Context: an optimization exercise on an open-source flow, tuned for small area. The choices shown serve that exercise and are no tape-out recipe.
RTL that was checked went through simulation tests only; none was proved equivalent to the original.
Not every run is shown, and edits may drop behaviour that the tests do not exercise.
No functional check of the RTL was part of runs 5 and 6.
Power and IR drop assume default switching activity.

**flow/run.sh**
```bash
#!/bin/bash
# synth_recipe.tcl (not shown) runs the flow's synth.tcl, then flattens the netlist and writes it again
# the make line also repeats each setting of config.mk as NAME=value (left out here)
make -C /OpenROAD-flow-scripts/flow DESIGN_CONFIG=/design/flow/config.mk WORK_HOME=/design/flow/orfs CLKGATE_MAP_FILE= SYNTH_SCRIPT=/design/flow/synth_recipe.tcl finish
```
**flow/config.mk**
```make
export PLATFORM = sky130hd
export DESIGN_NAME = rst_cipher
export DESIGN_NICKNAME = rst_cipher
export VERILOG_FILES = /design/flow/design.v
export SDC_FILE = /design/flow/constraint.sdc
export NUM_CORES = 4
export LEC_CHECK = 0
export CAP_MARGIN = 20
export CORE_MARGIN = 2
export CORE_UTILIZATION = 40
export SLEW_MARGIN = 20
```
**flow/constraint.sdc**
```tcl
create_clock -name core_clock -period 6.0 [get_ports {clk}]
set_input_delay 1.2000 -clock core_clock [delete_from_list [all_inputs] [get_ports {clk}]]
set_output_delay 1.2000 -clock core_clock [all_outputs]
set_load 0.01 [all_outputs]
```
**flow/design.v**
```verilog
module rst_cipher(
   input clk
  ,input rst_n
  ,input ptxt_valid
  ,input [11:0][7:0] key
  ,input [7:0] ptxt_char
  ,output reg [15:0] ctxt_str
  ,output reg ctxt_ready
  ,output reg err_invalid_ptxt_char
  ,output reg err_invalid_key
  ,output reg key_not_installed  
);
  wire [11:0][7:0] rot_table;
  wire key_valid;
  wire is_key_installed;
  wire ptxt_invalid;
  reg ctxt_ready_reg;
  reg [15:0] ctxt_str_reg;
  check_key check(
    .c0(key[0]),
    .c1(key[1]),
    .c2(key[2]),
    .c3(key[3]),
    .c4(key[4]),
    .c5(key[5]),
    .c6(key[6]),
    .c7(key[7]),
    .c8(key[8]),
    .c9(key[9]),
    .c10(key[10]),
    .c11(key[11]),
    .is_valid(key_valid)
  );
  always @ (posedge clk or negedge rst_n)
    if(!rst_n) begin
      ctxt_str <= {2{8'h00}};
      ctxt_ready <= 0;
      err_invalid_key <= 0;
      err_invalid_ptxt_char <= 0;
      key_not_installed <= 1;
    end else begin
      err_invalid_key <= !key_valid;
      ctxt_str <= ctxt_str_reg;
      ctxt_ready <= ctxt_ready_reg;
      key_not_installed <= !is_key_installed;
      err_invalid_ptxt_char <= ptxt_invalid;
    end
  rot_table ROT_TABLE(
    .clk(clk),
    .rst_n(rst_n),
    .key_valid(key_valid),
    .ctxt_valid(ctxt_ready_reg),  
    .key(key),
    .rot_table(rot_table),
    .is_table_initialized(is_key_installed)
  );
  substitution_law SUB_LAW(
    .ptxt_char(ptxt_char),
    .ptxt_valid(ptxt_valid),
    .rot_table(rot_table),
    .is_key_installed(is_key_installed),
    .ctxt_str(ctxt_str_reg),
    .ctxt_valid(ctxt_ready_reg),
    .err_invalid_ptxt_char(ptxt_invalid)
  );
endmodule
module rot_table (
   input clk
  ,input rst_n
  ,input key_valid
  ,input ctxt_valid
  ,input [11:0][7:0] key
  ,output reg [11:0][7:0] rot_table
  ,output reg is_table_initialized
);
  reg [7:0] temp_row;
  reg [7:0] temp_column;
  always @ (posedge clk or negedge rst_n) 
    if(!rst_n) begin
      rot_table <= {12{8'd0}};
      temp_row <= 8'd0;
      temp_column <= 8'd0;
      is_table_initialized <= 0;
    end else if(key_valid && !is_table_initialized) begin
      rot_table[0] <= key[11];
      rot_table[1] <= key[1];
      rot_table[2] <= key[9];
      rot_table[3] <= key[3];
      rot_table[4] <= key[7];
      rot_table[5] <= key[5];
      rot_table[6] <= key[10];
      rot_table[7] <= key[0]; 
      rot_table[8] <= key[8]; 
      rot_table[9] <= key[2]; 
      rot_table[10] <= key[6]; 
      rot_table[11] <= key[4];
      temp_row <= key[5];
      temp_column <= key[4];
      is_table_initialized <= 1;
    end else if(ctxt_valid) begin
      rot_table[0] <= temp_row;
      rot_table[1] <= rot_table[0];
      rot_table[2] <= rot_table[1];
      rot_table[3] <= rot_table[2];
      rot_table[4] <= rot_table[3];
      rot_table[5] <= rot_table[4];
      rot_table[6] <=  temp_column;
      rot_table[7] <=  rot_table[6]; 
      rot_table[8] <=  rot_table[7]; 
      rot_table[9] <=  rot_table[8]; 
      rot_table[10] <= rot_table[9]; 
      rot_table[11] <= rot_table[10];
      temp_row <= rot_table[4];
      temp_column <= rot_table[10];
    end
endmodule
module check_key (c0,c1,c2,c3,c4,c5,c6,c7,c8,c9,c10,c11,is_valid);
  input [7:0] c0,c1,c2,c3,c4,c5,c6,c7,c8,c9,c10,c11;
  output is_valid;
  wire check_all,check0,check1,check2,check3,check4,check5,check6,check7,check8,check9,check10,check11;
  wire  [7:0] key [11:0];
  localparam NUL_CHAR = 8'h00;
  localparam UPPERCASE_A_CHAR = 8'h41;
  localparam UPPERCASE_Z_CHAR = 8'h5A;
  localparam LOWERCASE_A_CHAR = 8'h61;
  localparam LOWERCASE_Z_CHAR = 8'h7A;
  localparam DIGIT_0_CHAR = 8'h30;
  localparam DIGIT_9_CHAR = 8'h39;
  wire       	c0_char_is_uppercase_letter;
  wire       	c0_char_is_lowercase_letter;
  wire 		  	c0_char_is_digit;
  wire       	c0_char_is_valid;
  wire       	c1_char_is_uppercase_letter;
  wire       	c1_char_is_lowercase_letter;
  wire 		  	c1_char_is_digit;
  wire       	c1_char_is_valid;
  wire       	c2_char_is_uppercase_letter;
  wire       	c2_char_is_lowercase_letter;
  wire 		  	c2_char_is_digit;
  wire       	c2_char_is_valid;
  wire       	c3_char_is_uppercase_letter;
  wire       	c3_char_is_lowercase_letter;
  wire 		  	c3_char_is_digit;
  wire       	c3_char_is_valid;
  wire       	c4_char_is_uppercase_letter;
  wire       	c4_char_is_lowercase_letter;
  wire 		  	c4_char_is_digit;
  wire       	c4_char_is_valid;
  wire       	c5_char_is_uppercase_letter;
  wire       	c5_char_is_lowercase_letter;
  wire 		  	c5_char_is_digit;
  wire       	c5_char_is_valid;
  wire       	c6_char_is_uppercase_letter;
  wire       	c6_char_is_lowercase_letter;
  wire 		  	c6_char_is_digit;
  wire       	c6_char_is_valid;
  wire       	c7_char_is_uppercase_letter;
  wire       	c7_char_is_lowercase_letter;
  wire 		  	c7_char_is_digit;
  wire       	c7_char_is_valid;
  wire       	c8_char_is_uppercase_letter;
  wire       	c8_char_is_lowercase_letter;
  wire 		  	c8_char_is_digit;
  wire       	c8_char_is_valid;
  wire       	c9_char_is_uppercase_letter;
  wire       	c9_char_is_lowercase_letter;
  wire 		  	c9_char_is_digit;
  wire       	c9_char_is_valid;
  wire       	c10_char_is_uppercase_letter;
  wire       	c10_char_is_lowercase_letter;
  wire 		  	c10_char_is_digit;
  wire       	c10_char_is_valid;
  wire       	c11_char_is_uppercase_letter;
  wire       	c11_char_is_lowercase_letter;
  wire 		  	c11_char_is_digit;
  wire       	c11_char_is_valid;
  wire 			  keyformalvalid;
  assign c0_char_is_uppercase_letter = (c0 >= UPPERCASE_A_CHAR) && (c0 <= UPPERCASE_Z_CHAR);                                  
  assign c0_char_is_lowercase_letter = (c0 >= LOWERCASE_A_CHAR) && (c0 <= LOWERCASE_Z_CHAR);                                        											  
  assign c0_char_is_digit = (c0 >= DIGIT_0_CHAR) && (c0 <= DIGIT_9_CHAR);                                                                              
  assign c0_char_is_valid = c0_char_is_uppercase_letter || c0_char_is_lowercase_letter || c0_char_is_digit; 
  assign c1_char_is_uppercase_letter = (c1 >= UPPERCASE_A_CHAR) && (c1 <= UPPERCASE_Z_CHAR);                                  
  assign c1_char_is_lowercase_letter = (c1 >= LOWERCASE_A_CHAR) && (c1 <= LOWERCASE_Z_CHAR);                                        											  
  assign c1_char_is_digit = (c1 >= DIGIT_0_CHAR) && (c1 <= DIGIT_9_CHAR);                                                                              
  assign c1_char_is_valid = c1_char_is_uppercase_letter || c1_char_is_lowercase_letter || c1_char_is_digit; 
  assign c2_char_is_uppercase_letter = (c2 >= UPPERCASE_A_CHAR) && (c2 <= UPPERCASE_Z_CHAR);                                  
  assign c2_char_is_lowercase_letter = (c2 >= LOWERCASE_A_CHAR) && (c2 <= LOWERCASE_Z_CHAR);                                        											  
  assign c2_char_is_digit = (c2 >= DIGIT_0_CHAR) && (c2 <= DIGIT_9_CHAR);                                                                              
  assign c2_char_is_valid = c2_char_is_uppercase_letter || c2_char_is_lowercase_letter || c2_char_is_digit; 
  assign c3_char_is_uppercase_letter = (c3 >= UPPERCASE_A_CHAR) && (c3 <= UPPERCASE_Z_CHAR);                                  
  assign c3_char_is_lowercase_letter = (c3 >= LOWERCASE_A_CHAR) && (c3 <= LOWERCASE_Z_CHAR);                                        											  
  assign c3_char_is_digit = (c3 >= DIGIT_0_CHAR) && (c3 <= DIGIT_9_CHAR);                                                                              
  assign c3_char_is_valid = c3_char_is_uppercase_letter || c3_char_is_lowercase_letter || c3_char_is_digit; 
  assign c4_char_is_uppercase_letter = (c4 >= UPPERCASE_A_CHAR) && (c4 <= UPPERCASE_Z_CHAR);                                  
  assign c4_char_is_lowercase_letter = (c4 >= LOWERCASE_A_CHAR) && (c4 <= LOWERCASE_Z_CHAR);                                        											  
  assign c4_char_is_digit = (c4 >= DIGIT_0_CHAR) && (c4 <= DIGIT_9_CHAR);                                                                              
  assign c4_char_is_valid = c4_char_is_uppercase_letter || c4_char_is_lowercase_letter || c4_char_is_digit; 
  assign c5_char_is_uppercase_letter = (c5 >= UPPERCASE_A_CHAR) && (c5 <= UPPERCASE_Z_CHAR);                                  
  assign c5_char_is_lowercase_letter = (c5 >= LOWERCASE_A_CHAR) && (c5 <= LOWERCASE_Z_CHAR);                                        											  
  assign c5_char_is_digit = (c5 >= DIGIT_0_CHAR) && (c5 <= DIGIT_9_CHAR);                                                                              
  assign c5_char_is_valid = c5_char_is_uppercase_letter || c5_char_is_lowercase_letter || c5_char_is_digit; 
  assign c6_char_is_uppercase_letter = (c6 >= UPPERCASE_A_CHAR) && (c6 <= UPPERCASE_Z_CHAR);                                  
  assign c6_char_is_lowercase_letter = (c6 >= LOWERCASE_A_CHAR) && (c6 <= LOWERCASE_Z_CHAR);                                        											  
  assign c6_char_is_digit = (c6 >= DIGIT_0_CHAR) && (c6 <= DIGIT_9_CHAR);                                                                              
  assign c6_char_is_valid = c6_char_is_uppercase_letter || c6_char_is_lowercase_letter || c6_char_is_digit; 
  assign c7_char_is_uppercase_letter = (c7 >= UPPERCASE_A_CHAR) && (c7 <= UPPERCASE_Z_CHAR);                                  
  assign c7_char_is_lowercase_letter = (c7 >= LOWERCASE_A_CHAR) && (c7 <= LOWERCASE_Z_CHAR);                                        											  
  assign c7_char_is_digit = (c7 >= DIGIT_0_CHAR) && (c7 <= DIGIT_9_CHAR);                                                                              
  assign c7_char_is_valid = c7_char_is_uppercase_letter || c7_char_is_lowercase_letter || c7_char_is_digit; 
  assign c8_char_is_uppercase_letter = (c8 >= UPPERCASE_A_CHAR) && (c8 <= UPPERCASE_Z_CHAR);                                  
  assign c8_char_is_lowercase_letter = (c8 >= LOWERCASE_A_CHAR) && (c8 <= LOWERCASE_Z_CHAR);                                        											  
  assign c8_char_is_digit = (c8 >= DIGIT_0_CHAR) && (c8 <= DIGIT_9_CHAR);                                                                              
  assign c8_char_is_valid = c8_char_is_uppercase_letter || c8_char_is_lowercase_letter || c8_char_is_digit; 
  assign c9_char_is_uppercase_letter = (c9 >= UPPERCASE_A_CHAR) && (c9 <= UPPERCASE_Z_CHAR);                                  
  assign c9_char_is_lowercase_letter = (c9 >= LOWERCASE_A_CHAR) && (c9 <= LOWERCASE_Z_CHAR);                                        											  
  assign c9_char_is_digit = (c9 >= DIGIT_0_CHAR) && (c9 <= DIGIT_9_CHAR);                                                                              
  assign c9_char_is_valid = c9_char_is_uppercase_letter || c9_char_is_lowercase_letter || c9_char_is_digit; 
  assign c10_char_is_uppercase_letter = (c10 >= UPPERCASE_A_CHAR) && (c10 <= UPPERCASE_Z_CHAR);                                  
  assign c10_char_is_lowercase_letter = (c10 >= LOWERCASE_A_CHAR) && (c10 <= LOWERCASE_Z_CHAR);                                        											  
  assign c10_char_is_digit = (c10 >= DIGIT_0_CHAR) && (c10 <= DIGIT_9_CHAR);                                                                              
  assign c10_char_is_valid = c10_char_is_uppercase_letter || c10_char_is_lowercase_letter || c10_char_is_digit; 
  assign c11_char_is_uppercase_letter = (c11 >= UPPERCASE_A_CHAR) && (c11 <= UPPERCASE_Z_CHAR);                                  
  assign c11_char_is_lowercase_letter = (c11 >= LOWERCASE_A_CHAR) && (c11 <= LOWERCASE_Z_CHAR);                                        											  
  assign c11_char_is_digit = (c11 >= DIGIT_0_CHAR) && (c11 <= DIGIT_9_CHAR);                                                                              
  assign c11_char_is_valid = c11_char_is_uppercase_letter || c11_char_is_lowercase_letter || c11_char_is_digit;
  assign keyformalvalid = c0_char_is_valid &&
              c1_char_is_valid && 
              c2_char_is_valid && 
              c3_char_is_valid && 
              c4_char_is_valid && 
              c5_char_is_valid && 
              c6_char_is_valid && 
              c7_char_is_valid && 
              c8_char_is_valid && 
              c9_char_is_valid && 
              c10_char_is_valid && 
              c11_char_is_valid;
  assign check0  = (c0==c1)||(c0==c2)||(c0==c3)||(c0==c4)||(c0==c5)||(c0==c6)||(c0==c7)||(c0==c8)||(c0==c9)||(c0==c10)||(c0==c11);						
  assign check1  = (c1==c2)||(c1==c3)||(c1==c4)||(c1==c5)||(c1==c6)||(c1==c7)||(c1==c8)||(c1==c9)||(c1==c10)||(c1==c11);	
  assign check2  = (c2==c3)||(c2==c4)||(c2==c5)||(c2==c6)||(c2==c7)||(c2==c8)||(c2==c9)||(c2==c10)||(c2==c11);	
  assign check3  = (c3==c4)||(c3==c5)||(c3==c6)||(c3==c7)||(c3==c8)||(c3==c9)||(c3==c10)||(c3==c11);	
  assign check4  = (c4==c5)||(c4==c6)||(c4==c7)||(c4==c8)||(c4==c9)||(c4==c10)||(c4==c11);	
  assign check5  = (c5==c6)||(c5==c7)||(c5==c8)||(c5==c9)||(c5==c10)||(c5==c11);	
  assign check6  = (c6==c7)||(c6==c8)||(c6==c9)||(c6==c10)||(c6==c11);	
  assign check7  = (c7==c8)||(c7==c9)||(c7==c10)||(c7==c11);	
  assign check8  = (c8==c9)||(c8==c10)||(c8==c11);	
  assign check9  = (c9==c10)||(c9==c11);	
  assign check10 = (c10==c11);	
  assign check_all = check0||check1||check2||check3||check4||check5||check6||check7||check8||check9||check10;						
  assign is_valid = (keyformalvalid===1'b1) && (check_all===1'b0) ? 1'b1:1'b0;
endmodule
module substitution_law(
  input [7:0] ptxt_char,
  input [11:0][7:0] rot_table,
  input ptxt_valid,
  input is_key_installed,
  output reg [15:0] ctxt_str, 
  output reg ctxt_valid,
  output err_invalid_ptxt_char
);
  localparam NUL_CHAR = 8'h00;
  localparam UPPERCASE_A_CHAR = 8'h41;
  localparam UPPERCASE_Z_CHAR = 8'h5A;
  localparam LOWERCASE_A_CHAR = 8'h61;
  localparam LOWERCASE_Z_CHAR = 8'h7A;
  localparam DIGIT_0_CHAR = 8'h30;
  localparam DIGIT_9_CHAR = 8'h39;
  wire is_uppercase_char;
  wire is_lowercase_char;
  wire is_digit_char;
  assign is_uppercase_char =  (ptxt_char >= UPPERCASE_A_CHAR) &&
                              (ptxt_char <= UPPERCASE_Z_CHAR);
  assign is_lowercase_char =  (ptxt_char >= LOWERCASE_A_CHAR) &&
                              (ptxt_char <= LOWERCASE_Z_CHAR);
  assign is_digit_char =  (ptxt_char >= DIGIT_0_CHAR) &&
                              (ptxt_char <= DIGIT_9_CHAR);
  assign err_invalid_ptxt_char = !(is_digit_char || is_uppercase_char || is_lowercase_char);
  always @(*) begin
    ctxt_valid = 0;
    if(!err_invalid_ptxt_char && ptxt_valid && is_key_installed) begin
      ctxt_valid = 1;
      case(ptxt_char)
        (8'd97) : ctxt_str = {rot_table[0],rot_table[6]}; 
        (8'd98) : ctxt_str = {rot_table[0],rot_table[7]}; 
        (8'd99) : ctxt_str = {rot_table[0],rot_table[8]}; 
        (8'd100) : ctxt_str = {rot_table[0],rot_table[9]}; 
        (8'd101) : ctxt_str = {rot_table[0],rot_table[10]}; 
        (8'd102) : ctxt_str = {rot_table[0],rot_table[11]}; 
        (8'd103) : ctxt_str = {rot_table[1],rot_table[6]}; 
        (8'd104) : ctxt_str = {rot_table[1],rot_table[7]}; 
        (8'd105) : ctxt_str = {rot_table[1],rot_table[8]}; 
        (8'd106) : ctxt_str = {rot_table[1],rot_table[9]}; 
        (8'd107) : ctxt_str = {rot_table[1],rot_table[10]}; 
        (8'd108) : ctxt_str = {rot_table[1],rot_table[11]}; 
        (8'd109) : ctxt_str = {rot_table[2],rot_table[6]}; 
        (8'd110) : ctxt_str = {rot_table[2],rot_table[7]}; 
        (8'd111) : ctxt_str = {rot_table[2],rot_table[8]}; 
        (8'd112) : ctxt_str = {rot_table[2],rot_table[9]}; 
        (8'd113) : ctxt_str = {rot_table[2],rot_table[10]}; 
        (8'd114) : ctxt_str = {rot_table[2],rot_table[11]}; 
        (8'd115) : ctxt_str = {rot_table[3],rot_table[6]}; 
        (8'd116) : ctxt_str = {rot_table[3],rot_table[7]}; 
        (8'd117) : ctxt_str = {rot_table[3],rot_table[8]}; 
        (8'd118) : ctxt_str = {rot_table[3],rot_table[9]}; 
        (8'd119) : ctxt_str = {rot_table[3],rot_table[10]}; 
        (8'd120) : ctxt_str = {rot_table[3],rot_table[11]}; 
        (8'd121) : ctxt_str = {rot_table[4],rot_table[6]}; 
        (8'd122) : ctxt_str = {rot_table[4],rot_table[7]};
        (8'd65) : ctxt_str = {rot_table[0],rot_table[6]}; 
        (8'd66) : ctxt_str = {rot_table[0],rot_table[7]}; 
        (8'd67) : ctxt_str = {rot_table[0],rot_table[8]}; 
        (8'd68) : ctxt_str = {rot_table[0],rot_table[9]}; 
        (8'd69) : ctxt_str = {rot_table[0],rot_table[10]}; 
        (8'd70) : ctxt_str = {rot_table[0],rot_table[11]}; 
        (8'd71) : ctxt_str = {rot_table[1],rot_table[6]}; 
        (8'd72) : ctxt_str = {rot_table[1],rot_table[7]}; 
        (8'd73) : ctxt_str = {rot_table[1],rot_table[8]}; 
        (8'd74) : ctxt_str = {rot_table[1],rot_table[9]}; 
        (8'd75) : ctxt_str = {rot_table[1],rot_table[10]}; 
        (8'd76) : ctxt_str = {rot_table[1],rot_table[11]}; 
        (8'd77) : ctxt_str = {rot_table[2],rot_table[6]}; 
        (8'd78) : ctxt_str = {rot_table[2],rot_table[7]}; 
        (8'd79) : ctxt_str = {rot_table[2],rot_table[8]}; 
        (8'd80) : ctxt_str = {rot_table[2],rot_table[9]}; 
        (8'd81) : ctxt_str = {rot_table[2],rot_table[10]}; 
        (8'd82) : ctxt_str = {rot_table[2],rot_table[11]}; 
        (8'd83) : ctxt_str = {rot_table[3],rot_table[6]}; 
        (8'd84) : ctxt_str = {rot_table[3],rot_table[7]}; 
        (8'd85) : ctxt_str = {rot_table[3],rot_table[8]}; 
        (8'd86) : ctxt_str = {rot_table[3],rot_table[9]}; 
        (8'd87) : ctxt_str = {rot_table[3],rot_table[10]}; 
        (8'd88) : ctxt_str = {rot_table[3],rot_table[11]}; 
        (8'd89) : ctxt_str = {rot_table[4],rot_table[6]}; 
        (8'd90) : ctxt_str = {rot_table[4],rot_table[7]};
        (8'd48) : ctxt_str = {rot_table[4],rot_table[8]}; 
        (8'd49) : ctxt_str = {rot_table[4],rot_table[9]}; 
        (8'd50) : ctxt_str = {rot_table[4],rot_table[10]}; 
        (8'd51) : ctxt_str = {rot_table[4],rot_table[11]}; 
        (8'd52) : ctxt_str = {rot_table[5],rot_table[6]}; 
        (8'd53) : ctxt_str = {rot_table[5],rot_table[7]}; 
        (8'd54) : ctxt_str = {rot_table[5],rot_table[8]}; 
        (8'd55) : ctxt_str = {rot_table[5],rot_table[9]}; 
        (8'd56) : ctxt_str = {rot_table[5],rot_table[10]}; 
        (8'd57) : ctxt_str = {rot_table[5],rot_table[11]};
        default: begin
          ctxt_str = {2{8'h00}};
          ctxt_valid = 0;
        end
      endcase
    end else begin
      ctxt_valid = 0;
      ctxt_str = {2{8'h00}};
    end
  end
endmodule
```
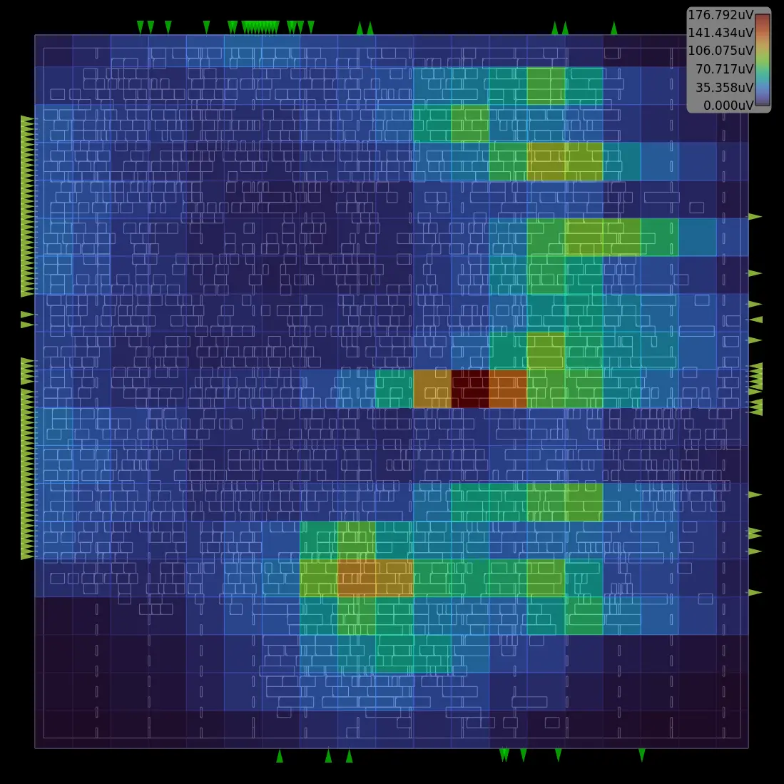
Run 1: IR drop over the die
Psw: 0.889 mW
total power: 2.74 mW
power per cell area: 175 nW/µm²
Internal Power: 1.85 mW

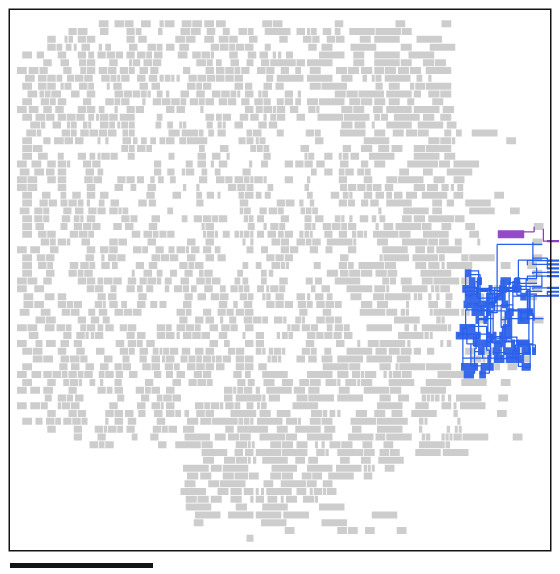
Run 1: wires at chosen ports, followed through buffers
Scale bar: 50 µm.
legend:
  err_invalid_ptxt_char:
    colour: purple
    bits: 1
    direction: output
    end_cells: 1
    buffers: 1
    wire: 11.7 µm
  ptxt_char:
    colour: blue
    bits: 8
    direction: input
    end_cells: 65
    buffers: 8
    wire: 870 µm
Top Ports: 127
PortBufs: 126

==> out/qor.txt, run 1 <==
Buffers excl. clock - 216
setup bufs post-CTS - 0
post-synthesis adder-cell area fraction - 0
M1 WL - 23100 µm
die area - 35500 µm²
prevailing post-synth register cell - dfrtp_1
Relative slew margins - 0.216
Worst R2R End - ROT_TABLE.temp_column[2]
cells on worst reg2reg path - 4
inverters - 29
vias in the first global route - 12700
P_seq - 0.791 mW
Clk. pwr - 1.10 mW
Fmax - 207 MHz
detailed router's first-iteration violation count - 1539
top cells by area, synth - xor2_1 (22%), dfrtp_1 (21%), xnor2_1 (12%), mux2_2 (11%), buf_2 (5.3%)
fraction of area in registers - 0.187
Worst-Skew Late Latency - 0.42 ns
syn avg cell area - 8.62 µm²
Crit Path Category - in -> reg
fin crit share - 0.805
Crit. End Element - flop
GR Layer Usage met3 - 0.0549
Vias/cell - 6.16
endpoints failing setup - 0
DR vias - 12700
nets@finish - 1704
final hold viol count - 0
Die X - 188 µm
met2 GRT Util - 0.464
ClkCell Share - 0.0406
cell area after layout - 15700 µm²
Worst setup startpoint - key[66]
simple-gate share of the synthesized area - 0.148
hold depth - 2
FF-to-FF setup slack - 3.66 ns
dpl ws - 0.915 ns
sequential cell area fraction in the yosys report - 0.215
CP Launch Type - input port
placed cells - 2025
Sw Ratio - 0.324
Residual DRC - 0
Final ANT Viol Nets - 0
initial antenna violation count - 0
CTS Buf Count - 17
Detail Placement HPWL - 39000 µm
max reg flops - 88
CTS tree - built
Slew Viols, Final - 0
multi-input logic area - 9510 µm²
Overflow after GRT - 0
crit-path cells - clkdlybuf4s50_1 > buf_4 > xor2_1 > nor4_1 > nand2_1 > o21ai_0 > nor4_1 > nand3_1 > nor3_4 > buf_12 > mux2_2
synth cell count leaders - xor2_1 (340), xnor2_1 (192), buf_2 (145)
total track usage - 0.312
Root Buffer - clkbuf_16
final cell count without fillers - 2058
clk_buf instances - 24
Clock Sinks - 117
Worst Path Buf+Inv - 3
most common cell after layout, fill and taps aside - xor2_1
post-route setup TNS - 0 ns
clock skew - 0.00725 ns
post-synth top area share - 0.219
Util after Layout - 0.468
delay-heaviest family, CP - buffers and inverters
Synth Instances - 1578
layout cell share with drive strength beyond 1 - 0.164
power share of the clock group - 0.400
register area - 2930 µm²
Hold Crit Endpoint - ROT_TABLE.rot_table[23]
Routed WL per cell - 27.3 µm
EDFF count, synth - 0
hold_buf cts - 0
Post-synth ARST share - 1.00
Initial Utilization - 0.406
routing usage on met1 - 0.432
Seq pwr share - 0.288
first-pass GRT wire length - 83000 µm
seq_cells - 117
Static Leak - 6.29 nW
Die Y - 188 µm
Crit path arrival time - 5.13 ns
Placed Area - 15000 µm²
Leading cell kind - multi-input gates
multi-input logic cell count - 1216
Worst Path Max Fanout - 96
Top Metal Used - met4
largest net degree at the start of global routing - 97
Final GP Congestion - 1.09
RSZ-0062 raised after global routing - false
clock period minus worst slack - 4.83 ns
synthesized area - 13600 µm²
Hold Path Class - reg -> reg
YS warnings - 3
fraction of area in multi-input gates - 0.607
most used routing layer in global routing - met2
Synth Area in Compound Gates - 0.0676
end of the critical path - ROT_TABLE.temp_column[2]
H-tree depth - 4
final wirelength - 56100 µm
Hold Crit Start - ROT_TABLE.rot_table[15]
post-synthesis cell type count - 52
post_cts resized - 0
Max-Cap Viols - 0
status - no timing/DRC/antenna violations
largest power group - the clock network
WP data required - 6.30 ns
drt pass-1 iters - 9
Layout Area Growth over Synthesis - 15.3%
Synth Area in XOR/XNOR - 0.343
Worst path depth - 11
Synth Register Bits - 117
Core Box Area - 33500 µm²
met3 wire len - 6000 µm
Rows - 67
maximum vdd drop - 0.180 mV
number of tap instances - 448
Comb. pwr - 0.856 mW
leading area contributor after synthesis - xor2_1
RR Startpoint - ROT_TABLE.is_table_initialized
cell mode on critical path - nor4_1
Logic pwr share - 0.312
Setup WS post-layout - 1.17 ns
slowest stage delay, CP - 1.17 ns
antenna diode count - 0
most frequent cells in the layout - xor2_1 (340), xnor2_1 (192), mux2_2 (129)
buffer share of cell area - 0.123
worst-margin pin slew - 1.17 ns
CP max-delay cell - clkdlybuf4s50_1
FILL cells - 3254
DR WL met2 - 24000 µm
largest family of logic cells by synthesized area - XOR/XNOR gates
cell with the most instances after synthesis - xor2_1
hold_ws - 0.513 ns
Clock Path Buffers - 2
post-synthesis mux area share - 0.139
Clk pin slew, worst setup/hold paths - 0.05 ns
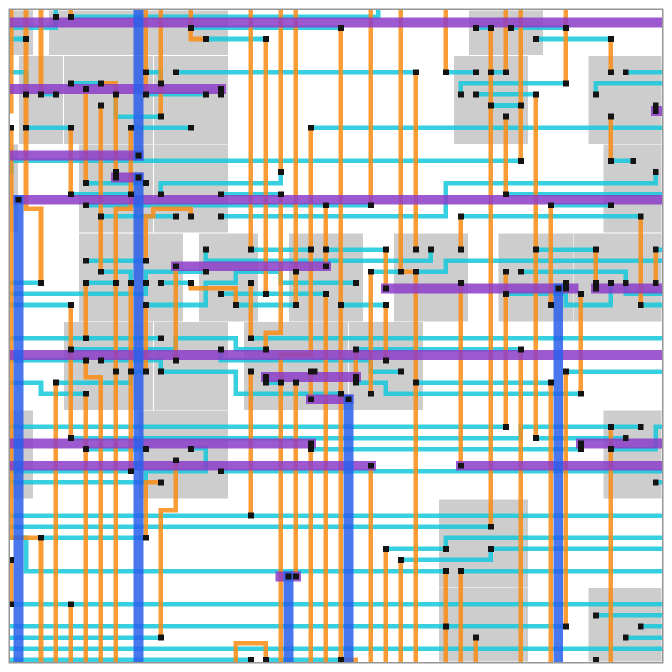
Run 1: close-up of the layout
Window x 37 to 57, y 131 to 151 µm. Cells in grey, sequential cells in the stronger grey; small squares are vias.
legend:
  M1:
    colour: cyan
  M3:
    colour: purple
  M2:
    colour: orange
  M4:
    colour: blue
sequential cells in the window: 0
cells with their middle in the window: 24
most frequent: nand4_1 (7), or4_1 (3), nor4_1 (3)

==> run 2: a larger rewrite; changed files in full <==
==> flow/design.v <==
module rst_cipher(
   input clk
  ,input rst_n
  ,input ptxt_valid
  ,input [11:0][7:0] key
  ,input [7:0] ptxt_char
  ,output [15:0] ctxt_str
  ,output reg ctxt_ready
  ,output reg err_invalid_ptxt_char
  ,output reg err_invalid_key
  ,output reg key_not_installed
);
  function automatic valid_char(input [7:0] c);
    valid_char = !c[7] && (c[6] ? (c[4:0] != 5'd0 && c[4:0] <= 5'd26)
                                : (c[5] && c[4] && c[3:0] <= 4'd9));
  endfunction
  function automatic [5:0] enc(input [7:0] c);
    enc[5] = c[6] ? c[5] : (c[3] ? c[0] : c[2]);
    enc[4] = c[4];
    enc[3] = c[3] | !c[6];
    enc[2] = c[6] ? c[2] : !c[3];
    enc[1] = c[1] | (!c[6] & c[3]);
    enc[0] = c[0] | (!c[6] & c[3]);
  endfunction
  function automatic [7:0] dec(input [5:0] e);
    reg dig, dig8;
    dig  = e[4] & e[3] & (e[2] | (e[1] & e[0]));
    dig8 = dig & !e[2];
    dec[7] = 1'b0;
    dec[6] = !dig;
    dec[5] = dig | e[5];
    dec[4] = e[4];
    dec[3] = dig ? !e[2] : e[3];
    dec[2] = e[2] & (!dig | e[5]);
    dec[1] = e[1] & !dig8;
    dec[0] = dig8 ? e[5] : e[0];
  endfunction
  function automatic [5:0] rowcol(input [5:0] k);
    case (k)
      6'd16: rowcol = 6'b001010;
      6'd17: rowcol = 6'b001100;
      6'd18: rowcol = 6'b001001;
      6'd19: rowcol = 6'b001110;
      6'd20: rowcol = 6'b110000;
      6'd21: rowcol = 6'b110101;
      6'd22: rowcol = 6'b110010;
      6'd23: rowcol = 6'b110100;
      6'd24: rowcol = 6'b110001;
      6'd25: rowcol = 6'b110110;
      6'd33: rowcol = 6'b000000;
      6'd34: rowcol = 6'b000101;
      6'd35: rowcol = 6'b000010;
      6'd36: rowcol = 6'b000100;
      6'd37: rowcol = 6'b000001;
      6'd38: rowcol = 6'b000110;
      6'd39: rowcol = 6'b101000;
      6'd40: rowcol = 6'b101101;
      6'd41: rowcol = 6'b101010;
      6'd42: rowcol = 6'b101100;
      6'd43: rowcol = 6'b101001;
      6'd44: rowcol = 6'b101110;
      6'd45: rowcol = 6'b010000;
      6'd46: rowcol = 6'b010101;
      6'd47: rowcol = 6'b010010;
      6'd48: rowcol = 6'b010100;
      6'd49: rowcol = 6'b010001;
      6'd50: rowcol = 6'b010110;
      6'd51: rowcol = 6'b100000;
      6'd52: rowcol = 6'b100101;
      6'd53: rowcol = 6'b100010;
      6'd54: rowcol = 6'b100100;
      6'd55: rowcol = 6'b100001;
      6'd56: rowcol = 6'b100110;
      6'd57: rowcol = 6'b001000;
      6'd58: rowcol = 6'b001101;
      default: rowcol = 6'd0;
    endcase
  endfunction
  function automatic [1:0] sub3(input [1:0] a, input [1:0] b);
    case ({a, b})
      4'b0000, 4'b0101, 4'b1010: sub3 = 2'd0;
      4'b0100, 4'b1001, 4'b0010: sub3 = 2'd1;
      default:                   sub3 = 2'd2;
    endcase
  endfunction
  function automatic [5:0] pick(input [5:0][5:0] t, input [2:0] a);
    case (a)
      3'b000:  pick = t[0];
      3'b101:  pick = t[1];
      3'b010:  pick = t[2];
      3'b100:  pick = t[3];
      3'b001:  pick = t[4];
      default: pick = t[5];
    endcase
  endfunction
  wire [11:0][5:0] kc;
  wire [11:0] kval;
  wire [65:0] same;
  genvar gi, gj;
  generate
    for (gi = 0; gi < 12; gi = gi + 1) begin : g_enc
      assign kc[gi] = enc(key[gi]);
      assign kval[gi] = valid_char(key[gi]);
    end
    for (gi = 0; gi < 12; gi = gi + 1) begin : g_a
      for (gj = gi + 1; gj < 12; gj = gj + 1) begin : g_b
        code_eq u_eq (
          .a(kc[gi]), .an(~kc[gi]), .b(kc[gj]), .bn(~kc[gj]),
          .eq(same[gi * (23 - gi) / 2 + gj - gi - 1])
        );
      end
    end
  endgenerate
  wire kv = (&kval) & !(|same);
  wire pv = valid_char(ptxt_char);
  reg installed;
  reg rot2;                
  reg [1:0] rot3;          
  reg [5:0][5:0] trow;     
  reg [5:0][5:0] tcol;     
  reg [2:0] arow, acol;    
  wire sub = pv & ptxt_valid & installed;
  wire [5:0] rc = rowcol({ptxt_char[6], ptxt_char[4:0]});
  always @(posedge clk or negedge rst_n)
    if (!rst_n) begin
      ctxt_ready <= 1'b0;
      err_invalid_key <= 1'b0;
      err_invalid_ptxt_char <= 1'b0;
      key_not_installed <= 1'b1;
      installed <= 1'b0;
      rot2 <= 1'b0;
      rot3 <= 2'd0;
    end else begin
      ctxt_ready <= sub;
      err_invalid_key <= !kv;
      err_invalid_ptxt_char <= !pv;
      key_not_installed <= !installed;
      if (kv) installed <= 1'b1;
      if (sub) begin
        rot2 <= !rot2;
        rot3 <= {rot3[0], !rot3[0] & !rot3[1]};
      end
    end
  always @(posedge clk) begin
    if (!installed) begin
      trow <= {kc[5], kc[7], kc[3], kc[9], kc[1], kc[11]};
      tcol <= {kc[4], kc[6], kc[2], kc[8], kc[0], kc[10]};
    end
    arow <= {rc[5] ^ rot2, sub3(rc[4:3], rot3)};
    acol <= {rc[2] ^ rot2, sub3(rc[1:0], rot3)};
  end
  assign ctxt_str = ctxt_ready ? {dec(pick(trow, arow)), dec(pick(tcol, acol))}
                               : 16'd0;
endmodule
module code_eq (
   input [5:0] a
  ,input [5:0] an
  ,input [5:0] b
  ,input [5:0] bn
  ,output eq
);
  assign eq = &(~((a | b) & (an | bn)));
endmodule
==> flow/config.mk <==
export PLATFORM = sky130hd
export DESIGN_NAME = rst_cipher
export DESIGN_NICKNAME = rst_cipher
export VERILOG_FILES = /design/flow/design.v
export SDC_FILE = /design/flow/constraint.sdc
export NUM_CORES = 4
export LEC_CHECK = 0
export CAP_MARGIN = 20
export CORE_MARGIN = 2
export CORE_UTILIZATION = 40
export SLEW_MARGIN = 20
export SYNTH_HIERARCHICAL = 1
export SYNTH_MINIMUM_KEEP_SIZE = 0
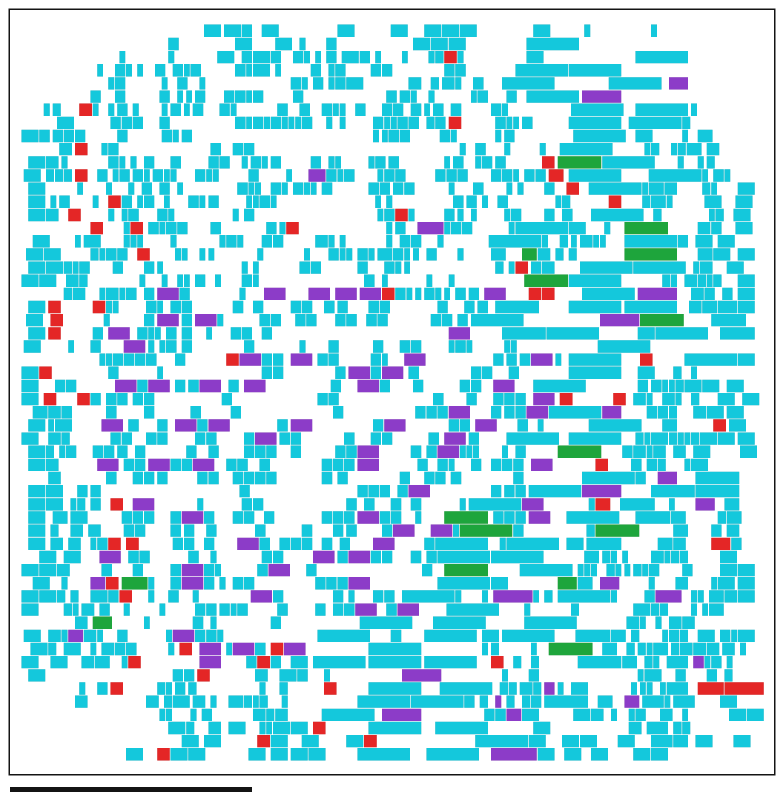
Run 2: cells by drive strength
Scale bar: 50 µm.
legend:
  x6 and larger:
    colour: green
    cells: 15
    share: 1.1%
    most_used: clkbuf_16
  x1 and smaller:
    colour: cyan
    cells: 1217
    share: 89%
    most_used: o22ai_1
  x3 and x4:
    colour: red
    cells: 54
    share: 3.9%
    most_used: buf_4
  x2:
    colour: purple
    cells: 89
    share: 6.5%
    most_used: o22ai_2
Setup WS post-layout: 1.35 ns
Layout Area Growth over Synthesis: 23.9%

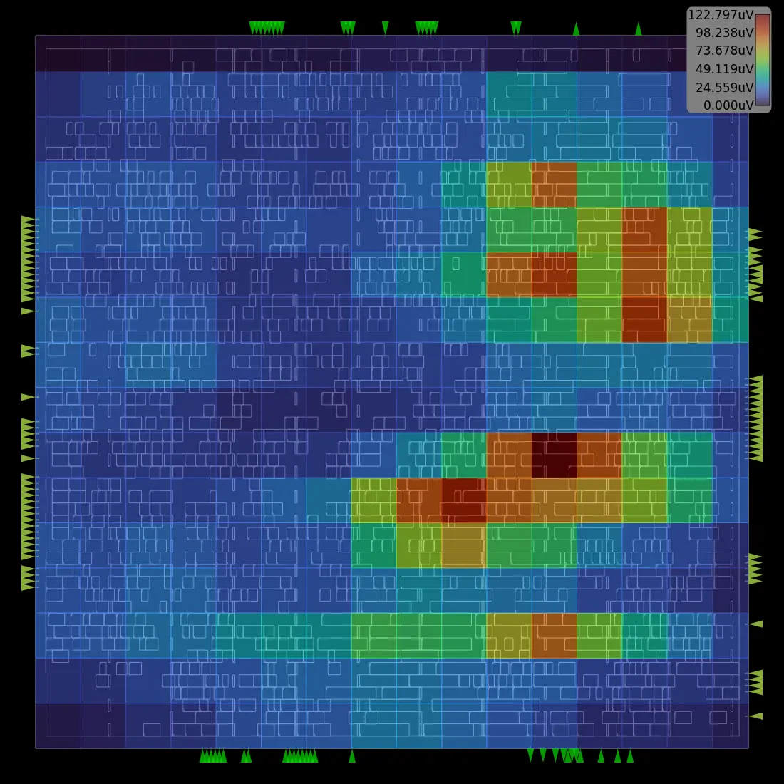
Run 2: IR drop over the die
power per cell area: 192 nW/µm²
total power: 2.26 mW
Internal Power: 1.39 mW

==> out/qor.txt, run 2 <==
Residual DRC - 0 (unchanged)
fin crit share - 0.776 (-0.0294)
setup bufs post-CTS - 0 (unchanged)
PortBufs - 124 (-1.6%)
FF-to-FF setup slack - 4.15 ns (+0.49 ns)
total track usage - 0.382 (+0.0703)
Synth Register Bits - 86 (-26%)
largest family of logic cells by synthesized area - compound AO/OA/AOI/OAI gates
Clk. pwr - 0.615 mW (-44%)
detailed router's first-iteration violation count - 2033 (+32%)
maximum vdd drop - 0.122 mV (-32%)
Die X - 158 µm (-16%)
Max-Cap Viols - 0 (unchanged)
antenna diode count - 2 (+2)
layout cell share with drive strength beyond 1 - 0.115 (-0.0491)
delay-heaviest family, CP - simple AND/OR/NAND/NOR gates
Util after Layout - 0.502 (+0.0346)
multi-input logic area - 6590 µm² (-31%)
final cell count without fillers - 1696 (-18%)
buffer share of cell area - 0.138 (+0.0154)
cells on worst reg2reg path - 2 (-2)
fraction of area in multi-input gates - 0.561 (-0.0462)
Hold Crit Start - rot2
Root Buffer - clkbuf_16
clock period minus worst slack - 4.65 ns (-0.176 ns)
Crit. End Element - flop
Placed Area - 11400 µm² (-24%)
Leading cell kind - multi-input gates
Detail Placement HPWL - 33300 µm (-15%)
synth cell count leaders - o22ai_1 (333), nand2_1 (114), nor2_1 (111)
ClkCell Share - 0.0281 (-0.0125)
register area - 2480 µm² (-15%)
post-synthesis mux area share - 0.0499 (-0.0889)
inverters - 85 (+190%)
CP Launch Type - input port
Worst Path Buf+Inv - 2 (-1)
first-pass GRT wire length - 71100 µm (-14%)
Core Box Area - 23400 µm² (-30%)
Overflow after GRT - 0 (unchanged)
P_seq - 0.714 mW (-9.7%)
largest power group - combinational logic
Static Leak - 4.22 nW (-33%)
Clock Path Buffers - 2 (unchanged)
Die Y - 158 µm (-16%)
Synth Instances - 1206 (-24%)
leading area contributor after synthesis - edfxtp_1
most used routing layer in global routing - met2
sequential cell area fraction in the yosys report - 0.262 (+0.0465)
post-route setup TNS - 0 ns (unchanged)
Crit path arrival time - 4.81 ns (-0.32 ns)
Top Metal Used - met4
post-synth top area share - 0.228 (+0.00904)
hold_buf cts - 0 (unchanged)
Synth Area in XOR/XNOR - 0.00462 (-0.338)
placed cells - 1678 (-17%)
CTS tree - built
nets@finish - 1483 (-13%)
status - no timing/DRC/antenna violations
Sw Ratio - 0.384 (+0.0597)
Worst-Skew Late Latency - 0.35 ns (-0.07 ns)
Clock Sinks - 86 (-26%)
die area - 25000 µm² (-30%)
Hold Crit Endpoint - rot2
## Run 3: files that changed since run 2, shown whole
removed: flow/run.sh
==> flow/design.v <==
module rst_cipher(
   input clk
  ,input rst_n
  ,input ptxt_valid
  ,input [11:0][7:0] key
  ,input [7:0] ptxt_char
  ,output [15:0] ctxt_str
  ,output reg ctxt_ready
  ,output reg err_invalid_ptxt_char
  ,output reg err_invalid_key
  ,output reg key_not_installed
);
  function automatic valid_char(input [7:0] c);
    valid_char = !c[7] && (c[6] ? (c[4:0] != 5'd0 && c[4:0] <= 5'd26)
                                : (c[5] && c[4] && c[3:0] <= 4'd9));
  endfunction
  function automatic [5:0] rowcol(input [5:0] k);
    case (k)
      6'd16: rowcol = 6'b001010;
      6'd17: rowcol = 6'b001100;
      6'd18: rowcol = 6'b001001;
      6'd19: rowcol = 6'b001110;
      6'd20: rowcol = 6'b110000;
      6'd21: rowcol = 6'b110101;
      6'd22: rowcol = 6'b110010;
      6'd23: rowcol = 6'b110100;
      6'd24: rowcol = 6'b110001;
      6'd25: rowcol = 6'b110110;
      6'd33: rowcol = 6'b000000;
      6'd34: rowcol = 6'b000101;
      6'd35: rowcol = 6'b000010;
      6'd36: rowcol = 6'b000100;
      6'd37: rowcol = 6'b000001;
      6'd38: rowcol = 6'b000110;
      6'd39: rowcol = 6'b101000;
      6'd40: rowcol = 6'b101101;
      6'd41: rowcol = 6'b101010;
      6'd42: rowcol = 6'b101100;
      6'd43: rowcol = 6'b101001;
      6'd44: rowcol = 6'b101110;
      6'd45: rowcol = 6'b010000;
      6'd46: rowcol = 6'b010101;
      6'd47: rowcol = 6'b010010;
      6'd48: rowcol = 6'b010100;
      6'd49: rowcol = 6'b010001;
      6'd50: rowcol = 6'b010110;
      6'd51: rowcol = 6'b100000;
      6'd52: rowcol = 6'b100101;
      6'd53: rowcol = 6'b100010;
      6'd54: rowcol = 6'b100100;
      6'd55: rowcol = 6'b100001;
      6'd56: rowcol = 6'b100110;
      6'd57: rowcol = 6'b001000;
      6'd58: rowcol = 6'b001101;
      default: rowcol = 6'd0;
    endcase
  endfunction
  function automatic [1:0] sub3(input [1:0] a, input [1:0] b);
    case ({a, b})
      4'b0000, 4'b0101, 4'b1010: sub3 = 2'd0;
      4'b0100, 4'b1001, 4'b0010: sub3 = 2'd1;
      default:                   sub3 = 2'd2;
    endcase
  endfunction
  wire [11:0] kval;
  wire [65:0][1:0] differ;
  genvar gi, gj;
  generate
    for (gi = 0; gi < 12; gi = gi + 1) begin : g_val
      assign kval[gi] = valid_char(key[gi]);
    end
    for (gi = 0; gi < 12; gi = gi + 1) begin : g_a
      for (gj = gi + 1; gj < 12; gj = gj + 1) begin : g_b
        char_eq u_eq (
          .a(key[gi][6:0]), .an(~key[gi][6:0]),
          .b(key[gj][6:0]), .bn(~key[gj][6:0]),
          .ne(differ[gi * (23 - gi) / 2 + gj - gi - 1])
        );
      end
    end
  endgenerate
  reg distinct;
  integer p;
  always @(*) begin
    distinct = 1'b1;
    for (p = 0; p < 66; p = p + 1)
      distinct = distinct & (|differ[p]);
  end
  wire kv = (&kval) & distinct;
  wire pv = valid_char(ptxt_char);
  reg installed;
  reg rot2;                
  reg [1:0] rot3;          
  reg [5:0][6:0] trow;     
  reg [5:0][6:0] tcol;     
  reg [2:0] arow, acol;    
  wire sub = pv & ptxt_valid & installed;
  wire [5:0] rc = rowcol({ptxt_char[6], ptxt_char[4:0]});
  always @(posedge clk or negedge rst_n)
    if (!rst_n) begin
      ctxt_ready <= 1'b0;
      err_invalid_key <= 1'b0;
      err_invalid_ptxt_char <= 1'b0;
      key_not_installed <= 1'b1;
      installed <= 1'b0;
      rot2 <= 1'b0;
      rot3 <= 2'd0;
    end else begin
      ctxt_ready <= sub;
      err_invalid_key <= !kv;
      err_invalid_ptxt_char <= !pv;
      key_not_installed <= !installed;
      if (kv) installed <= 1'b1;
      if (sub) begin
        rot2 <= !rot2;
        rot3 <= {rot3[0], !rot3[0] & !rot3[1]};
      end
    end
  always @(posedge clk) begin
    if (!installed) begin
      trow <= {key[5][6:0], key[7][6:0], key[3][6:0], key[9][6:0], key[1][6:0], key[11][6:0]};
      tcol <= {key[4][6:0], key[6][6:0], key[2][6:0], key[8][6:0], key[0][6:0], key[10][6:0]};
    end
    arow <= {rc[5] ^ rot2, sub3(rc[4:3], rot3)};
    acol <= {rc[2] ^ rot2, sub3(rc[1:0], rot3)};
  end
  ctxt_out u_out (
    .trow(trow), .tcol(tcol), .arow(arow), .acol(acol), .rdy(ctxt_ready),
    .ctxt_str(ctxt_str)
  );
endmodule
module char_eq (
   input [6:0] a
  ,input [6:0] an
  ,input [6:0] b
  ,input [6:0] bn
  ,output [1:0] ne
);
  wire [6:0] same = ~((a | b) & (an | bn));
  assign ne = {~&same[6:4], ~&same[3:0]};
endmodule
module ctxt_out (
   input [5:0][6:0] trow
  ,input [5:0][6:0] tcol
  ,input [2:0] arow
  ,input [2:0] acol
  ,input rdy
  ,output [15:0] ctxt_str
);
  function automatic [5:0] lines(input [2:0] a, input en);
    lines[0] = en & !a[2] & (a[1:0] == 2'd0);
    lines[1] = en &  a[2] & (a[1:0] == 2'd1);
    lines[2] = en & !a[2] & (a[1:0] == 2'd2);
    lines[3] = en &  a[2] & (a[1:0] == 2'd0);
    lines[4] = en & !a[2] & (a[1:0] == 2'd1);
    lines[5] = en &  a[2] & (a[1:0] == 2'd2);
  endfunction
  function automatic [6:0] sel(input [5:0][6:0] t, input [5:0] l);
    integer i;
    sel = 7'd0;
    for (i = 0; i < 6; i = i + 1)
      sel = sel | (t[i] & {7{l[i]}});
  endfunction
  assign ctxt_str = {1'b0, sel(trow, lines(arow, rdy)), 1'b0, sel(tcol, lines(acol, rdy))};
endmodule
==> flow/flow/run.sh <==
#!/bin/bash
# Layout flow: the standard ORFS flow with two changes:
#  - synthesis maps with an area-oriented ABC script (flow/abc.script)
#  - port buffers are sky130_fd_sc_hd__buf_1 cells
#  - clock tree: small clock buffers, no dummy loads
set -uo pipefail
W=$(pwd)
export MY_ABC_SCRIPT=$W/flow/abc.script
export CTS_ARGS="-sink_clustering_enable -repair_clock_nets -dont_use_dummy_load -buf_list sky130_fd_sc_hd__clkbuf_4 -root_buf sky130_fd_sc_hd__clkbuf_8"
make -C "$FLOW_HOME" DESIGN_CONFIG="$FLOW_CONFIG" WORK_HOME="$W/orfs" \
  CLKGATE_MAP_FILE= SYNTH_SCRIPT="$W/flow/synth.tcl" \
  BUFFER_PORTS_ARGS="-buffer_cell sky130_fd_sc_hd__buf_1" \
  finish > "$W/make.log" 2>&1
status=$?
R=$W/orfs/results/$FLOW_PLATFORM/rst_cipher/base
if [[ -f $R/6_final.odb ]]; then
  : # left out here: write the final layout as DEF
fi
exit $status
==> flow/flow/abc.script <==
&get -n
&st
&dch -f
&nf -a -R 1000
&put
topo
==> flow/flow/synth.tcl <==
# The standard flow's synthesis (synth_recipe.tcl), except that technology mapping runs
# the ABC script in MY_ABC_SCRIPT (area-oriented, no buffering or sizing)
proc synth {args} { yosys synth -nofsm -noshare {*}$args }
proc abc {args} {
  set i [lsearch -exact $args -script]
  if {$i >= 0 && [info exists ::env(MY_ABC_SCRIPT)]} {
    lset args [expr {$i + 1}] $::env(MY_ABC_SCRIPT)
  }
  puts "abc with: $args"
  yosys abc {*}$args
}
source $::env(SCRIPTS_DIR)/synth.tcl
# left out here: clear keep_hierarchy, flatten, clean up, hide names made inside functions, write 1_2_yosys.v
==> flow/standard.sh <==
#!/bin/bash
# synth_recipe.tcl (not shown) runs the flow's synth.tcl, then flattens the netlist and writes it again
# the make line also repeats each setting of config.mk as NAME=value (left out here)
make -C /OpenROAD-flow-scripts/flow DESIGN_CONFIG=/design/flow/config.mk WORK_HOME=/design/flow/orfs CLKGATE_MAP_FILE= SYNTH_SCRIPT=/design/flow/synth_recipe.tcl "${@:-finish}"
==> flow/config.mk <==
export PLATFORM = sky130hd
export DESIGN_NAME = rst_cipher
export DESIGN_NICKNAME = rst_cipher
export VERILOG_FILES = /design/flow/design.v
export SDC_FILE = /design/flow/constraint.sdc
export NUM_CORES = 4
export LEC_CHECK = 0
export CAP_MARGIN = 20
export CORE_MARGIN = 2
export CORE_UTILIZATION = 35
export PLACE_DENSITY = 0.45
export SLEW_MARGIN = 20
export SYNTH_HIERARCHICAL = 1
export SYNTH_MINIMUM_KEEP_SIZE = 0
==> out/qor.txt, run 3 <==
most used routing layer in global routing - met2
sequential cell area fraction in the yosys report - 0.332 (+0.0697)
Crit Path Category - in -> reg
Crit path arrival time - 4.65 ns (-0.16 ns)
clock skew - 0.0295 ns
Internal Power - 1.14 mW (-18%)
leading area contributor after synthesis - o22ai_1
fraction of area in multi-input gates - 0.548 (-0.0123)
synth cell count leaders - o22ai_1 (504), clkinv_1 (91), nand4_1 (89)
Static Leak - 2.59 nW (-39%)
drt pass-1 iters - 10
hold_ws - 0.521 ns
Comb. pwr - 0.771 mW
Die Y - 161 µm (+1.6%)
P_seq - 0.804 mW (+13%)
Vias/cell - 7.97
Util after Layout - 0.406 (-0.0964)
Worst-Skew Late Latency - 0.38 ns (+0.03 ns)
Detail Placement HPWL - 36300 µm (+9.0%)
post-synthesis mux area share - 0.00263 (-0.0472)
buffer share of cell area - 0.0731 (-0.0654)
dpl ws - 1.76 ns
GR Layer Usage met3 - 0.115
PortBufs - 124 (unchanged)
CP Launch Type - input port
FILL cells - 2588
delay-heaviest family, CP - buffers and inverters
inverters - 91 (+7.1%)
antenna diode count - 0 (-2)
power share of the clock group - 0.186
Synth Instances - 1096 (-9.1%)
placed cells - 1576 (-6.1%)
CTS tree - built
Worst Path Buf+Inv - 2 (unchanged)
clk_buf instances - 9
Setup WS post-layout - 1.67 ns (+0.319 ns)
setup bufs post-CTS - 0 (unchanged)
vias in the first global route - 11600
Hold Crit Start - installed
Hold Path Class - reg -> reg
ClkCell Share - 0.0126 (-0.0155)
final cell count without fillers - 1585 (-6.5%)
Synth Area in XOR/XNOR - 0.00306 (-0.00155)
Root Buffer - clkbuf_8
routing usage on met1 - 0.557
cells on worst reg2reg path - 2 (unchanged)
initial antenna violation count - 0
Worst setup startpoint - key[35]
Slew Viols, Final - 0
Residual DRC - 0 (unchanged)
Placed Area - 9690 µm² (-15%)
post-synth top area share - 0.368 (+0.140)
synthesized area - 8580 µm²
Synth Register Bits - 98 (+14%)
endpoints failing setup - 0
first-pass GRT wire length - 80500 µm (+13%)
Clock Sinks - 98 (+14%)
Hold Crit Endpoint - key_not_installed
die area - 25800 µm² (+3.3%)
Synth Area in Compound Gates - 0.430
multi-input logic area - 5380 µm² (-18%)
post_cts resized - 0
largest family of logic cells by synthesized area - compound AO/OA/AOI/OAI gates
Core Box Area - 24200 µm² (+3.3%)
met2 GRT Util - 0.616
Top Metal Used - met4
hold depth - 1
detailed router's first-iteration violation count - 2594 (+28%)
final hold viol count - 0
Clk. pwr - 0.360 mW (-41%)
hold_buf cts - 0 (unchanged)
clock period minus worst slack - 4.33 ns (-0.319 ns)
syn avg cell area - 7.83 µm²
Post-synth ARST share - 0.0816
post-synthesis adder-cell area fraction - 0.00584
fin crit share - 0.722 (-0.0531)
status - no timing/DRC/antenna violations
largest power group - registers
Worst Path Max Fanout - 14
power per cell area - 197 nW/µm² (+2.5%)
crit-path cells - buf_1 > clkinv_1 > nand4_1 > o21ai_0 > a2111oi_0 > and4_1 > nand4_1 > nand2_1
Clock Path Buffers - 2 (unchanged)
register area - 2840 µm² (+15%)
Leading cell kind - multi-input gates
post-route setup TNS - 0 ns (unchanged)
Crit. End Element - flop
number of tap instances - 324
Die X - 161 µm (+1.6%)
FF-to-FF setup slack - 4.43 ns (+0.28 ns)
Sw Ratio - 0.413 (+0.0293)
maximum vdd drop - 0.100 mV (-18%)
Overflow after GRT - 0 (unchanged)
Max-Cap Viols - 0 (unchanged)
RSZ-0062 raised after global routing - false
seq_cells - 98
total power - 1.93 mW (-14%)
worst-margin pin slew - 1.15 ns
Seq pwr share - 0.415
nets@finish - 1374 (-7.3%)
layout cell share with drive strength beyond 1 - 0.0349 (-0.0800)
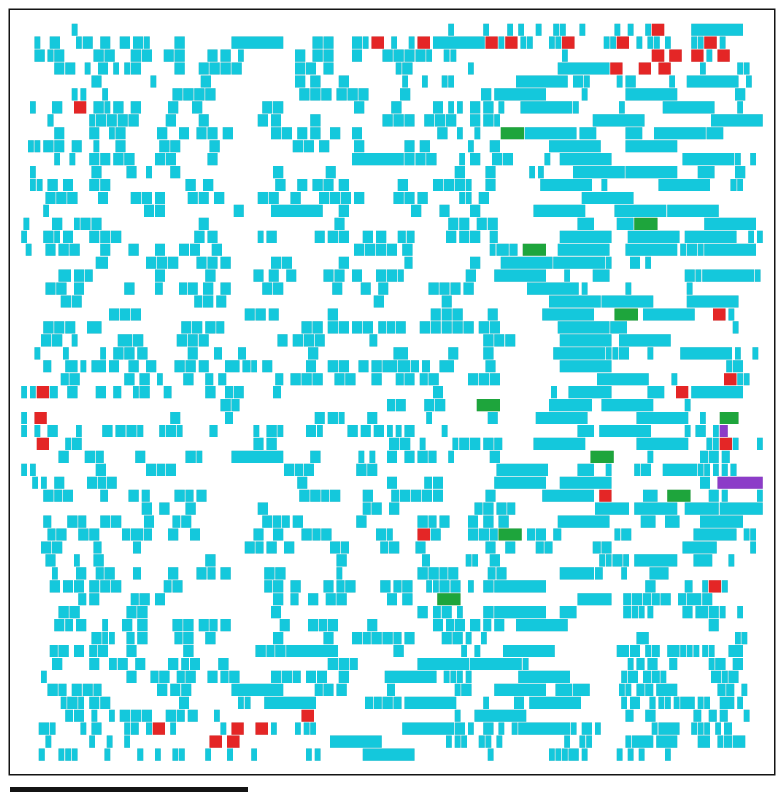
Run 3: cells by drive strength
Scale bar: 50 µm.
legend:
  x1 and smaller:
    colour: cyan
    cells: 1217
    share: 97%
    most_used: o22ai_1
  x2:
    colour: purple
    cells: 2
    share: 0.16%
  x6 and larger:
    colour: green
    cells: 10
    share: 0.79%
    most_used: clkbuf_8
  x3 and x4:
    colour: red
    cells: 32
    share: 2.5%
    most_used: buf_4
cell area after layout: 9810 µm²
Layout Area Growth over Synthesis: 14.4%

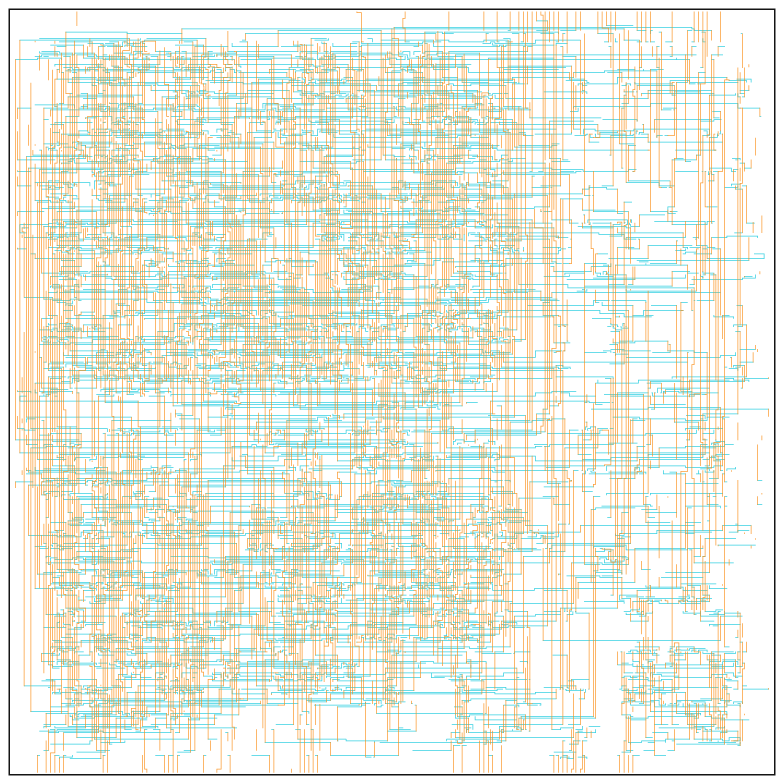
Run 3: routed metal, one colour a layer
Only two layers are drawn.
legend:
  M1:
    colour: cyan
    wire_length: 20.5 mm
  M2:
    colour: orange
    wire_length: 23.3 mm
final wirelength: 56000 µm
DR vias: 12600
Routed WL per cell: 35.3 µm
total track usage: 0.420

==> run 4: changes to the inputs <==
--- a/flow/flow/run.sh
+++ b/flow/flow/run.sh
@@ -4,3 +4,2 @@
 #  - port buffers are sky130_fd_sc_hd__buf_1 cells
-#  - clock tree: small clock buffers, no dummy loads
 set -uo pipefail
@@ -8,3 +7,2 @@
 export MY_ABC_SCRIPT=$W/flow/abc.script
-export CTS_ARGS="-sink_clustering_enable -repair_clock_nets -dont_use_dummy_load -buf_list sky130_fd_sc_hd__clkbuf_4 -root_buf sky130_fd_sc_hd__clkbuf_8"
 make -C "$FLOW_HOME" DESIGN_CONFIG="$FLOW_CONFIG" WORK_HOME="$W/orfs" \
--- a/flow/config.mk
+++ b/flow/config.mk
@@ -10,3 +10,2 @@
 export CORE_UTILIZATION = 35
-export PLACE_DENSITY = 0.45
 export SLEW_MARGIN = 20
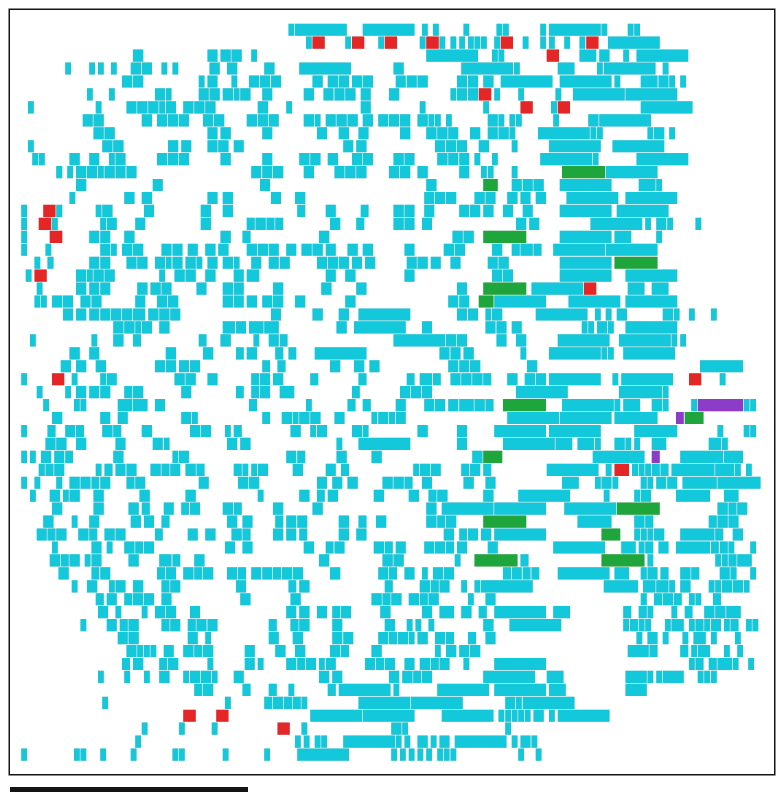
Run 4: cells by drive strength
Scale bar: 50 µm.
legend:
  x2:
    colour: purple
    cells: 3
    share: 0.24%
  x1 and smaller:
    colour: cyan
    cells: 1218
    share: 97%
    most_used: o22ai_1
  x3 and x4:
    colour: red
    cells: 21
    share: 1.7%
    most_used: buf_4
  x6 and larger:
    colour: green
    cells: 14
    share: 1.1%
    most_used: clkbuf_16
cell area after layout: 9890 µm²
Layout Area Growth over Synthesis: 15.3%
Setup WS post-layout: 1.91 ns
Buffers excl. clock: 145

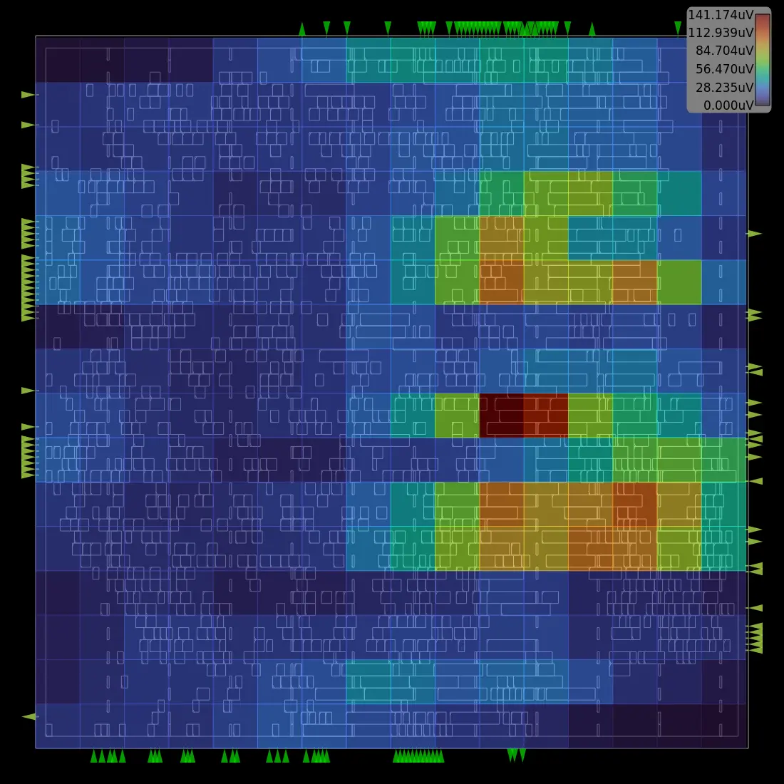
Run 4: IR drop over the die
power per cell area: 215 nW/µm²
Psw: 0.844 mW
Internal Power: 1.28 mW
total power: 2.13 mW

==> out/qor.txt, run 4 <==
EDFF count, synth - 84
DR WL met2 - 21700 µm
Vias/cell - 7.94 (-0.31%)
Routed WL per cell - 33.4 µm (-5.5%)
PortBufs - 124 (unchanged)
largest power group - registers
cell with the most instances after synthesis - o22ai_1
Placed Area - 9590 µm² (-1.0%)
synthesized area - 8580 µm² (unchanged)
syn avg cell area - 7.83 µm² (unchanged)
inverters - 91 (unchanged)
CTS tree - built
post-synthesis mux area share - 0.00263 (unchanged)
dpl ws - 1.91 ns (+0.151 ns)
cell mode on critical path - nand4_1
prevailing post-synth register cell - edfxtp_1
synth cell count leaders - o22ai_1 (504), clkinv_1 (91), nand4_1 (89)
placed cells - 1563 (-0.82%)
Synth Area in Compound Gates - 0.430 (unchanged)
endpoints failing setup - 0 (unchanged)
post-synthesis cell type count - 41
cells on worst reg2reg path - 4 (+2)
initial antenna violation count - 2 (+2)
Post-synth ARST share - 0.0816 (unchanged)
final hold viol count - 0 (unchanged)
slowest stage delay, CP - 0.81 ns
first-pass GRT wire length - 78100 µm (-3.0%)
Clk. pwr - 0.569 mW (+58%)
P_seq - 0.807 mW (about the same)
RSZ-0062 raised after global routing - false
Hold Path Class - reg -> reg
most common cell after layout, fill and taps aside - o22ai_1
buffer share of cell area - 0.0631 (-0.00991)
Top Ports - 127
Overflow after GRT - 0 (unchanged)
fraction of area in multi-input gates - 0.544 (-0.00409)
register area - 2840 µm² (unchanged)
met2 GRT Util - 0.588 (-0.0276)
Crit path arrival time - 4.29 ns (-0.36 ns)
top cells by area, synth - o22ai_1 (37%), edfxtp_1 (29%), nand4_1 (6.5%), nand3_1 (4.6%), clkinv_1 (4.0%)
clk_buf instances - 9 (unchanged)
power share of the clock group - 0.267 (+0.081)
Crit. End Element - flop
clock period minus worst slack - 4.09 ns (-0.244 ns)
routing usage on met1 - 0.546 (-0.0116)
post-synthesis adder-cell area fraction - 0.00584 (unchanged)
clock skew - 0.00708 ns (-0.0224 ns)
GR Layer Usage met3 - 0.107 (-0.00826)
Worst setup startpoint - key[27]
crit-path cells - buf_1 > clkinv_1 > o22ai_1 > nand4_1 > o22a_1 > o221ai_1 > nor3_1 > nand4_1 > nor4_1 > nand4_1 > nand2_1
Top Metal Used - met4
Worst-Skew Late Latency - 0.35 ns (-0.03 ns)
Core Box Area - 24200 µm² (unchanged)
Leading cell kind - multi-input gates
Worst Path Buf+Inv - 2 (unchanged)
Hold Crit Endpoint - rot2
Util after Layout - 0.409 (+0.00305)
Clk pin slew, worst setup/hold paths - 0.07 ns
DR vias - 12600 (-0.50%)
Comb. pwr - 0.754 mW (-2%)
Static Leak - 2.60 nW (+0.56%)
worst-margin pin slew - 1.12 ns (-0.0307 ns)
sequential cell area fraction in the yosys report - 0.332 (unchanged)
Clock Sinks - 98 (unchanged)
Seq pwr share - 0.379 (-0.036)
hold_buf cts - 0 (unchanged)
detailed router's first-iteration violation count - 3284 (+27%)
die area - 25800 µm² (unchanged)
Relative slew margins - 0.249
drt pass-1 iters - 7 (-3)
CP Launch Type - input port
hold depth - 1 (unchanged)
FF-to-FF setup slack - 4.48 ns (+0.05 ns)
vias in the first global route - 11400 (-1.5%)
Hold Crit Start - rot2
Die Y - 161 µm (unchanged)
ClkCell Share - 0.0289 (+0.0162)
post-route setup TNS - 0 ns (unchanged)
largest registers - tcol: 42 flops, trow: 42 flops
Clock Path Buffers - 2 (unchanged)
most used routing layer in global routing - met2
Slew Viols, Final - 0 (unchanged)
most frequent cells in the layout - o22ai_1 (504), buf_1 (124), clkinv_1 (91)
post_cts resized - 0 (unchanged)
Worst Path Max Fanout - 14 (unchanged)
Sw Ratio - 0.396 (-0.0164)
hold_ws - 0.572 ns (+0.0513 ns)
largest net degree at the start of global routing - 87
total track usage - 0.400 (-0.0196)
fraction of area in registers - 0.288
Synth Instances - 1096 (unchanged)
Synth Area in XOR/XNOR - 0.00306 (unchanged)
final cell count without fillers - 1582 (-0.19%)
FILL cells - 2532 (-2.2%)
delay-heaviest family, CP - buffers and inverters
layout cell share with drive strength beyond 1 - 0.0303 (-0.00464)
maximum vdd drop - 0.119 mV (+19%)
setup bufs post-CTS - 0 (unchanged)
Crit Path Category - in -> reg
WP data required - 6.20 ns
leading area contributor after synthesis - o22ai_1
antenna diode count - 2 (+2)
Synth Register Bits - 98 (unchanged)
H-tree depth - 3
final wirelength - 52800 µm (-5.7%)
Detail Placement HPWL - 34600 µm (-4.8%)
number of tap instances - 324 (unchanged)
status - no timing/DRC/antenna violations
Residual DRC - 0 (unchanged)
seq_cells - 98 (unchanged)
Initial Utilization - 0.355
largest family of logic cells by synthesized area - compound AO/OA/AOI/OAI gates
fin crit share - 0.682 (-0.0407)
Logic pwr share - 0.354
Final ANT Viol Nets - 0
nets@finish - 1362 (-0.87%)
Die X - 161 µm (unchanged)
Max-Cap Viols - 0 (unchanged)
Root Buffer - clkbuf_16
post-synth top area share - 0.368 (unchanged)
multi-input logic area - 5380 µm² (unchanged)
==> run 5: changes to the inputs <==
--- a/flow/design.v
+++ b/flow/design.v
@@ -57,9 +57,2 @@
   endfunction
-  function automatic [1:0] sub3(input [1:0] a, input [1:0] b);
-    case ({a, b})
-      4'b0000, 4'b0101, 4'b1010: sub3 = 2'd0;
-      4'b0100, 4'b1001, 4'b0010: sub3 = 2'd1;
-      default:                   sub3 = 2'd2;
-    endcase
-  endfunction
   wire [11:0] kval;
@@ -95,3 +88,3 @@
   reg [5:0][6:0] tcol;     
-  reg [2:0] arow, acol;    
+  reg [2:0] crow, ccol;    
   wire sub = pv & ptxt_valid & installed;
@@ -123,7 +116,8 @@
     end
-    arow <= {rc[5] ^ rot2, sub3(rc[4:3], rot3)};
-    acol <= {rc[2] ^ rot2, sub3(rc[1:0], rot3)};
+    crow <= rc[5:3];
+    ccol <= rc[2:0];
   end
   ctxt_out u_out (
-    .trow(trow), .tcol(tcol), .arow(arow), .acol(acol), .rdy(ctxt_ready),
+    .trow(trow), .tcol(tcol), .crow(crow), .ccol(ccol), .rot2(rot2), .rot3(rot3),
+    .rdy(ctxt_ready),
     .ctxt_str(ctxt_str)
@@ -144,4 +138,6 @@
   ,input [5:0][6:0] tcol
-  ,input [2:0] arow
-  ,input [2:0] acol
+  ,input [2:0] crow
+  ,input [2:0] ccol
+  ,input rot2
+  ,input [1:0] rot3
   ,input rdy
@@ -149,9 +145,18 @@
 );
-  function automatic [5:0] lines(input [2:0] a, input en);
-    lines[0] = en & !a[2] & (a[1:0] == 2'd0);
-    lines[1] = en &  a[2] & (a[1:0] == 2'd1);
-    lines[2] = en & !a[2] & (a[1:0] == 2'd2);
-    lines[3] = en &  a[2] & (a[1:0] == 2'd0);
-    lines[4] = en & !a[2] & (a[1:0] == 2'd1);
-    lines[5] = en &  a[2] & (a[1:0] == 2'd2);
+  function automatic [1:0] sub3(input [1:0] a, input [1:0] b);
+    case ({a, b})
+      4'b0000, 4'b0101, 4'b1010: sub3 = 2'd0;
+      4'b0100, 4'b1001, 4'b0010: sub3 = 2'd1;
+      default:                   sub3 = 2'd2;
+    endcase
+  endfunction
+  function automatic [5:0] lines(input [2:0] a, input k2, input [1:0] k3,
+                                 input en);
+    reg e;
+    reg [1:0] s;
+    integer p;
+    e = a[2] ^ k2;
+    s = sub3(a[1:0], k3);
+    for (p = 0; p < 6; p = p + 1)
+      lines[p] = en & (e != p[0]) & (s == (p % 3 + 2) % 3);
   endfunction
@@ -163,3 +168,3 @@
   endfunction
-  assign ctxt_str = {1'b0, sel(trow, lines(arow, rdy)), 1'b0, sel(tcol, lines(acol, rdy))};
+  assign ctxt_str = {1'b0, sel(trow, lines(crow, rot2, rot3, rdy)), 1'b0, sel(tcol, lines(ccol, rot2, rot3, rdy))};
 endmodule
--- a/flow/flow/run.sh
+++ b/flow/flow/run.sh
@@ -4,2 +4,3 @@
 #  - port buffers are sky130_fd_sc_hd__buf_1 cells
+#  - clock tree: small clock buffers, no dummy loads
 set -uo pipefail
@@ -7,2 +8,3 @@
 export MY_ABC_SCRIPT=$W/flow/abc.script
+export CTS_ARGS="-sink_clustering_enable -repair_clock_nets -dont_use_dummy_load -buf_list sky130_fd_sc_hd__clkbuf_4 -root_buf sky130_fd_sc_hd__clkbuf_8"
 make -C "$FLOW_HOME" DESIGN_CONFIG="$FLOW_CONFIG" WORK_HOME="$W/orfs" \
==> out/qor.txt, run 5 <==
synth cell count leaders - o22ai_1 (505), clkinv_1 (91), edfxtp_1 (84)
slowest stage delay, CP - 0.84 ns (+0.03 ns)
drt pass-1 iters - 12 (+5)
largest net degree at the start of global routing - 87 (unchanged)
Core Box Area - 24100 µm² (-0.29%)
ClkCell Share - 0.0127 (-0.0162)
clock period minus worst slack - 4.11 ns (+0.0228 ns)
Final ANT Viol Nets - 0 (unchanged)
die area - 25600 µm² (-0.55%)
final cell count without fillers - 1567 (-0.95%)
Worst setup startpoint - key[80]
total track usage - 0.417 (+0.0175)
buffer share of cell area - 0.0720 (+0.00883)
Clock Sinks - 98 (unchanged)
WP data required - 6.25 ns (+0.05 ns)
cell with the most instances after synthesis - o22ai_1
layout cell share with drive strength beyond 1 - 0.0338 (+0.00356)
DR vias - 13000 (+3.2%)
hold depth - 1 (unchanged)
crit-path cells - buf_1 > clkinv_1 > o22ai_1 > nand4_1 > o221ai_1 > nor2_1 > nand4_1 > nor4_1 > nand4_1 > nand2_1
Root Buffer - clkbuf_8
fraction of area in multi-input gates - 0.547 (+0.00254)
Hold Crit Endpoint - rot2
Comb. pwr - 0.774 mW (+3%)
endpoints failing setup - 0 (unchanged)
Sw Ratio - 0.423 (+0.0266)
Overflow after GRT - 0 (unchanged)
CTS tree - built
Logic pwr share - 0.402 (+0.048)
leading area contributor after synthesis - o22ai_1
power share of the clock group - 0.196 (-0.071)
post-synthesis adder-cell area fraction - 0.00587 (+0.0000334)
inverters - 91 (unchanged)
clock skew - 0.0355 ns (+0.0284 ns)
Synth Area in XOR/XNOR - 0.00308 (+0.0000175)
Post-synth ARST share - 0.0816 (unchanged)
Synth Instances - 1079 (-1.6%)
hold_buf cts - 0 (unchanged)
Detail Placement HPWL - 35400 µm (+2.5%)
register area - 2840 µm² (unchanged)
Worst Path Buf+Inv - 2 (unchanged)
initial antenna violation count - 2 (unchanged)
final hold viol count - 0 (unchanged)
Top Metal Used - met4
hold_ws - 0.546 ns (-0.0268 ns)
status - no timing/DRC/antenna violations
Clk pin slew, worst setup/hold paths - 0.10 ns (+0.03 ns)
cells on worst reg2reg path - 2 (-2)
placed cells - 1557 (-0.38%)
post-synthesis mux area share - 0.00132 (-0.00131)
Die Y - 160 µm (-0.28%)
Relative slew margins - 0.176 (-0.0737)
Max-Cap Viols - 0 (unchanged)
Synth Register Bits - 98 (unchanged)
Util after Layout - 0.405 (-0.00440)
met2 GRT Util - 0.587 (-0.000996)
PortBufs - 124 (unchanged)
syn avg cell area - 7.90 µm² (+1.0%)
Clk. pwr - 0.376 mW (-34%)
fraction of area in registers - 0.292 (+0.00399)
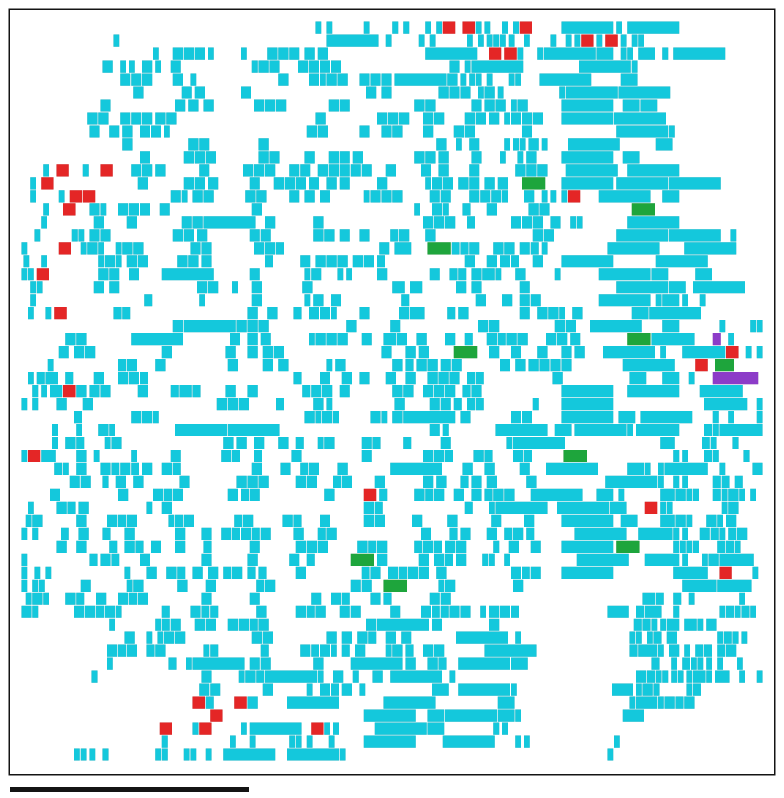
Run 5: cells by drive strength
Scale bar: 50 µm.
legend:
  x1 and smaller:
    colour: cyan
    cells: 1200
    share: 97%
    most_used: o22ai_1
  x6 and larger:
    colour: green
    cells: 10
    share: 0.81%
    most_used: clkbuf_8
  x2:
    colour: purple
    cells: 2
    share: 0.16%
  x3 and x4:
    colour: red
    cells: 30
    share: 2.4%
    most_used: buf_4
Buffers excl. clock: 155
Layout Area Growth over Synthesis: 14.3%

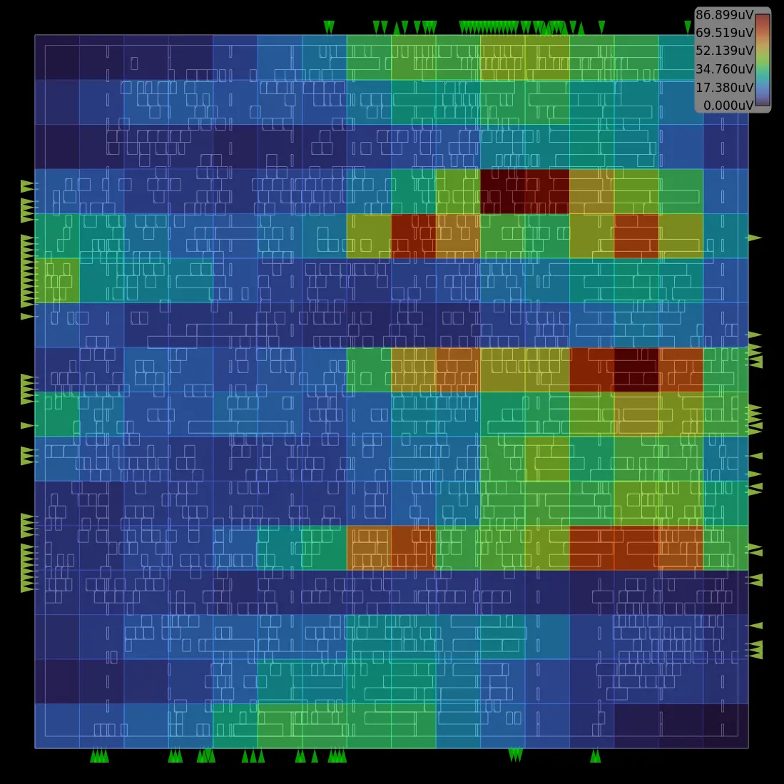
Run 5: IR drop over the die
total power: 1.92 mW
power per cell area: 197 nW/µm²
Internal Power: 1.11 mW
Psw: 0.814 mW

==> run 6: changes to the inputs <==
--- a/flow/config.mk
+++ b/flow/config.mk
@@ -10,2 +10,3 @@
 export CORE_UTILIZATION = 35
+export GPL_TIMING_DRIVEN = 0
 export SLEW_MARGIN = 20
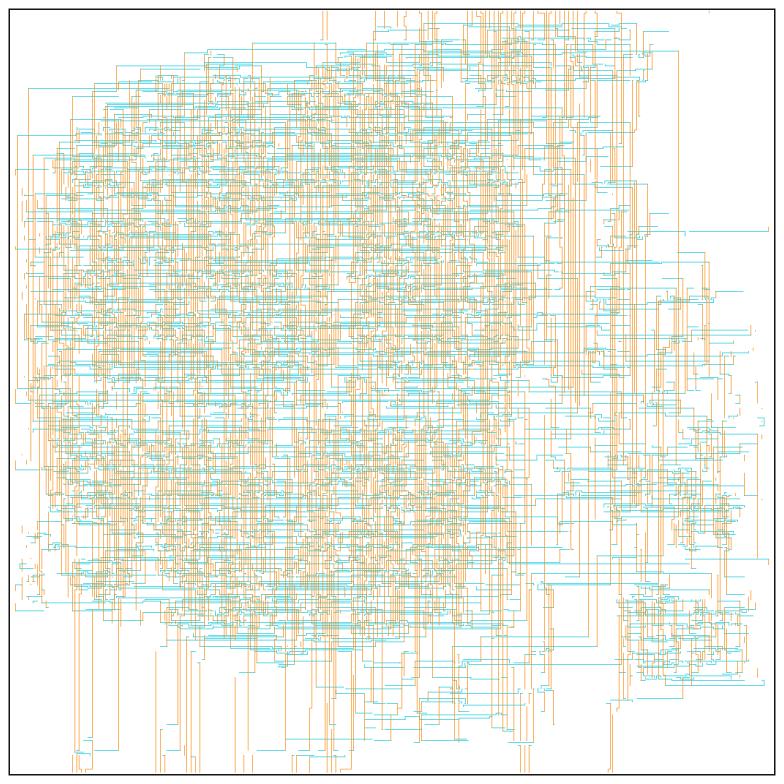
Run 6: routed metal, one colour a layer
Only two layers are drawn.
legend:
  M1:
    colour: cyan
    wire_length: 17800 µm
  M2:
    colour: orange
    wire_length: 20.3 mm
Routed WL per cell: 32.1 µm
final wirelength: 49300 µm
total track usage: 0.370
DR vias: 12400

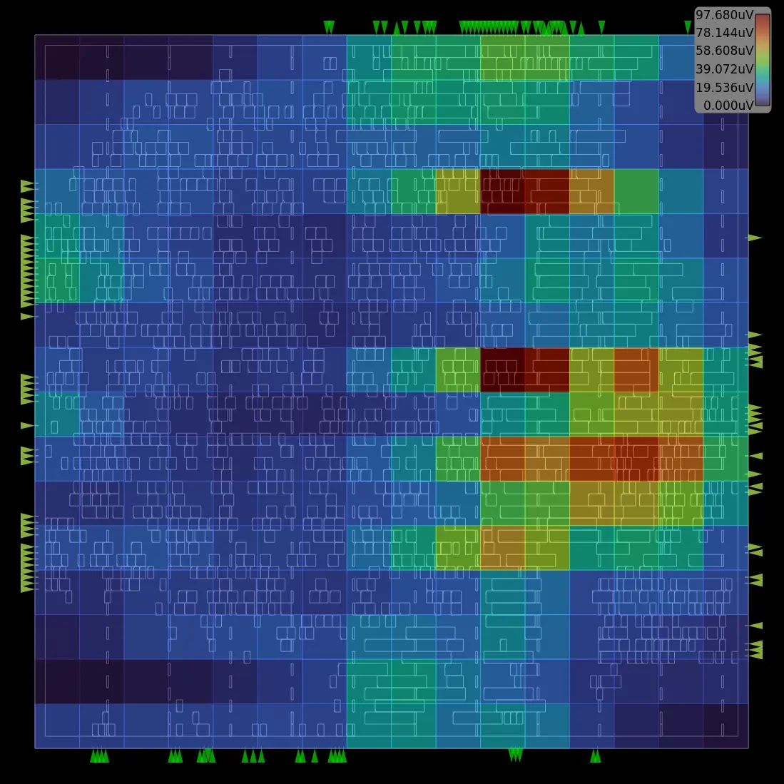
Run 6: IR drop over the die
Internal Power: 1.10 mW
Psw: 0.743 mW
total power: 1.84 mW
power per cell area: 193 nW/µm²

==> out/qor.txt, run 6 <==
Worst Path Max Fanout - 13
cell with the most instances after synthesis - o22ai_1
inverters - 91 (unchanged)
RSZ-0062 raised after global routing - false
GR Layer Usage met3 - 0.120
fraction of area in multi-input gates - 0.559 (+0.0124)
Core Box Area - 24100 µm² (unchanged)
CTS tree - built
Synth Instances - 1079 (unchanged)
buffer share of cell area - 0.0505 (-0.0215)
sequential cell area fraction in the yosys report - 0.333
seq_cells - 98
detailed router's first-iteration violation count - 3011
Die X - 160 µm
number of tap instances - 324
most used routing layer in global routing - met2
Detail Placement HPWL - 31400 µm (-11%)
Logic pwr share - 0.398 (-0.004)
M1 WL - 17800 µm
Top Ports - 127
DR WL met2 - 20300 µm
maximum vdd drop - 0.129 mV
final hold viol count - 0 (unchanged)
most frequent cells in the layout - o22ai_1 (505), buf_1 (123), clkinv_1 (90)
Initial Utilization - 0.354
initial antenna violation count - 1 (-1)
antenna diode count - 1
hold_ws - 0.547 ns (+0.00159 ns)
CP Launch Type - input port
die area - 25600 µm² (unchanged)
PortBufs - 124 (unchanged)
post-synthesis adder-cell area fraction - 0.00587 (unchanged)
most common cell after layout, fill and taps aside - o22ai_1
Buffers excl. clock - 126 (-19%)
CTS Buf Count - 9
Worst Path Buf+Inv - 2 (unchanged)
final cell count without fillers - 1538 (-1.9%)
post-synthesis cell type count - 35
prevailing post-synth register cell - edfxtp_1
routing usage on met1 - 0.488
Clock Path Buffers - 2
Hold Crit Endpoint - rot2
clk_buf instances - 9
Hold Path Class - reg -> reg
Final ANT Viol Nets - 0 (unchanged)
Setup WS post-layout - 1.71 ns
power share of the clock group - 0.181 (-0.015)
largest net degree at the start of global routing - 87 (unchanged)
largest power group - registers
Synth Area in XOR/XNOR - 0.00308 (unchanged)
register area - 2840 µm² (unchanged)
worst-margin pin slew - 1.22 ns
Static Leak - 2.48 nW
leading area contributor after synthesis - o22ai_1
YS warnings - 8
Leading cell kind - multi-input gates
Relative slew margins - 0.184 (+0.00792)
synth cell count leaders - o22ai_1 (505), clkinv_1 (91), edfxtp_1 (84)
fraction of area in registers - 0.298 (+0.00662)
clock period minus worst slack - 4.29 ns (+0.179 ns)
vias in the first global route - 11400
endpoints failing setup - 0 (unchanged)
clock skew - 0.0298 ns (-0.00575 ns)
placed cells - 1528 (-1.9%)
post-synthesis mux area share - 0.00132 (unchanged)
largest family of logic cells by synthesized area - compound AO/OA/AOI/OAI gates
top cells by area, synth - o22ai_1 (37%), edfxtp_1 (30%), nand4_1 (5.5%), nand3_1 (4.6%), clkinv_1 (4.0%)
Final GP Congestion - 1.10
Vias/cell - 8.07
syn avg cell area - 7.90 µm² (unchanged)
Sw Ratio - 0.404 (-0.0192)
Crit. End Element - flop
Slew Viols, Final - 0
RR Startpoint - installed
Util after Layout - 0.396 (-0.00898)
nets@finish - 1326
Clock Sinks - 98 (unchanged)
Crit path arrival time - 4.52 ns
cell area after layout - 9540 µm²
multi-input logic area - 5330 µm²
Root Buffer - clkbuf_8
EDFF count, synth - 84
Residual DRC - 0
drt pass-1 iters - 9 (-3)
hold_buf cts - 0 (unchanged)
synthesized area - 8530 µm²
post-route setup TNS - 0 ns
delay-heaviest family, CP - buffers and inverters
Worst R2R End - tcol[13]
met2 GRT Util - 0.541 (-0.0458)
layout cell share with drive strength beyond 1 - 0.0115 (-0.0223)
fin crit share - 0.715
Worst setup startpoint - key[73]
cells on worst reg2reg path - 1 (-1)
crit-path cells - buf_1 > clkinv_1 > o22ai_1 > nand4_1 > o221ai_1 > nor2_1 > nand4_1 > nor4_1 > nand4_1 > nand2_1
P_seq - 0.775 mW
Die Y - 160 µm (unchanged)
multi-input logic cell count - 889
end of the critical path - installed
H-tree depth - 3
dpl ws - 1.82 ns
Worst-Skew Late Latency - 0.36 ns
setup bufs post-CTS - 0
hold depth - 1 (unchanged)
Placed Area - 9410 µm²
post_cts resized - 0
Layout Area Growth over Synthesis - 11.8%
Clk. pwr - 0.334 mW (-11%)
Fmax - 233 MHz
FF-to-FF setup slack - 4.51 ns
WP data required - 6.23 ns (-0.02 ns)
Top Metal Used - met5
Hold Crit Start - rot2
status - no timing/DRC/antenna violations
Max-Cap Viols - 0 (unchanged)
Overflow after GRT - 0 (unchanged)
Post-synth ARST share - 0.0816 (unchanged)
Comb. pwr - 0.732 mW (-5.4%)
Worst path depth - 10
Clk pin slew, worst setup/hold paths - 0.09 ns (about the same)
Synth Register Bits - 98 (unchanged)
Seq pwr share - 0.421
post-synth top area share - 0.370
ClkCell Share - 0.0130 (+0.000288)
slowest stage delay, CP - 0.99 ns (+0.15 ns)
Rows - 57
==> run 7: changes to the inputs <==
--- a/flow/design.v
+++ b/flow/design.v
@@ -15,2 +15,10 @@
                                 : (c[5] && c[4] && c[3:0] <= 4'd9));
+  endfunction
+  function automatic [5:0] enc(input [7:0] c);
+    enc[5] = c[6] ? c[5] : (c[3] ? c[0] : c[2]);
+    enc[4] = c[4];
+    enc[3] = c[3] | !c[6];
+    enc[2] = c[6] ? c[2] : !c[3];
+    enc[1] = c[1] | (!c[6] & c[3]);
+    enc[0] = c[0] | (!c[6] & c[3]);
   endfunction
@@ -58,2 +66,3 @@
   wire [11:0] kval;
+  wire [11:0][5:0] kc;
   wire [65:0][1:0] differ;
@@ -63,2 +72,3 @@
       assign kval[gi] = valid_char(key[gi]);
+      assign kc[gi] = enc(key[gi]);
     end
@@ -67,4 +77,3 @@
         char_eq u_eq (
-          .a(key[gi][6:0]), .an(~key[gi][6:0]),
-          .b(key[gj][6:0]), .bn(~key[gj][6:0]),
+          .a(kc[gi]), .an(~kc[gi]), .b(kc[gj]), .bn(~kc[gj]),
           .ne(differ[gi * (23 - gi) / 2 + gj - gi - 1])
@@ -86,4 +95,4 @@
   reg [1:0] rot3;          
-  reg [5:0][6:0] trow;     
-  reg [5:0][6:0] tcol;     
+  reg [5:0][5:0] trow;     
+  reg [5:0][5:0] tcol;     
   reg [2:0] crow, ccol;    
@@ -113,4 +122,4 @@
     if (!installed) begin
-      trow <= {key[5][6:0], key[7][6:0], key[3][6:0], key[9][6:0], key[1][6:0], key[11][6:0]};
-      tcol <= {key[4][6:0], key[6][6:0], key[2][6:0], key[8][6:0], key[0][6:0], key[10][6:0]};
+      trow <= {kc[5], kc[7], kc[3], kc[9], kc[1], kc[11]};
+      tcol <= {kc[4], kc[6], kc[2], kc[8], kc[0], kc[10]};
     end
@@ -126,14 +135,14 @@
 module char_eq (
-   input [6:0] a
-  ,input [6:0] an
-  ,input [6:0] b
-  ,input [6:0] bn
+   input [5:0] a
+  ,input [5:0] an
+  ,input [5:0] b
+  ,input [5:0] bn
   ,output [1:0] ne
 );
-  wire [6:0] same = ~((a | b) & (an | bn));
-  assign ne = {~&same[6:4], ~&same[3:0]};
+  wire [5:0] same = ~((a | b) & (an | bn));
+  assign ne = {~&same[5:3], ~&same[2:0]};
 endmodule
 module ctxt_out (
-   input [5:0][6:0] trow
-  ,input [5:0][6:0] tcol
+   input [5:0][5:0] trow
+  ,input [5:0][5:0] tcol
   ,input [2:0] crow
@@ -162,9 +171,22 @@
   endfunction
-  function automatic [6:0] sel(input [5:0][6:0] t, input [5:0] l);
+  function automatic [5:0] sel(input [5:0][5:0] t, input [5:0] l);
     integer i;
-    sel = 7'd0;
+    sel = 6'd0;
     for (i = 0; i < 6; i = i + 1)
-      sel = sel | (t[i] & {7{l[i]}});
+      sel = sel | (t[i] & {6{l[i]}});
   endfunction
-  assign ctxt_str = {1'b0, sel(trow, lines(crow, rot2, rot3, rdy)), 1'b0, sel(tcol, lines(ccol, rot2, rot3, rdy))};
+  function automatic [7:0] dec(input [5:0] e);
+    reg dig, dig8;
+    dig  = e[4] & e[3] & (e[2] | (e[1] & e[0]));
+    dig8 = dig & !e[2];
+    dec[7] = 1'b0;
+    dec[6] = !dig & (e != 6'd0);
+    dec[5] = dig | e[5];
+    dec[4] = e[4];
+    dec[3] = dig ? !e[2] : e[3];
+    dec[2] = e[2] & (!dig | e[5]);
+    dec[1] = e[1] & !dig8;
+    dec[0] = dig8 ? e[5] : e[0];
+  endfunction
+  assign ctxt_str = {dec(sel(trow, lines(crow, rot2, rot3, rdy))), dec(sel(tcol, lines(ccol, rot2, rot3, rdy)))};
 endmodule
--- a/flow/config.mk
+++ b/flow/config.mk
@@ -10,3 +10,2 @@
 export CORE_UTILIZATION = 35
-export GPL_TIMING_DRIVEN = 0
 export SLEW_MARGIN = 20
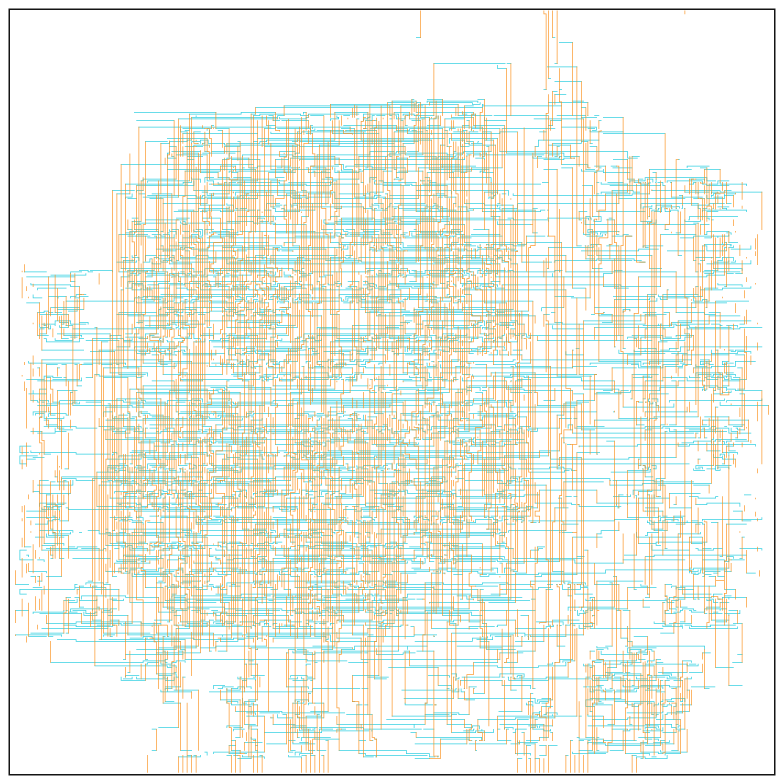
Run 7: routed metal, one colour a layer
Only two layers are drawn.
DR vias: 12000
final wirelength: 44200 µm
Routed WL per cell: 27.0 µm
total track usage: 0.331

==> out/qor.txt, run 7 <==
multi-input logic cell count - 958 (+7.8%)
fin crit share - 0.762 (+0.0462)
Rows - 56 (-1.8%)
status - no timing/DRC/antenna violations
placed cells - 1627 (+6.5%)
end of the critical path - ctxt_str[0]
synth cell count leaders - o22ai_1 (430), nand3_1 (135), clkinv_1 (92)
Worst R2R End - tcol[22]
P_seq - 0.684 mW (-12%)
Static Leak - 2.84 nW (+15%)
hold_ws - 0.556 ns (+0.00904 ns)
Placed Area - 9690 µm² (+3.0%)
Comb. pwr - 0.913 mW (+25%)
Hold Crit Endpoint - rot2
Clk. pwr - 0.320 mW (-4%)
Layout Area Growth over Synthesis - 15.9%
Clk pin slew, worst setup/hold paths - 0.08 ns (about the same)
cell area after layout - 9820 µm² (+3.0%)
total power - 1.92 mW (+4.2%)
Top Ports - 127 (unchanged)
M1 WL - 16600 µm (-6.3%)
Initial Utilization - 0.359 (+0.00516)
synthesized area - 8480 µm² (-0.62%)
Synth Area in XOR/XNOR - 0.00310 (+0.0000191)
routing usage on met1 - 0.437 (-0.0511)
Buffers excl. clock - 172 (+37%)
detailed router's first-iteration violation count - 2396 (-20%)
fraction of area in registers - 0.253 (-0.0454)
slowest stage delay, CP - 0.48 ns (-0.51 ns)
Fmax - 219 MHz (-6.1%)
Seq pwr share - 0.357 (-0.064)
RSZ-0062 raised after global routing - false
CP Launch Type - flop
Hold Crit Start - rot2
Clock Path Buffers - 2 (unchanged)
Slew Viols, Final - 0 (unchanged)
hold_buf cts - 0 (unchanged)
Die X - 160 µm (-0.30%)
Worst setup startpoint - rot3[1]
Detail Placement HPWL - 30000 µm (-4.6%)
Worst path depth - 12 (+2)
GR Layer Usage met3 - 0.106 (-0.0143)
Die Y - 160 µm (-0.30%)
Crit path arrival time - 3.37 ns (-1.15 ns)
post-synthesis mux area share - 0 (-0.00132)
H-tree depth - 3 (unchanged)
setup bufs post-CTS - 0 (unchanged)
CTS tree - built
Setup WS post-layout - 1.43 ns (-0.277 ns)
Max-Cap Viols - 0 (unchanged)
Synth Instances - 1137 (+5.4%)
drt pass-1 iters - 10 (+1)
EDFF count, synth - 72 (-14%)
Util after Layout - 0.416 (+0.0203)
power share of the clock group - 0.167 (-0.014)
RR Startpoint - installed
die area - 25500 µm² (-0.60%)
clk_buf instances - 9 (unchanged)
Final ANT Viol Nets - 0 (unchanged)
most common cell after layout, fill and taps aside - o22ai_1
delay-heaviest family, CP - compound AO/OA/AOI/OAI gates
Core Box Area - 23600 µm² (-2.0%)
Logic pwr share - 0.476 (+0.078)
post-synth top area share - 0.317 (-0.0531)
cell with the most instances after synthesis - o22ai_1
Psw - 0.831 mW (+12%)
WP data required - 4.80 ns (-1.43 ns)
Clock Sinks - 86 (-12%)
Relative slew margins - 0.238 (+0.0546)
buffer share of cell area - 0.0841 (+0.0336)
largest net degree at the start of global routing - 39 (-55%)
post-synthesis adder-cell area fraction - 0.00590 (+0.0000364)
final cell count without fillers - 1639 (+6.6%)
Worst-Skew Late Latency - 0.37 ns (about the same)
nets@finish - 1430 (+7.8%)
post-route setup TNS - 0 ns (unchanged)
Worst Path Max Fanout - 7 (-6)
clock period minus worst slack - 4.57 ns (+0.277 ns)
layout cell share with drive strength beyond 1 - 0.0448 (+0.0333)
number of tap instances - 319 (-1.5%)
endpoints failing setup - 0 (unchanged)
clock skew - 0.0243 ns (-0.00544 ns)
largest power group - combinational logic
inverters - 92 (+1.1%)
maximum vdd drop - 0.106 mV (-17%)
prevailing post-synth register cell - edfxtp_1
antenna diode count - 3 (+2)
post_cts resized - 0 (unchanged)
met2 GRT Util - 0.469 (-0.0726)
YS warnings - 8 (unchanged)
Sw Ratio - 0.433 (+0.0294)
Final GP Congestion - 1.11 (+0.26%)
seq_cells - 86 (-12%)
Crit. End Element - output port
Residual DRC - 0 (unchanged)
FF-to-FF setup slack - 4.08 ns (-0.43 ns)
Synth Register Bits - 86 (-12%)
post-synthesis cell type count - 39 (+11%)
Vias/cell - 7.34 (-9.0%)
Top Metal Used - met5
DR WL met2 - 17700 µm (-13%)
Worst Path Buf+Inv - 1 (-1)
most used routing layer in global routing - met2
Overflow after GRT - 0 (unchanged)
initial antenna violation count - 1 (unchanged)
Hold Path Class - reg -> reg
sequential cell area fraction in the yosys report - 0.293 (-0.0404)
Post-synth ARST share - 0.0930 (+0.0114)
Root Buffer - clkbuf_8
power per cell area - 195 nW/µm² (+1.2%)
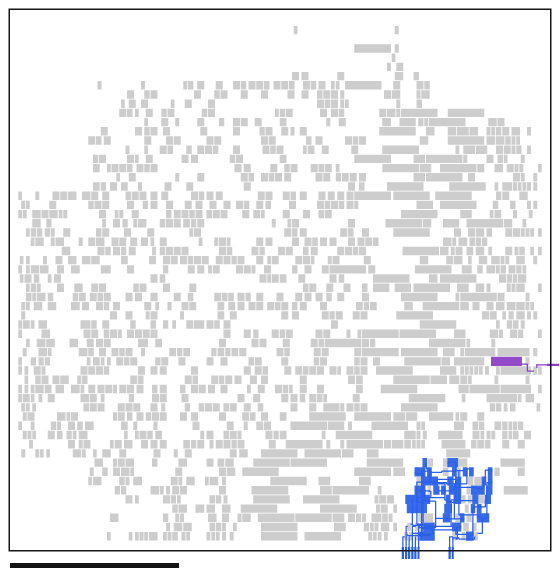
Run 7: wires at chosen ports, followed through buffers
Scale bar: 50 µm.
PortBufs: 124

==> run 8: changes to the inputs <==
--- a/flow/config.mk
+++ b/flow/config.mk
@@ -10,2 +10,3 @@
 export CORE_UTILIZATION = 35
+export GPL_TIMING_DRIVEN = 0
 export SLEW_MARGIN = 20
==> out/qor.txt, run 8 <==
Synth Area in XOR/XNOR - 0.00310 (unchanged)
Synth Register Bits - 86 (unchanged)
Fmax - 196 MHz (-10%)
Vias/cell - 7.37 (+0.41%)
cell area after layout - 9480 µm² (-3.5%)
CP Launch Type - input port
YS warnings - 8 (unchanged)
M1 WL - 17200 µm (+3.5%)
RSZ-0062 raised after global routing - false
H-tree depth - 3 (unchanged)
met2 GRT Util - 0.455 (-0.0140)
delay-heaviest family, CP - simple AND/OR/NAND/NOR gates
Rows - 56 (unchanged)
buffer share of cell area - 0.0508 (-0.0333)
maximum vdd drop - 0.137 mV (+29%)
Hold Path Class - reg -> reg
Worst setup startpoint - key[62]
Max-Cap Viols - 0 (unchanged)
post_cts resized - 0 (unchanged)
Post-synth ARST share - 0.0930 (unchanged)
power share of the clock group - 0.167 (about the same)
placed cells - 1581 (-2.8%)
Layout Area Growth over Synthesis - 11.8%
Overflow after GRT - 0 (unchanged)
clk_buf instances - 9 (unchanged)
largest power group - combinational logic
post-synthesis adder-cell area fraction - 0.00590 (unchanged)
Worst R2R End - tcol[30]
Relative slew margins - 0.161 (-0.0773)
inverters - 92 (unchanged)
slowest stage delay, CP - 0.92 ns (+0.44 ns)
cell with the most instances after synthesis - o22ai_1
FF-to-FF setup slack - 4.63 ns (+0.55 ns)
Clock Sinks - 86 (unchanged)
Util after Layout - 0.401 (-0.0146)
Sw Ratio - 0.434 (+0.00125)
detailed router's first-iteration violation count - 2525 (+5.4%)
Slew Viols, Final - 0 (unchanged)
Worst path depth - 13 (+1)
hold_buf cts - 0 (unchanged)
status - no timing/DRC/antenna violations
Initial Utilization - 0.359 (unchanged)
endpoints failing setup - 0 (unchanged)
Worst Path Max Fanout - 13 (+6)
most common cell after layout, fill and taps aside - o22ai_1
post-synth top area share - 0.317 (unchanged)
post-route setup TNS - 0 ns (unchanged)
WP data required - 6.26 ns (+1.46 ns)
Buffers excl. clock - 126 (-27%)
initial antenna violation count - 0 (-1)
number of tap instances - 319 (unchanged)
Final ANT Viol Nets - 0 (unchanged)
sequential cell area fraction in the yosys report - 0.293 (unchanged)
Top Ports - 127 (unchanged)
DR vias - 11700 (-2.5%)
die area - 25500 µm² (unchanged)
most used routing layer in global routing - met1
EDFF count, synth - 72 (unchanged)
Die X - 160 µm (unchanged)
synthesized area - 8480 µm² (unchanged)
Detail Placement HPWL - 29400 µm (-1.8%)
routing usage on met1 - 0.461 (+0.0240)
Hold Crit Endpoint - rot2
Residual DRC - 0 (unchanged)
final cell count without fillers - 1591 (-2.9%)
Placed Area - 9350 µm² (-3.5%)
Synth Instances - 1137 (unchanged)
CTS tree - built
fraction of area in registers - 0.262 (+0.00918)
end of the critical path - installed
prevailing post-synth register cell - edfxtp_1
DR WL met2 - 17400 µm (-1.9%)
Clk pin slew, worst setup/hold paths - 0.08 ns (about the same)
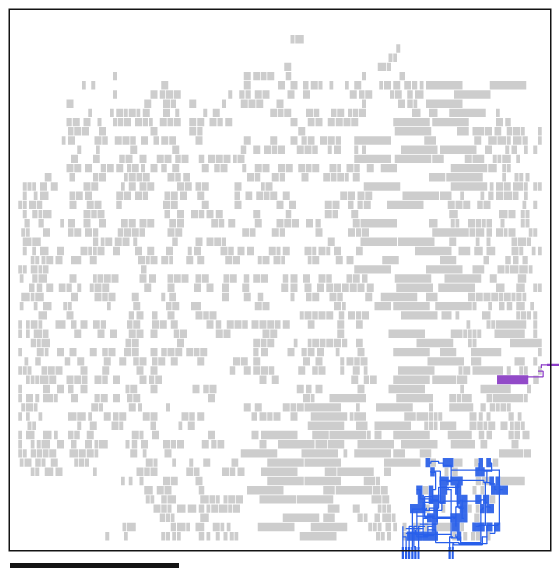
Run 8: wires at chosen ports, followed through buffers
Scale bar: 50 µm.

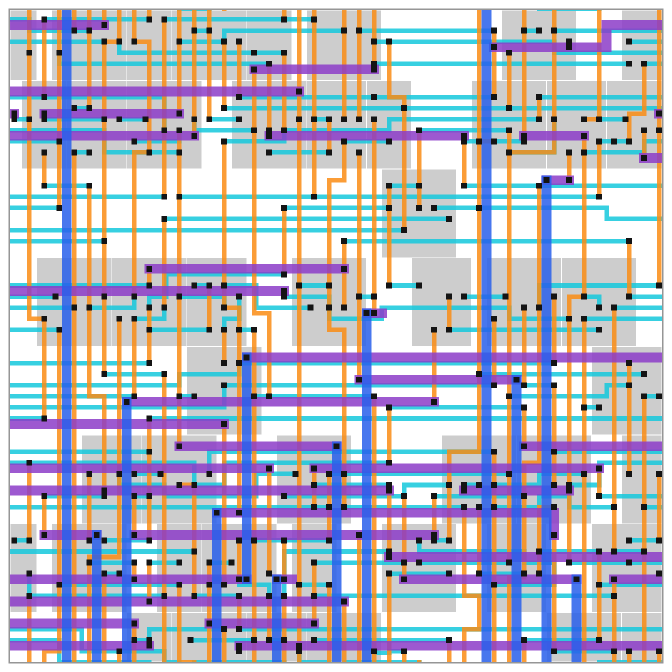
Run 8: close-up of the layout
Window x 30 to 50, y 110 to 130 µm. Cells in grey, sequential cells in the stronger grey; small squares are vias.
legend:
  M2:
    colour: orange
  M3:
    colour: purple
  M4:
    colour: blue
  M1:
    colour: cyan
most frequent: o22ai_1 (27), nand3_1 (10), clkinv_1 (9)
cells with their middle in the window: 46
sequential cells in the window: 0

Run 8, IR drop over the die:
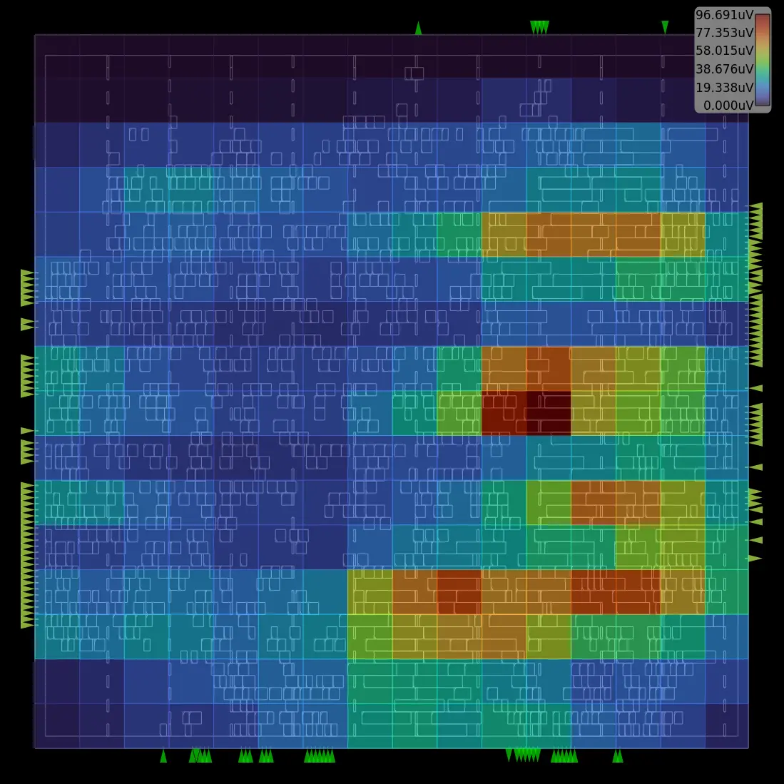

==> run 9: changes to the inputs <==
==> flow/flow/abc.script (replaced) <==
&get -n
&st
&deepsyn -T 20
&dch -f
&nf -a -R 1000
&put
topo
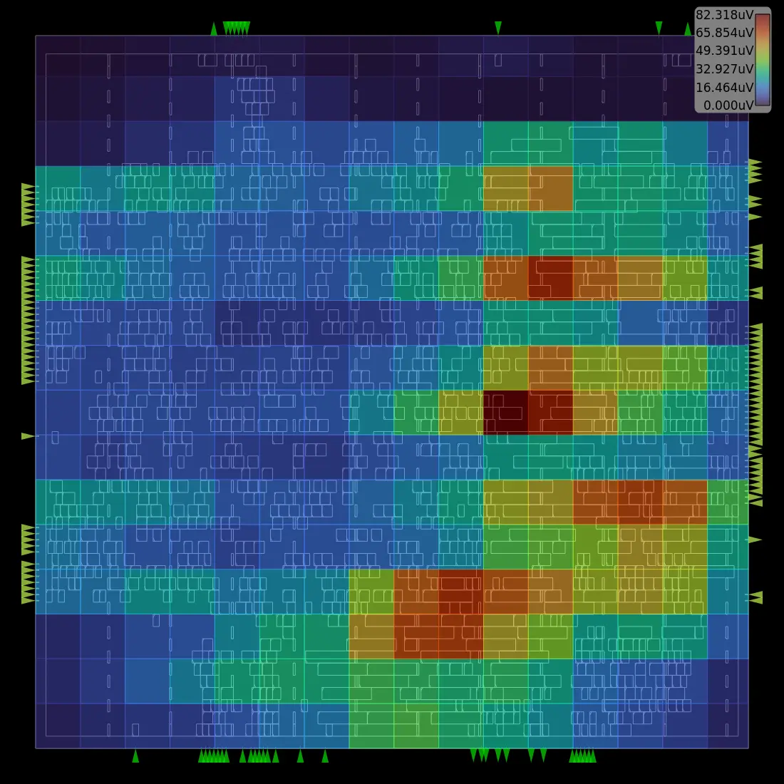
Run 9: IR drop over the die
power per cell area: 196 nW/µm²
Psw: 0.799 mW

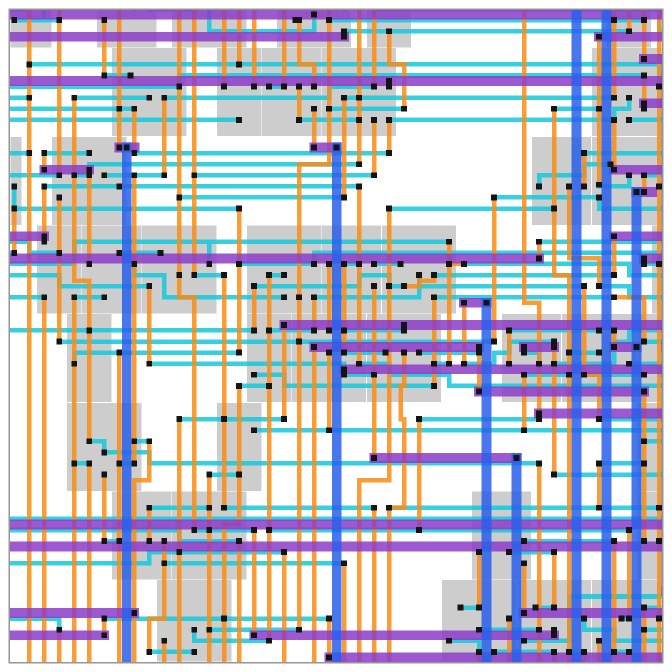
Run 9: close-up of the layout
Window x 30 to 50, y 109 to 129 µm. Cells in grey, sequential cells in the stronger grey; small squares are vias.
legend:
  M3:
    colour: purple
  M4:
    colour: blue
  M1:
    colour: cyan
  M2:
    colour: orange
most frequent: o22ai_1 (17), nand3_1 (7), clkinv_1 (6)
cells with their middle in the window: 30
sequential cells in the window: 0

==> out/qor.txt, run 9 <==
status - no timing/DRC/antenna violations
post-synthesis adder-cell area fraction - 0.00594 (+0.0000377)
total track usage - 0.316
syn avg cell area - 7.53 µm²
largest family of logic cells by synthesized area - compound AO/OA/AOI/OAI gates
Die X - 159 µm (-0.31%)
Overflow after GRT - 0 (unchanged)
multi-input logic cell count - 940
largest net degree at the start of global routing - 75
PortBufs - 124
most frequent cells in the layout - o22ai_1 (423), nand3_1 (151), buf_1 (124)
CTS tree - built
Worst-Skew Late Latency - 0.35 ns
M1 WL - 16200 µm (-5.7%)
leading area contributor after synthesis - o22ai_1
buffer share of cell area - 0.0544 (+0.00355)
Final GP Congestion - 1.02
Top Ports - 127 (unchanged)
final cell count without fillers - 1577 (-0.88%)
RSZ-0062 raised after global routing - false
Relative slew margins - 0.228 (+0.0666)
Top Metal Used - met4
H-tree depth - 3 (unchanged)
most common cell after layout, fill and taps aside - o22ai_1
Worst R2R End - tcol[16]
sequential cell area fraction in the yosys report - 0.295 (+0.00187)
Detail Placement HPWL - 28700 µm (-2.4%)
Hold Crit Endpoint - rot2
simple-gate share of the synthesized area - 0.206
initial antenna violation count - 0 (unchanged)
Final ANT Viol Nets - 0 (unchanged)
end of the critical path - installed
placed cells - 1567 (-0.89%)
Residual DRC - 0 (unchanged)
inverters - 92 (unchanged)
Crit. End Element - flop
first-pass GRT wire length - 62500 µm
delay-heaviest family, CP - simple AND/OR/NAND/NOR gates
CTS Buf Count - 9
cells on worst reg2reg path - 1
RR Startpoint - installed
Sw Ratio - 0.430 (-0.00426)
Crit Path Category - in -> reg
Seq pwr share - 0.369
hold_buf cts - 0 (unchanged)
GR Layer Usage met3 - 0.0901
Hold Crit Start - rot2
Max-Cap Viols - 0 (unchanged)
register area - 2480 µm²
Internal Power - 1.06 mW
Comb. pwr - 0.861 mW
routing usage on met1 - 0.423 (-0.0386)
Clk. pwr - 0.311 mW
Slew Viols, Final - 0 (unchanged)
post-synthesis mux area share - 0.0107
Worst setup startpoint - key[62]
seq_cells - 86
post-synth top area share - 0.314 (-0.00317)
crit-path cells - buf_1 > nor2b_1 > or2_1 > clkinv_1 > o22ai_1 > nand3_1 > o22a_1 > o221ai_1 > nor3_1 > nand4_1 > nor4_1 > nand4_1 > nand2_1
fraction of area in registers - 0.263 (+0.000590)
Synth Register Bits - 86 (unchanged)
fin crit share - 0.731
post-synthesis cell type count - 38
synth cell count leaders - o22ai_1 (423), nand3_1 (151), clkinv_1 (92)
layout cell share with drive strength beyond 1 - 0.0135
cell with the most instances after synthesis - o22ai_1
prevailing post-synth register cell - edfxtp_1
Core Box Area - 23500 µm²
Setup WS post-layout - 1.61 ns
Static Leak - 2.61 nW
Leading cell kind - multi-input gates
Layout Area Growth over Synthesis - 12.3%
Die Y - 159 µm
Worst path depth - 13 (unchanged)
Crit path arrival time - 4.66 ns
Placed Area - 9330 µm² (-0.21%)
EDFF count, synth - 72 (unchanged)
post-route setup TNS - 0 ns (unchanged)
nets@finish - 1370
Clk pin slew, worst setup/hold paths - 0.08 ns (about the same)
Synth Area in Compound Gates - 0.436
hold depth - 1
DR WL met2 - 16700 µm (-3.8%)
endpoints failing setup - 0 (unchanged)
final wirelength - 42200 µm
Worst Path Max Fanout - 13 (unchanged)
fraction of area in multi-input gates - 0.590
Worst Path Buf+Inv - 2
FILL cells - 2567
DR vias - 11700 (-0.43%)
top cells by area, synth - o22ai_1 (31%), edfxtp_1 (26%), nand3_1 (9.0%), clkinv_1 (4.1%), o21ai_0 (3.0%)
maximum vdd drop - 0.0914 mV (-33%)
slowest stage delay, CP - 0.75 ns (-0.17 ns)
Synth Area in XOR/XNOR - 0.00312 (+0.0000198)
Buffers excl. clock - 130 (+3.2%)
number of tap instances - 319 (unchanged)
most used routing layer in global routing - met2
power share of the clock group - 0.168 (about the same)
largest power group - combinational logic
YS warnings - 8 (unchanged)
Hold Path Class - reg -> reg
Post-synth ARST share - 0.0930 (unchanged)
met2 GRT Util - 0.450 (-0.00514)
Fmax - 228 MHz (+16%)
post_cts resized - 0 (unchanged)
cell area after layout - 9460 µm² (-0.22%)
synthesized area - 8420 µm² (-0.63%)
P_seq - 0.684 mW
die area - 25300 µm² (-0.62%)
worst-margin pin slew - 1.16 ns
CP max-delay cell - nor4_1
drt pass-1 iters - 9
Synth Instances - 1119 (-1.6%)
Initial Utilization - 0.358 (-0.00122)
Clock Sinks - 86 (unchanged)
Routed WL per cell - 26.7 µm
ClkCell Share - 0.0131
dpl ws - 1.37 ns
detailed router's first-iteration violation count - 2193 (-13%)
clk_buf instances - 9 (unchanged)
clock skew - 0.0262 ns
WP data required - 6.27 ns (about the same)
CP Launch Type - input port
FF-to-FF setup slack - 4.62 ns (about the same)
Rows - 56 (unchanged)
cell mode on critical path - nand4_1
met3 wire len - 6190 µm
antenna diode count - 1
Vias/cell - 7.40 (+0.46%)
Util after Layout - 0.402 (about the same)
Run 9, cells by drive strength:
Scale bar: 50 µm.
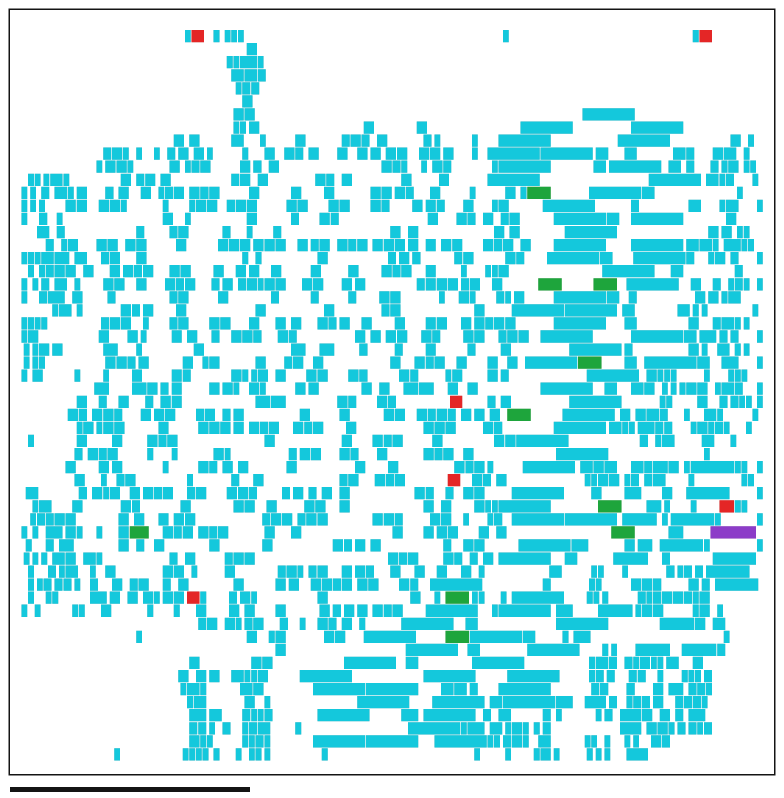

==> run 10: changes to the inputs <==
==> flow/flow/abc.script (replaced) <==
&get -n
&st
&dch -f
&nf -a -R 1000 -C 32
&put
topo
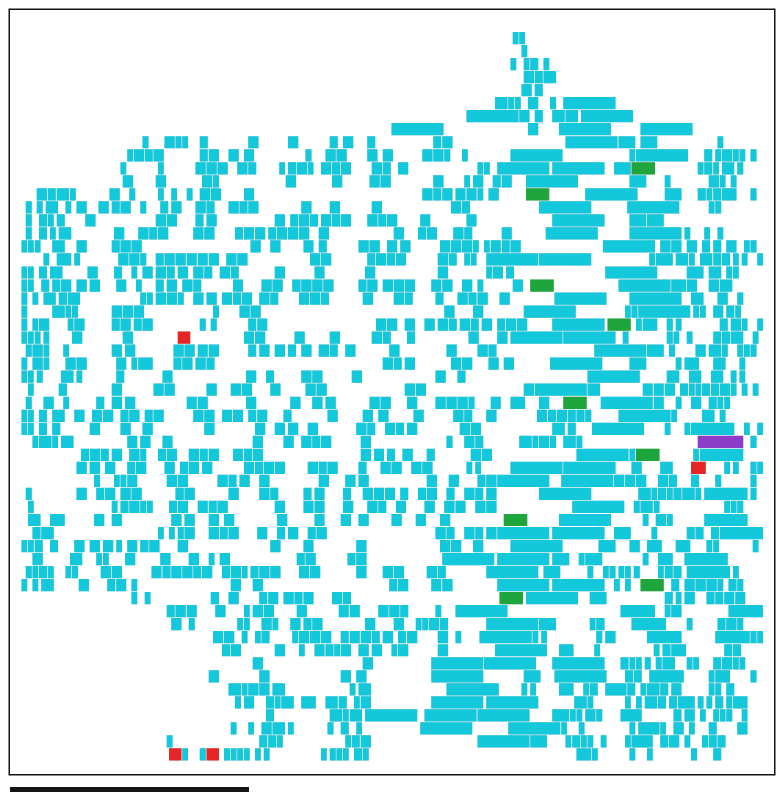
Run 10: cells by drive strength
Scale bar: 50 µm.
legend:
  x6 and larger:
    colour: green
    cells: 9
    share: 0.71%
    most_used: clkbuf_8
  x2:
    colour: purple
    cells: 1
    share: 0.079%
    most_used: dfstp_2
  x1 and smaller:
    colour: cyan
    cells: 1256
    share: 99%
    most_used: o22ai_1
  x3 and x4:
    colour: red
    cells: 4
    share: 0.31%
    most_used: buf_4
Setup WS post-layout: 1.16 ns
cell area after layout: 9470 µm²

==> out/qor.txt, run 10 <==
Initial Utilization - 0.359 (+0.000846)
post-synth top area share - 0.317 (+0.00276)
RR Startpoint - installed
Seq pwr share - 0.365 (-0.004)
total track usage - 0.318 (+0.00262)
Worst setup startpoint - rot3[0]
end of the critical path - ctxt_str[0]
EDFF count, synth - 72 (unchanged)
largest net degree at the start of global routing - 75 (unchanged)
fin crit share - 0.807 (+0.0755)
Sw Ratio - 0.434 (+0.00346)
Crit Path Category - reg -> out
Crit path arrival time - 3.64 ns (-1.02 ns)
fraction of area in multi-input gates - 0.593 (+0.00295)
Worst-Skew Late Latency - 0.35 ns (about the same)
Residual DRC - 0 (unchanged)
Synth Register Bits - 86 (unchanged)
detailed router's first-iteration violation count - 2633 (+20%)
Worst R2R End - tcol[8]
routing usage on met1 - 0.449 (+0.0267)
layout cell share with drive strength beyond 1 - 0.0110 (-0.00250)
Synth Area in XOR/XNOR - 0.00310 (-0.0000166)
power share of the clock group - 0.166 (-0.002)
H-tree depth - 3 (unchanged)
power per cell area - 198 nW/µm² (+0.75%)
Fmax - 207 MHz (-9.4%)
post-route setup TNS - 0 ns (unchanged)
FF-to-FF setup slack - 4.62 ns (about the same)
CTS Buf Count - 9 (unchanged)
GR Layer Usage met3 - 0.0654 (-0.0247)
largest power group - combinational logic
register area - 2480 µm² (unchanged)
Die X - 160 µm (+0.26%)
status - no timing/DRC/antenna violations
top cells by area, synth - o22ai_1 (32%), edfxtp_1 (26%), nand3_1 (8.0%), clkinv_1 (4.2%), o21ai_0 (2.8%)
hold_buf cts - 0 (unchanged)
die area - 25500 µm² (+0.52%)
seq_cells - 86 (unchanged)
sequential cell area fraction in the yosys report - 0.293 (-0.00157)
antenna diode count - 0 (-1)
placed cells - 1580 (+0.83%)
post-synthesis mux area share - 0 (-0.0107)
prevailing post-synth register cell - edfxtp_1
YS warnings - 8 (unchanged)
cell with the most instances after synthesis - o22ai_1
Die Y - 160 µm (+0.26%)
Placed Area - 9350 µm² (+0.20%)
drt pass-1 iters - 9 (unchanged)
Worst Path Max Fanout - 9 (-4)
CTS tree - built
FILL cells - 2535 (-1.2%)
ClkCell Share - 0.0131 (-0.0000225)
most frequent cells in the layout - o22ai_1 (429), nand3_1 (135), buf_1 (124)
DR WL met2 - 17000 µm (+1.8%)
inverters - 94 (+2.2%)
Final GP Congestion - 1.00 (-1.4%)
clock skew - 0.0163 ns (-0.00986 ns)
crit-path cells - nand2b_1 > nor3_1 > nor3_1 > nor2_1 > a222oi_1 > nand2_1 > a221oi_1 > clkinv_1 > nand2_1 > or2_0 > nor2_1 > nand2_1 > and2_0 > buf_1
DR vias - 11700 (+0.62%)
met3 wire len - 6260 µm (+1.1%)
Hold Crit Start - rot2
most used routing layer in global routing - met2
buffer share of cell area - 0.0515 (-0.00287)
CP max-delay cell - dfrtp_1
Hold Crit Endpoint - rot2
final cell count without fillers - 1589 (+0.76%)
Core Box Area - 23600 µm² (+0.30%)
Buffers excl. clock - 127 (-2.3%)
synth cell count leaders - o22ai_1 (429), nand3_1 (135), clkinv_1 (94)
Crit. End Element - output port
most common cell after layout, fill and taps aside - o22ai_1
Slew Viols, Final - 0 (unchanged)
Post-synth ARST share - 0.0930 (unchanged)
delay-heaviest family, CP - simple AND/OR/NAND/NOR gates
Top Metal Used - met4
synthesized area - 8470 µm² (+0.53%)
endpoints failing setup - 0 (unchanged)
post_cts resized - 0 (unchanged)
Clk. pwr - 0.311 mW (about the same)
first-pass GRT wire length - 63400 µm (+1.4%)
Static Leak - 2.66 nW (+1.7%)
WP data required - 4.80 ns (-1.47 ns)
Clk pin slew, worst setup/hold paths - 0.07 ns (about the same)
Routed WL per cell - 26.7 µm (about the same)
Top Ports - 127 (unchanged)
number of tap instances - 319 (unchanged)
Clock Sinks - 86 (unchanged)
Vias/cell - 7.39 (-0.14%)
CP Launch Type - flop
met2 GRT Util - 0.451 (+0.00160)
syn avg cell area - 7.46 µm² (-0.88%)
Worst Path Buf+Inv - 2 (unchanged)
fraction of area in registers - 0.262 (-0.000451)
Overflow after GRT - 0 (unchanged)
Detail Placement HPWL - 29100 µm (+1.5%)
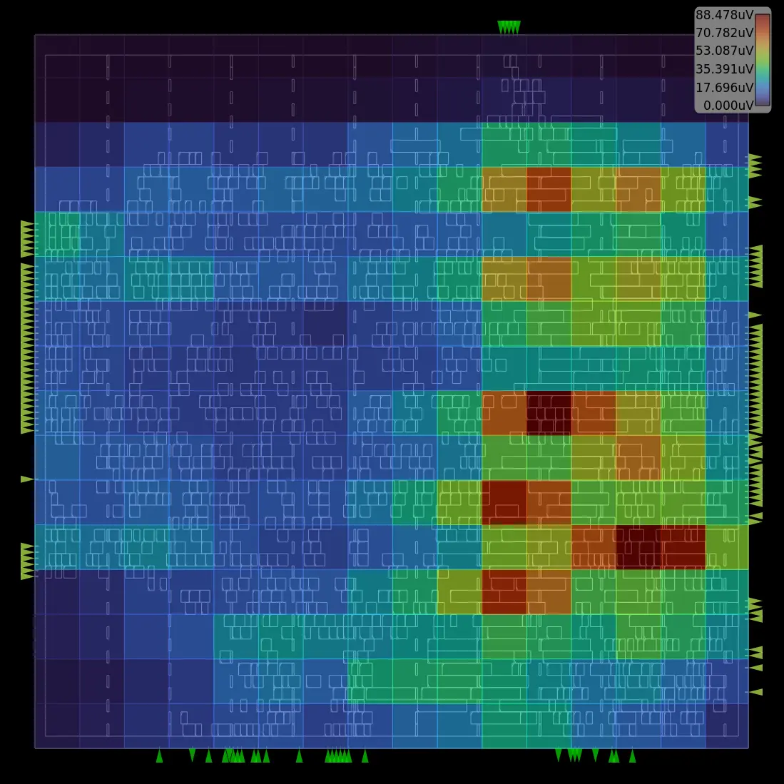
Run 10: IR drop over the die
Psw: 0.813 mW
Internal Power: 1.06 mW


==> screenshots <==
Wires at chosen ports, followed through buffers.
Scale bar: 50 µm.
panel A
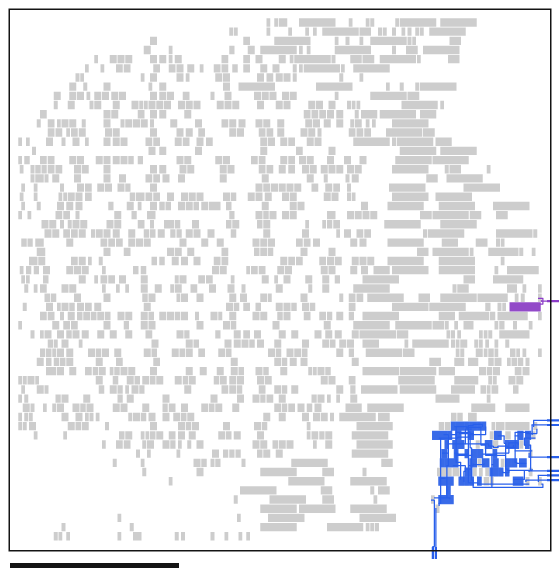
panel B
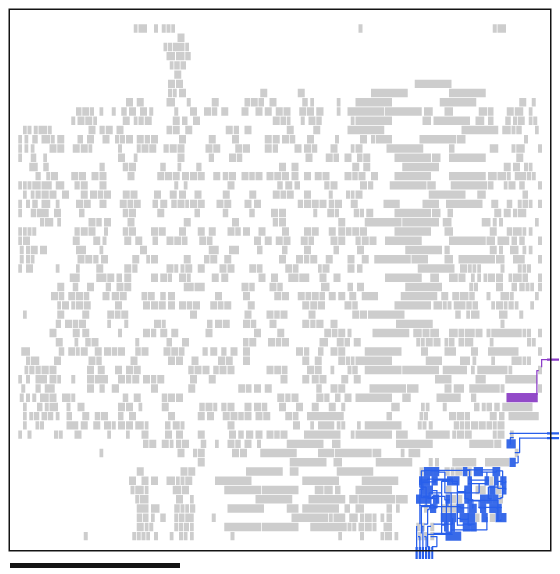
Panel B comes from run 9.
Panel A comes from run 6.

Key to panel B:
legend:
  ptxt_char:
    colour: blue
    bits: 8
    direction: input
    end_cells: 44
    buffers: 8
    wire: 432 µm
  err_invalid_ptxt_char:
    colour: purple
    bits: 1
    direction: output
    end_cells: 1
    buffers: 1
    wire: 11.9 µm


## Gallery

Wires at chosen ports, followed through buffers.
Scale bar: 50 µm.
shot_01.png
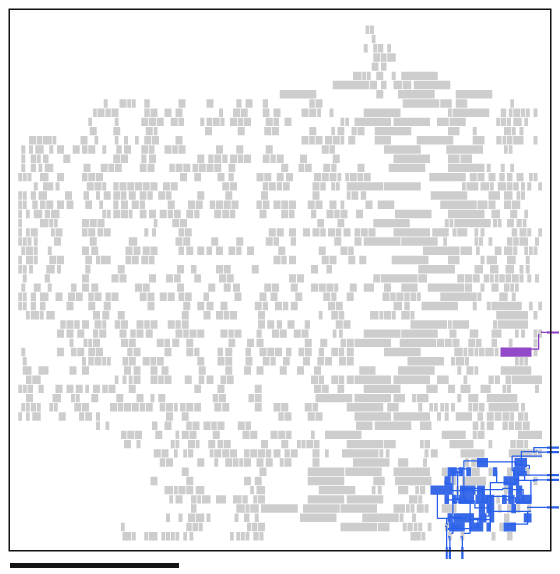
shot_02.png
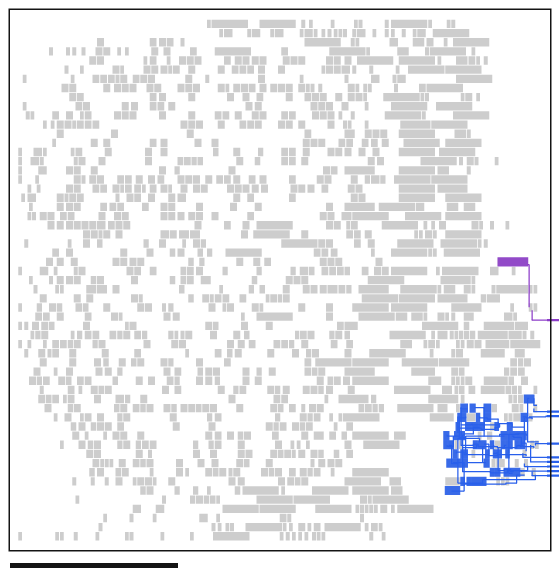
shot_02.png -> run 4
shot_01.png -> run 10

Key to shot_02.png:
legend:
  ptxt_char:
    colour: blue
    bits: 8
    direction: input
    end_cells: 45
    buffers: 8
    wire: 445 µm
  err_invalid_ptxt_char:
    colour: purple
    bits: 1
    direction: output
    end_cells: 1
    buffers: 1
    wire: 20.8 µm

## port drivers added, routing unchanged
In the flow no input, the clock included, has a driving cell. The finished layouts below were timed again as built, in two steps.
Step 1 sets driving cells, clkbuf_16 on the clock port and buf_2 on the other inputs (assumed; they add their load-dependent delay and slew).
Step 2 times the ports against the registers' clock, not the clock port: input delays grow and output delays shrink by t, the midpoint of the rising clock arrivals with the driver on.
Three values: ideal, step 1, step 2; two values: the first two.
| run | t (ns) | setup slack, ns | worst setup path after step 2 | cell pins on the clock port's net |
|---|---|---|---|---|
| run 1 | 0.461 | 1.170 / 1.194 / 0.733 | input to register | 1 |
| run 2 | 0.379 | 1.346 / 1.363 / 0.984 | input to register | 1 |
| run 3 | 0.409 | 1.665 / 1.678 / 1.268 | input to register | 1 |
| run 4 | 0.386 | 1.910 / 1.917 / 1.531 | input to register | 1 |
| run 5 | 0.421 | 1.887 / 1.891 / 1.470 | input to register | 1 |
| run 6 | 0.390 | 1.708 / 1.714 / 1.324 | input to register | 1 |
| run 7 | 0.381 | 1.431 / 1.394 / 1.376 | input to register | 1 |
| run 8 | 0.391 | 0.898 / 0.917 / 0.525 | input to register | 1 |
| run 9 | 0.380 | 1.613 / 1.601 / 1.250 | input to register | 1 |
| run 10 | 0.389 | 1.160 / 1.122 / 0.929 | input to register | 1 |
After both steps every run listed still meets setup and hold. For run 1, which loses most, drivers alone change the setup slack by +0.024 ns; drivers and shift together by -0.437 ns.
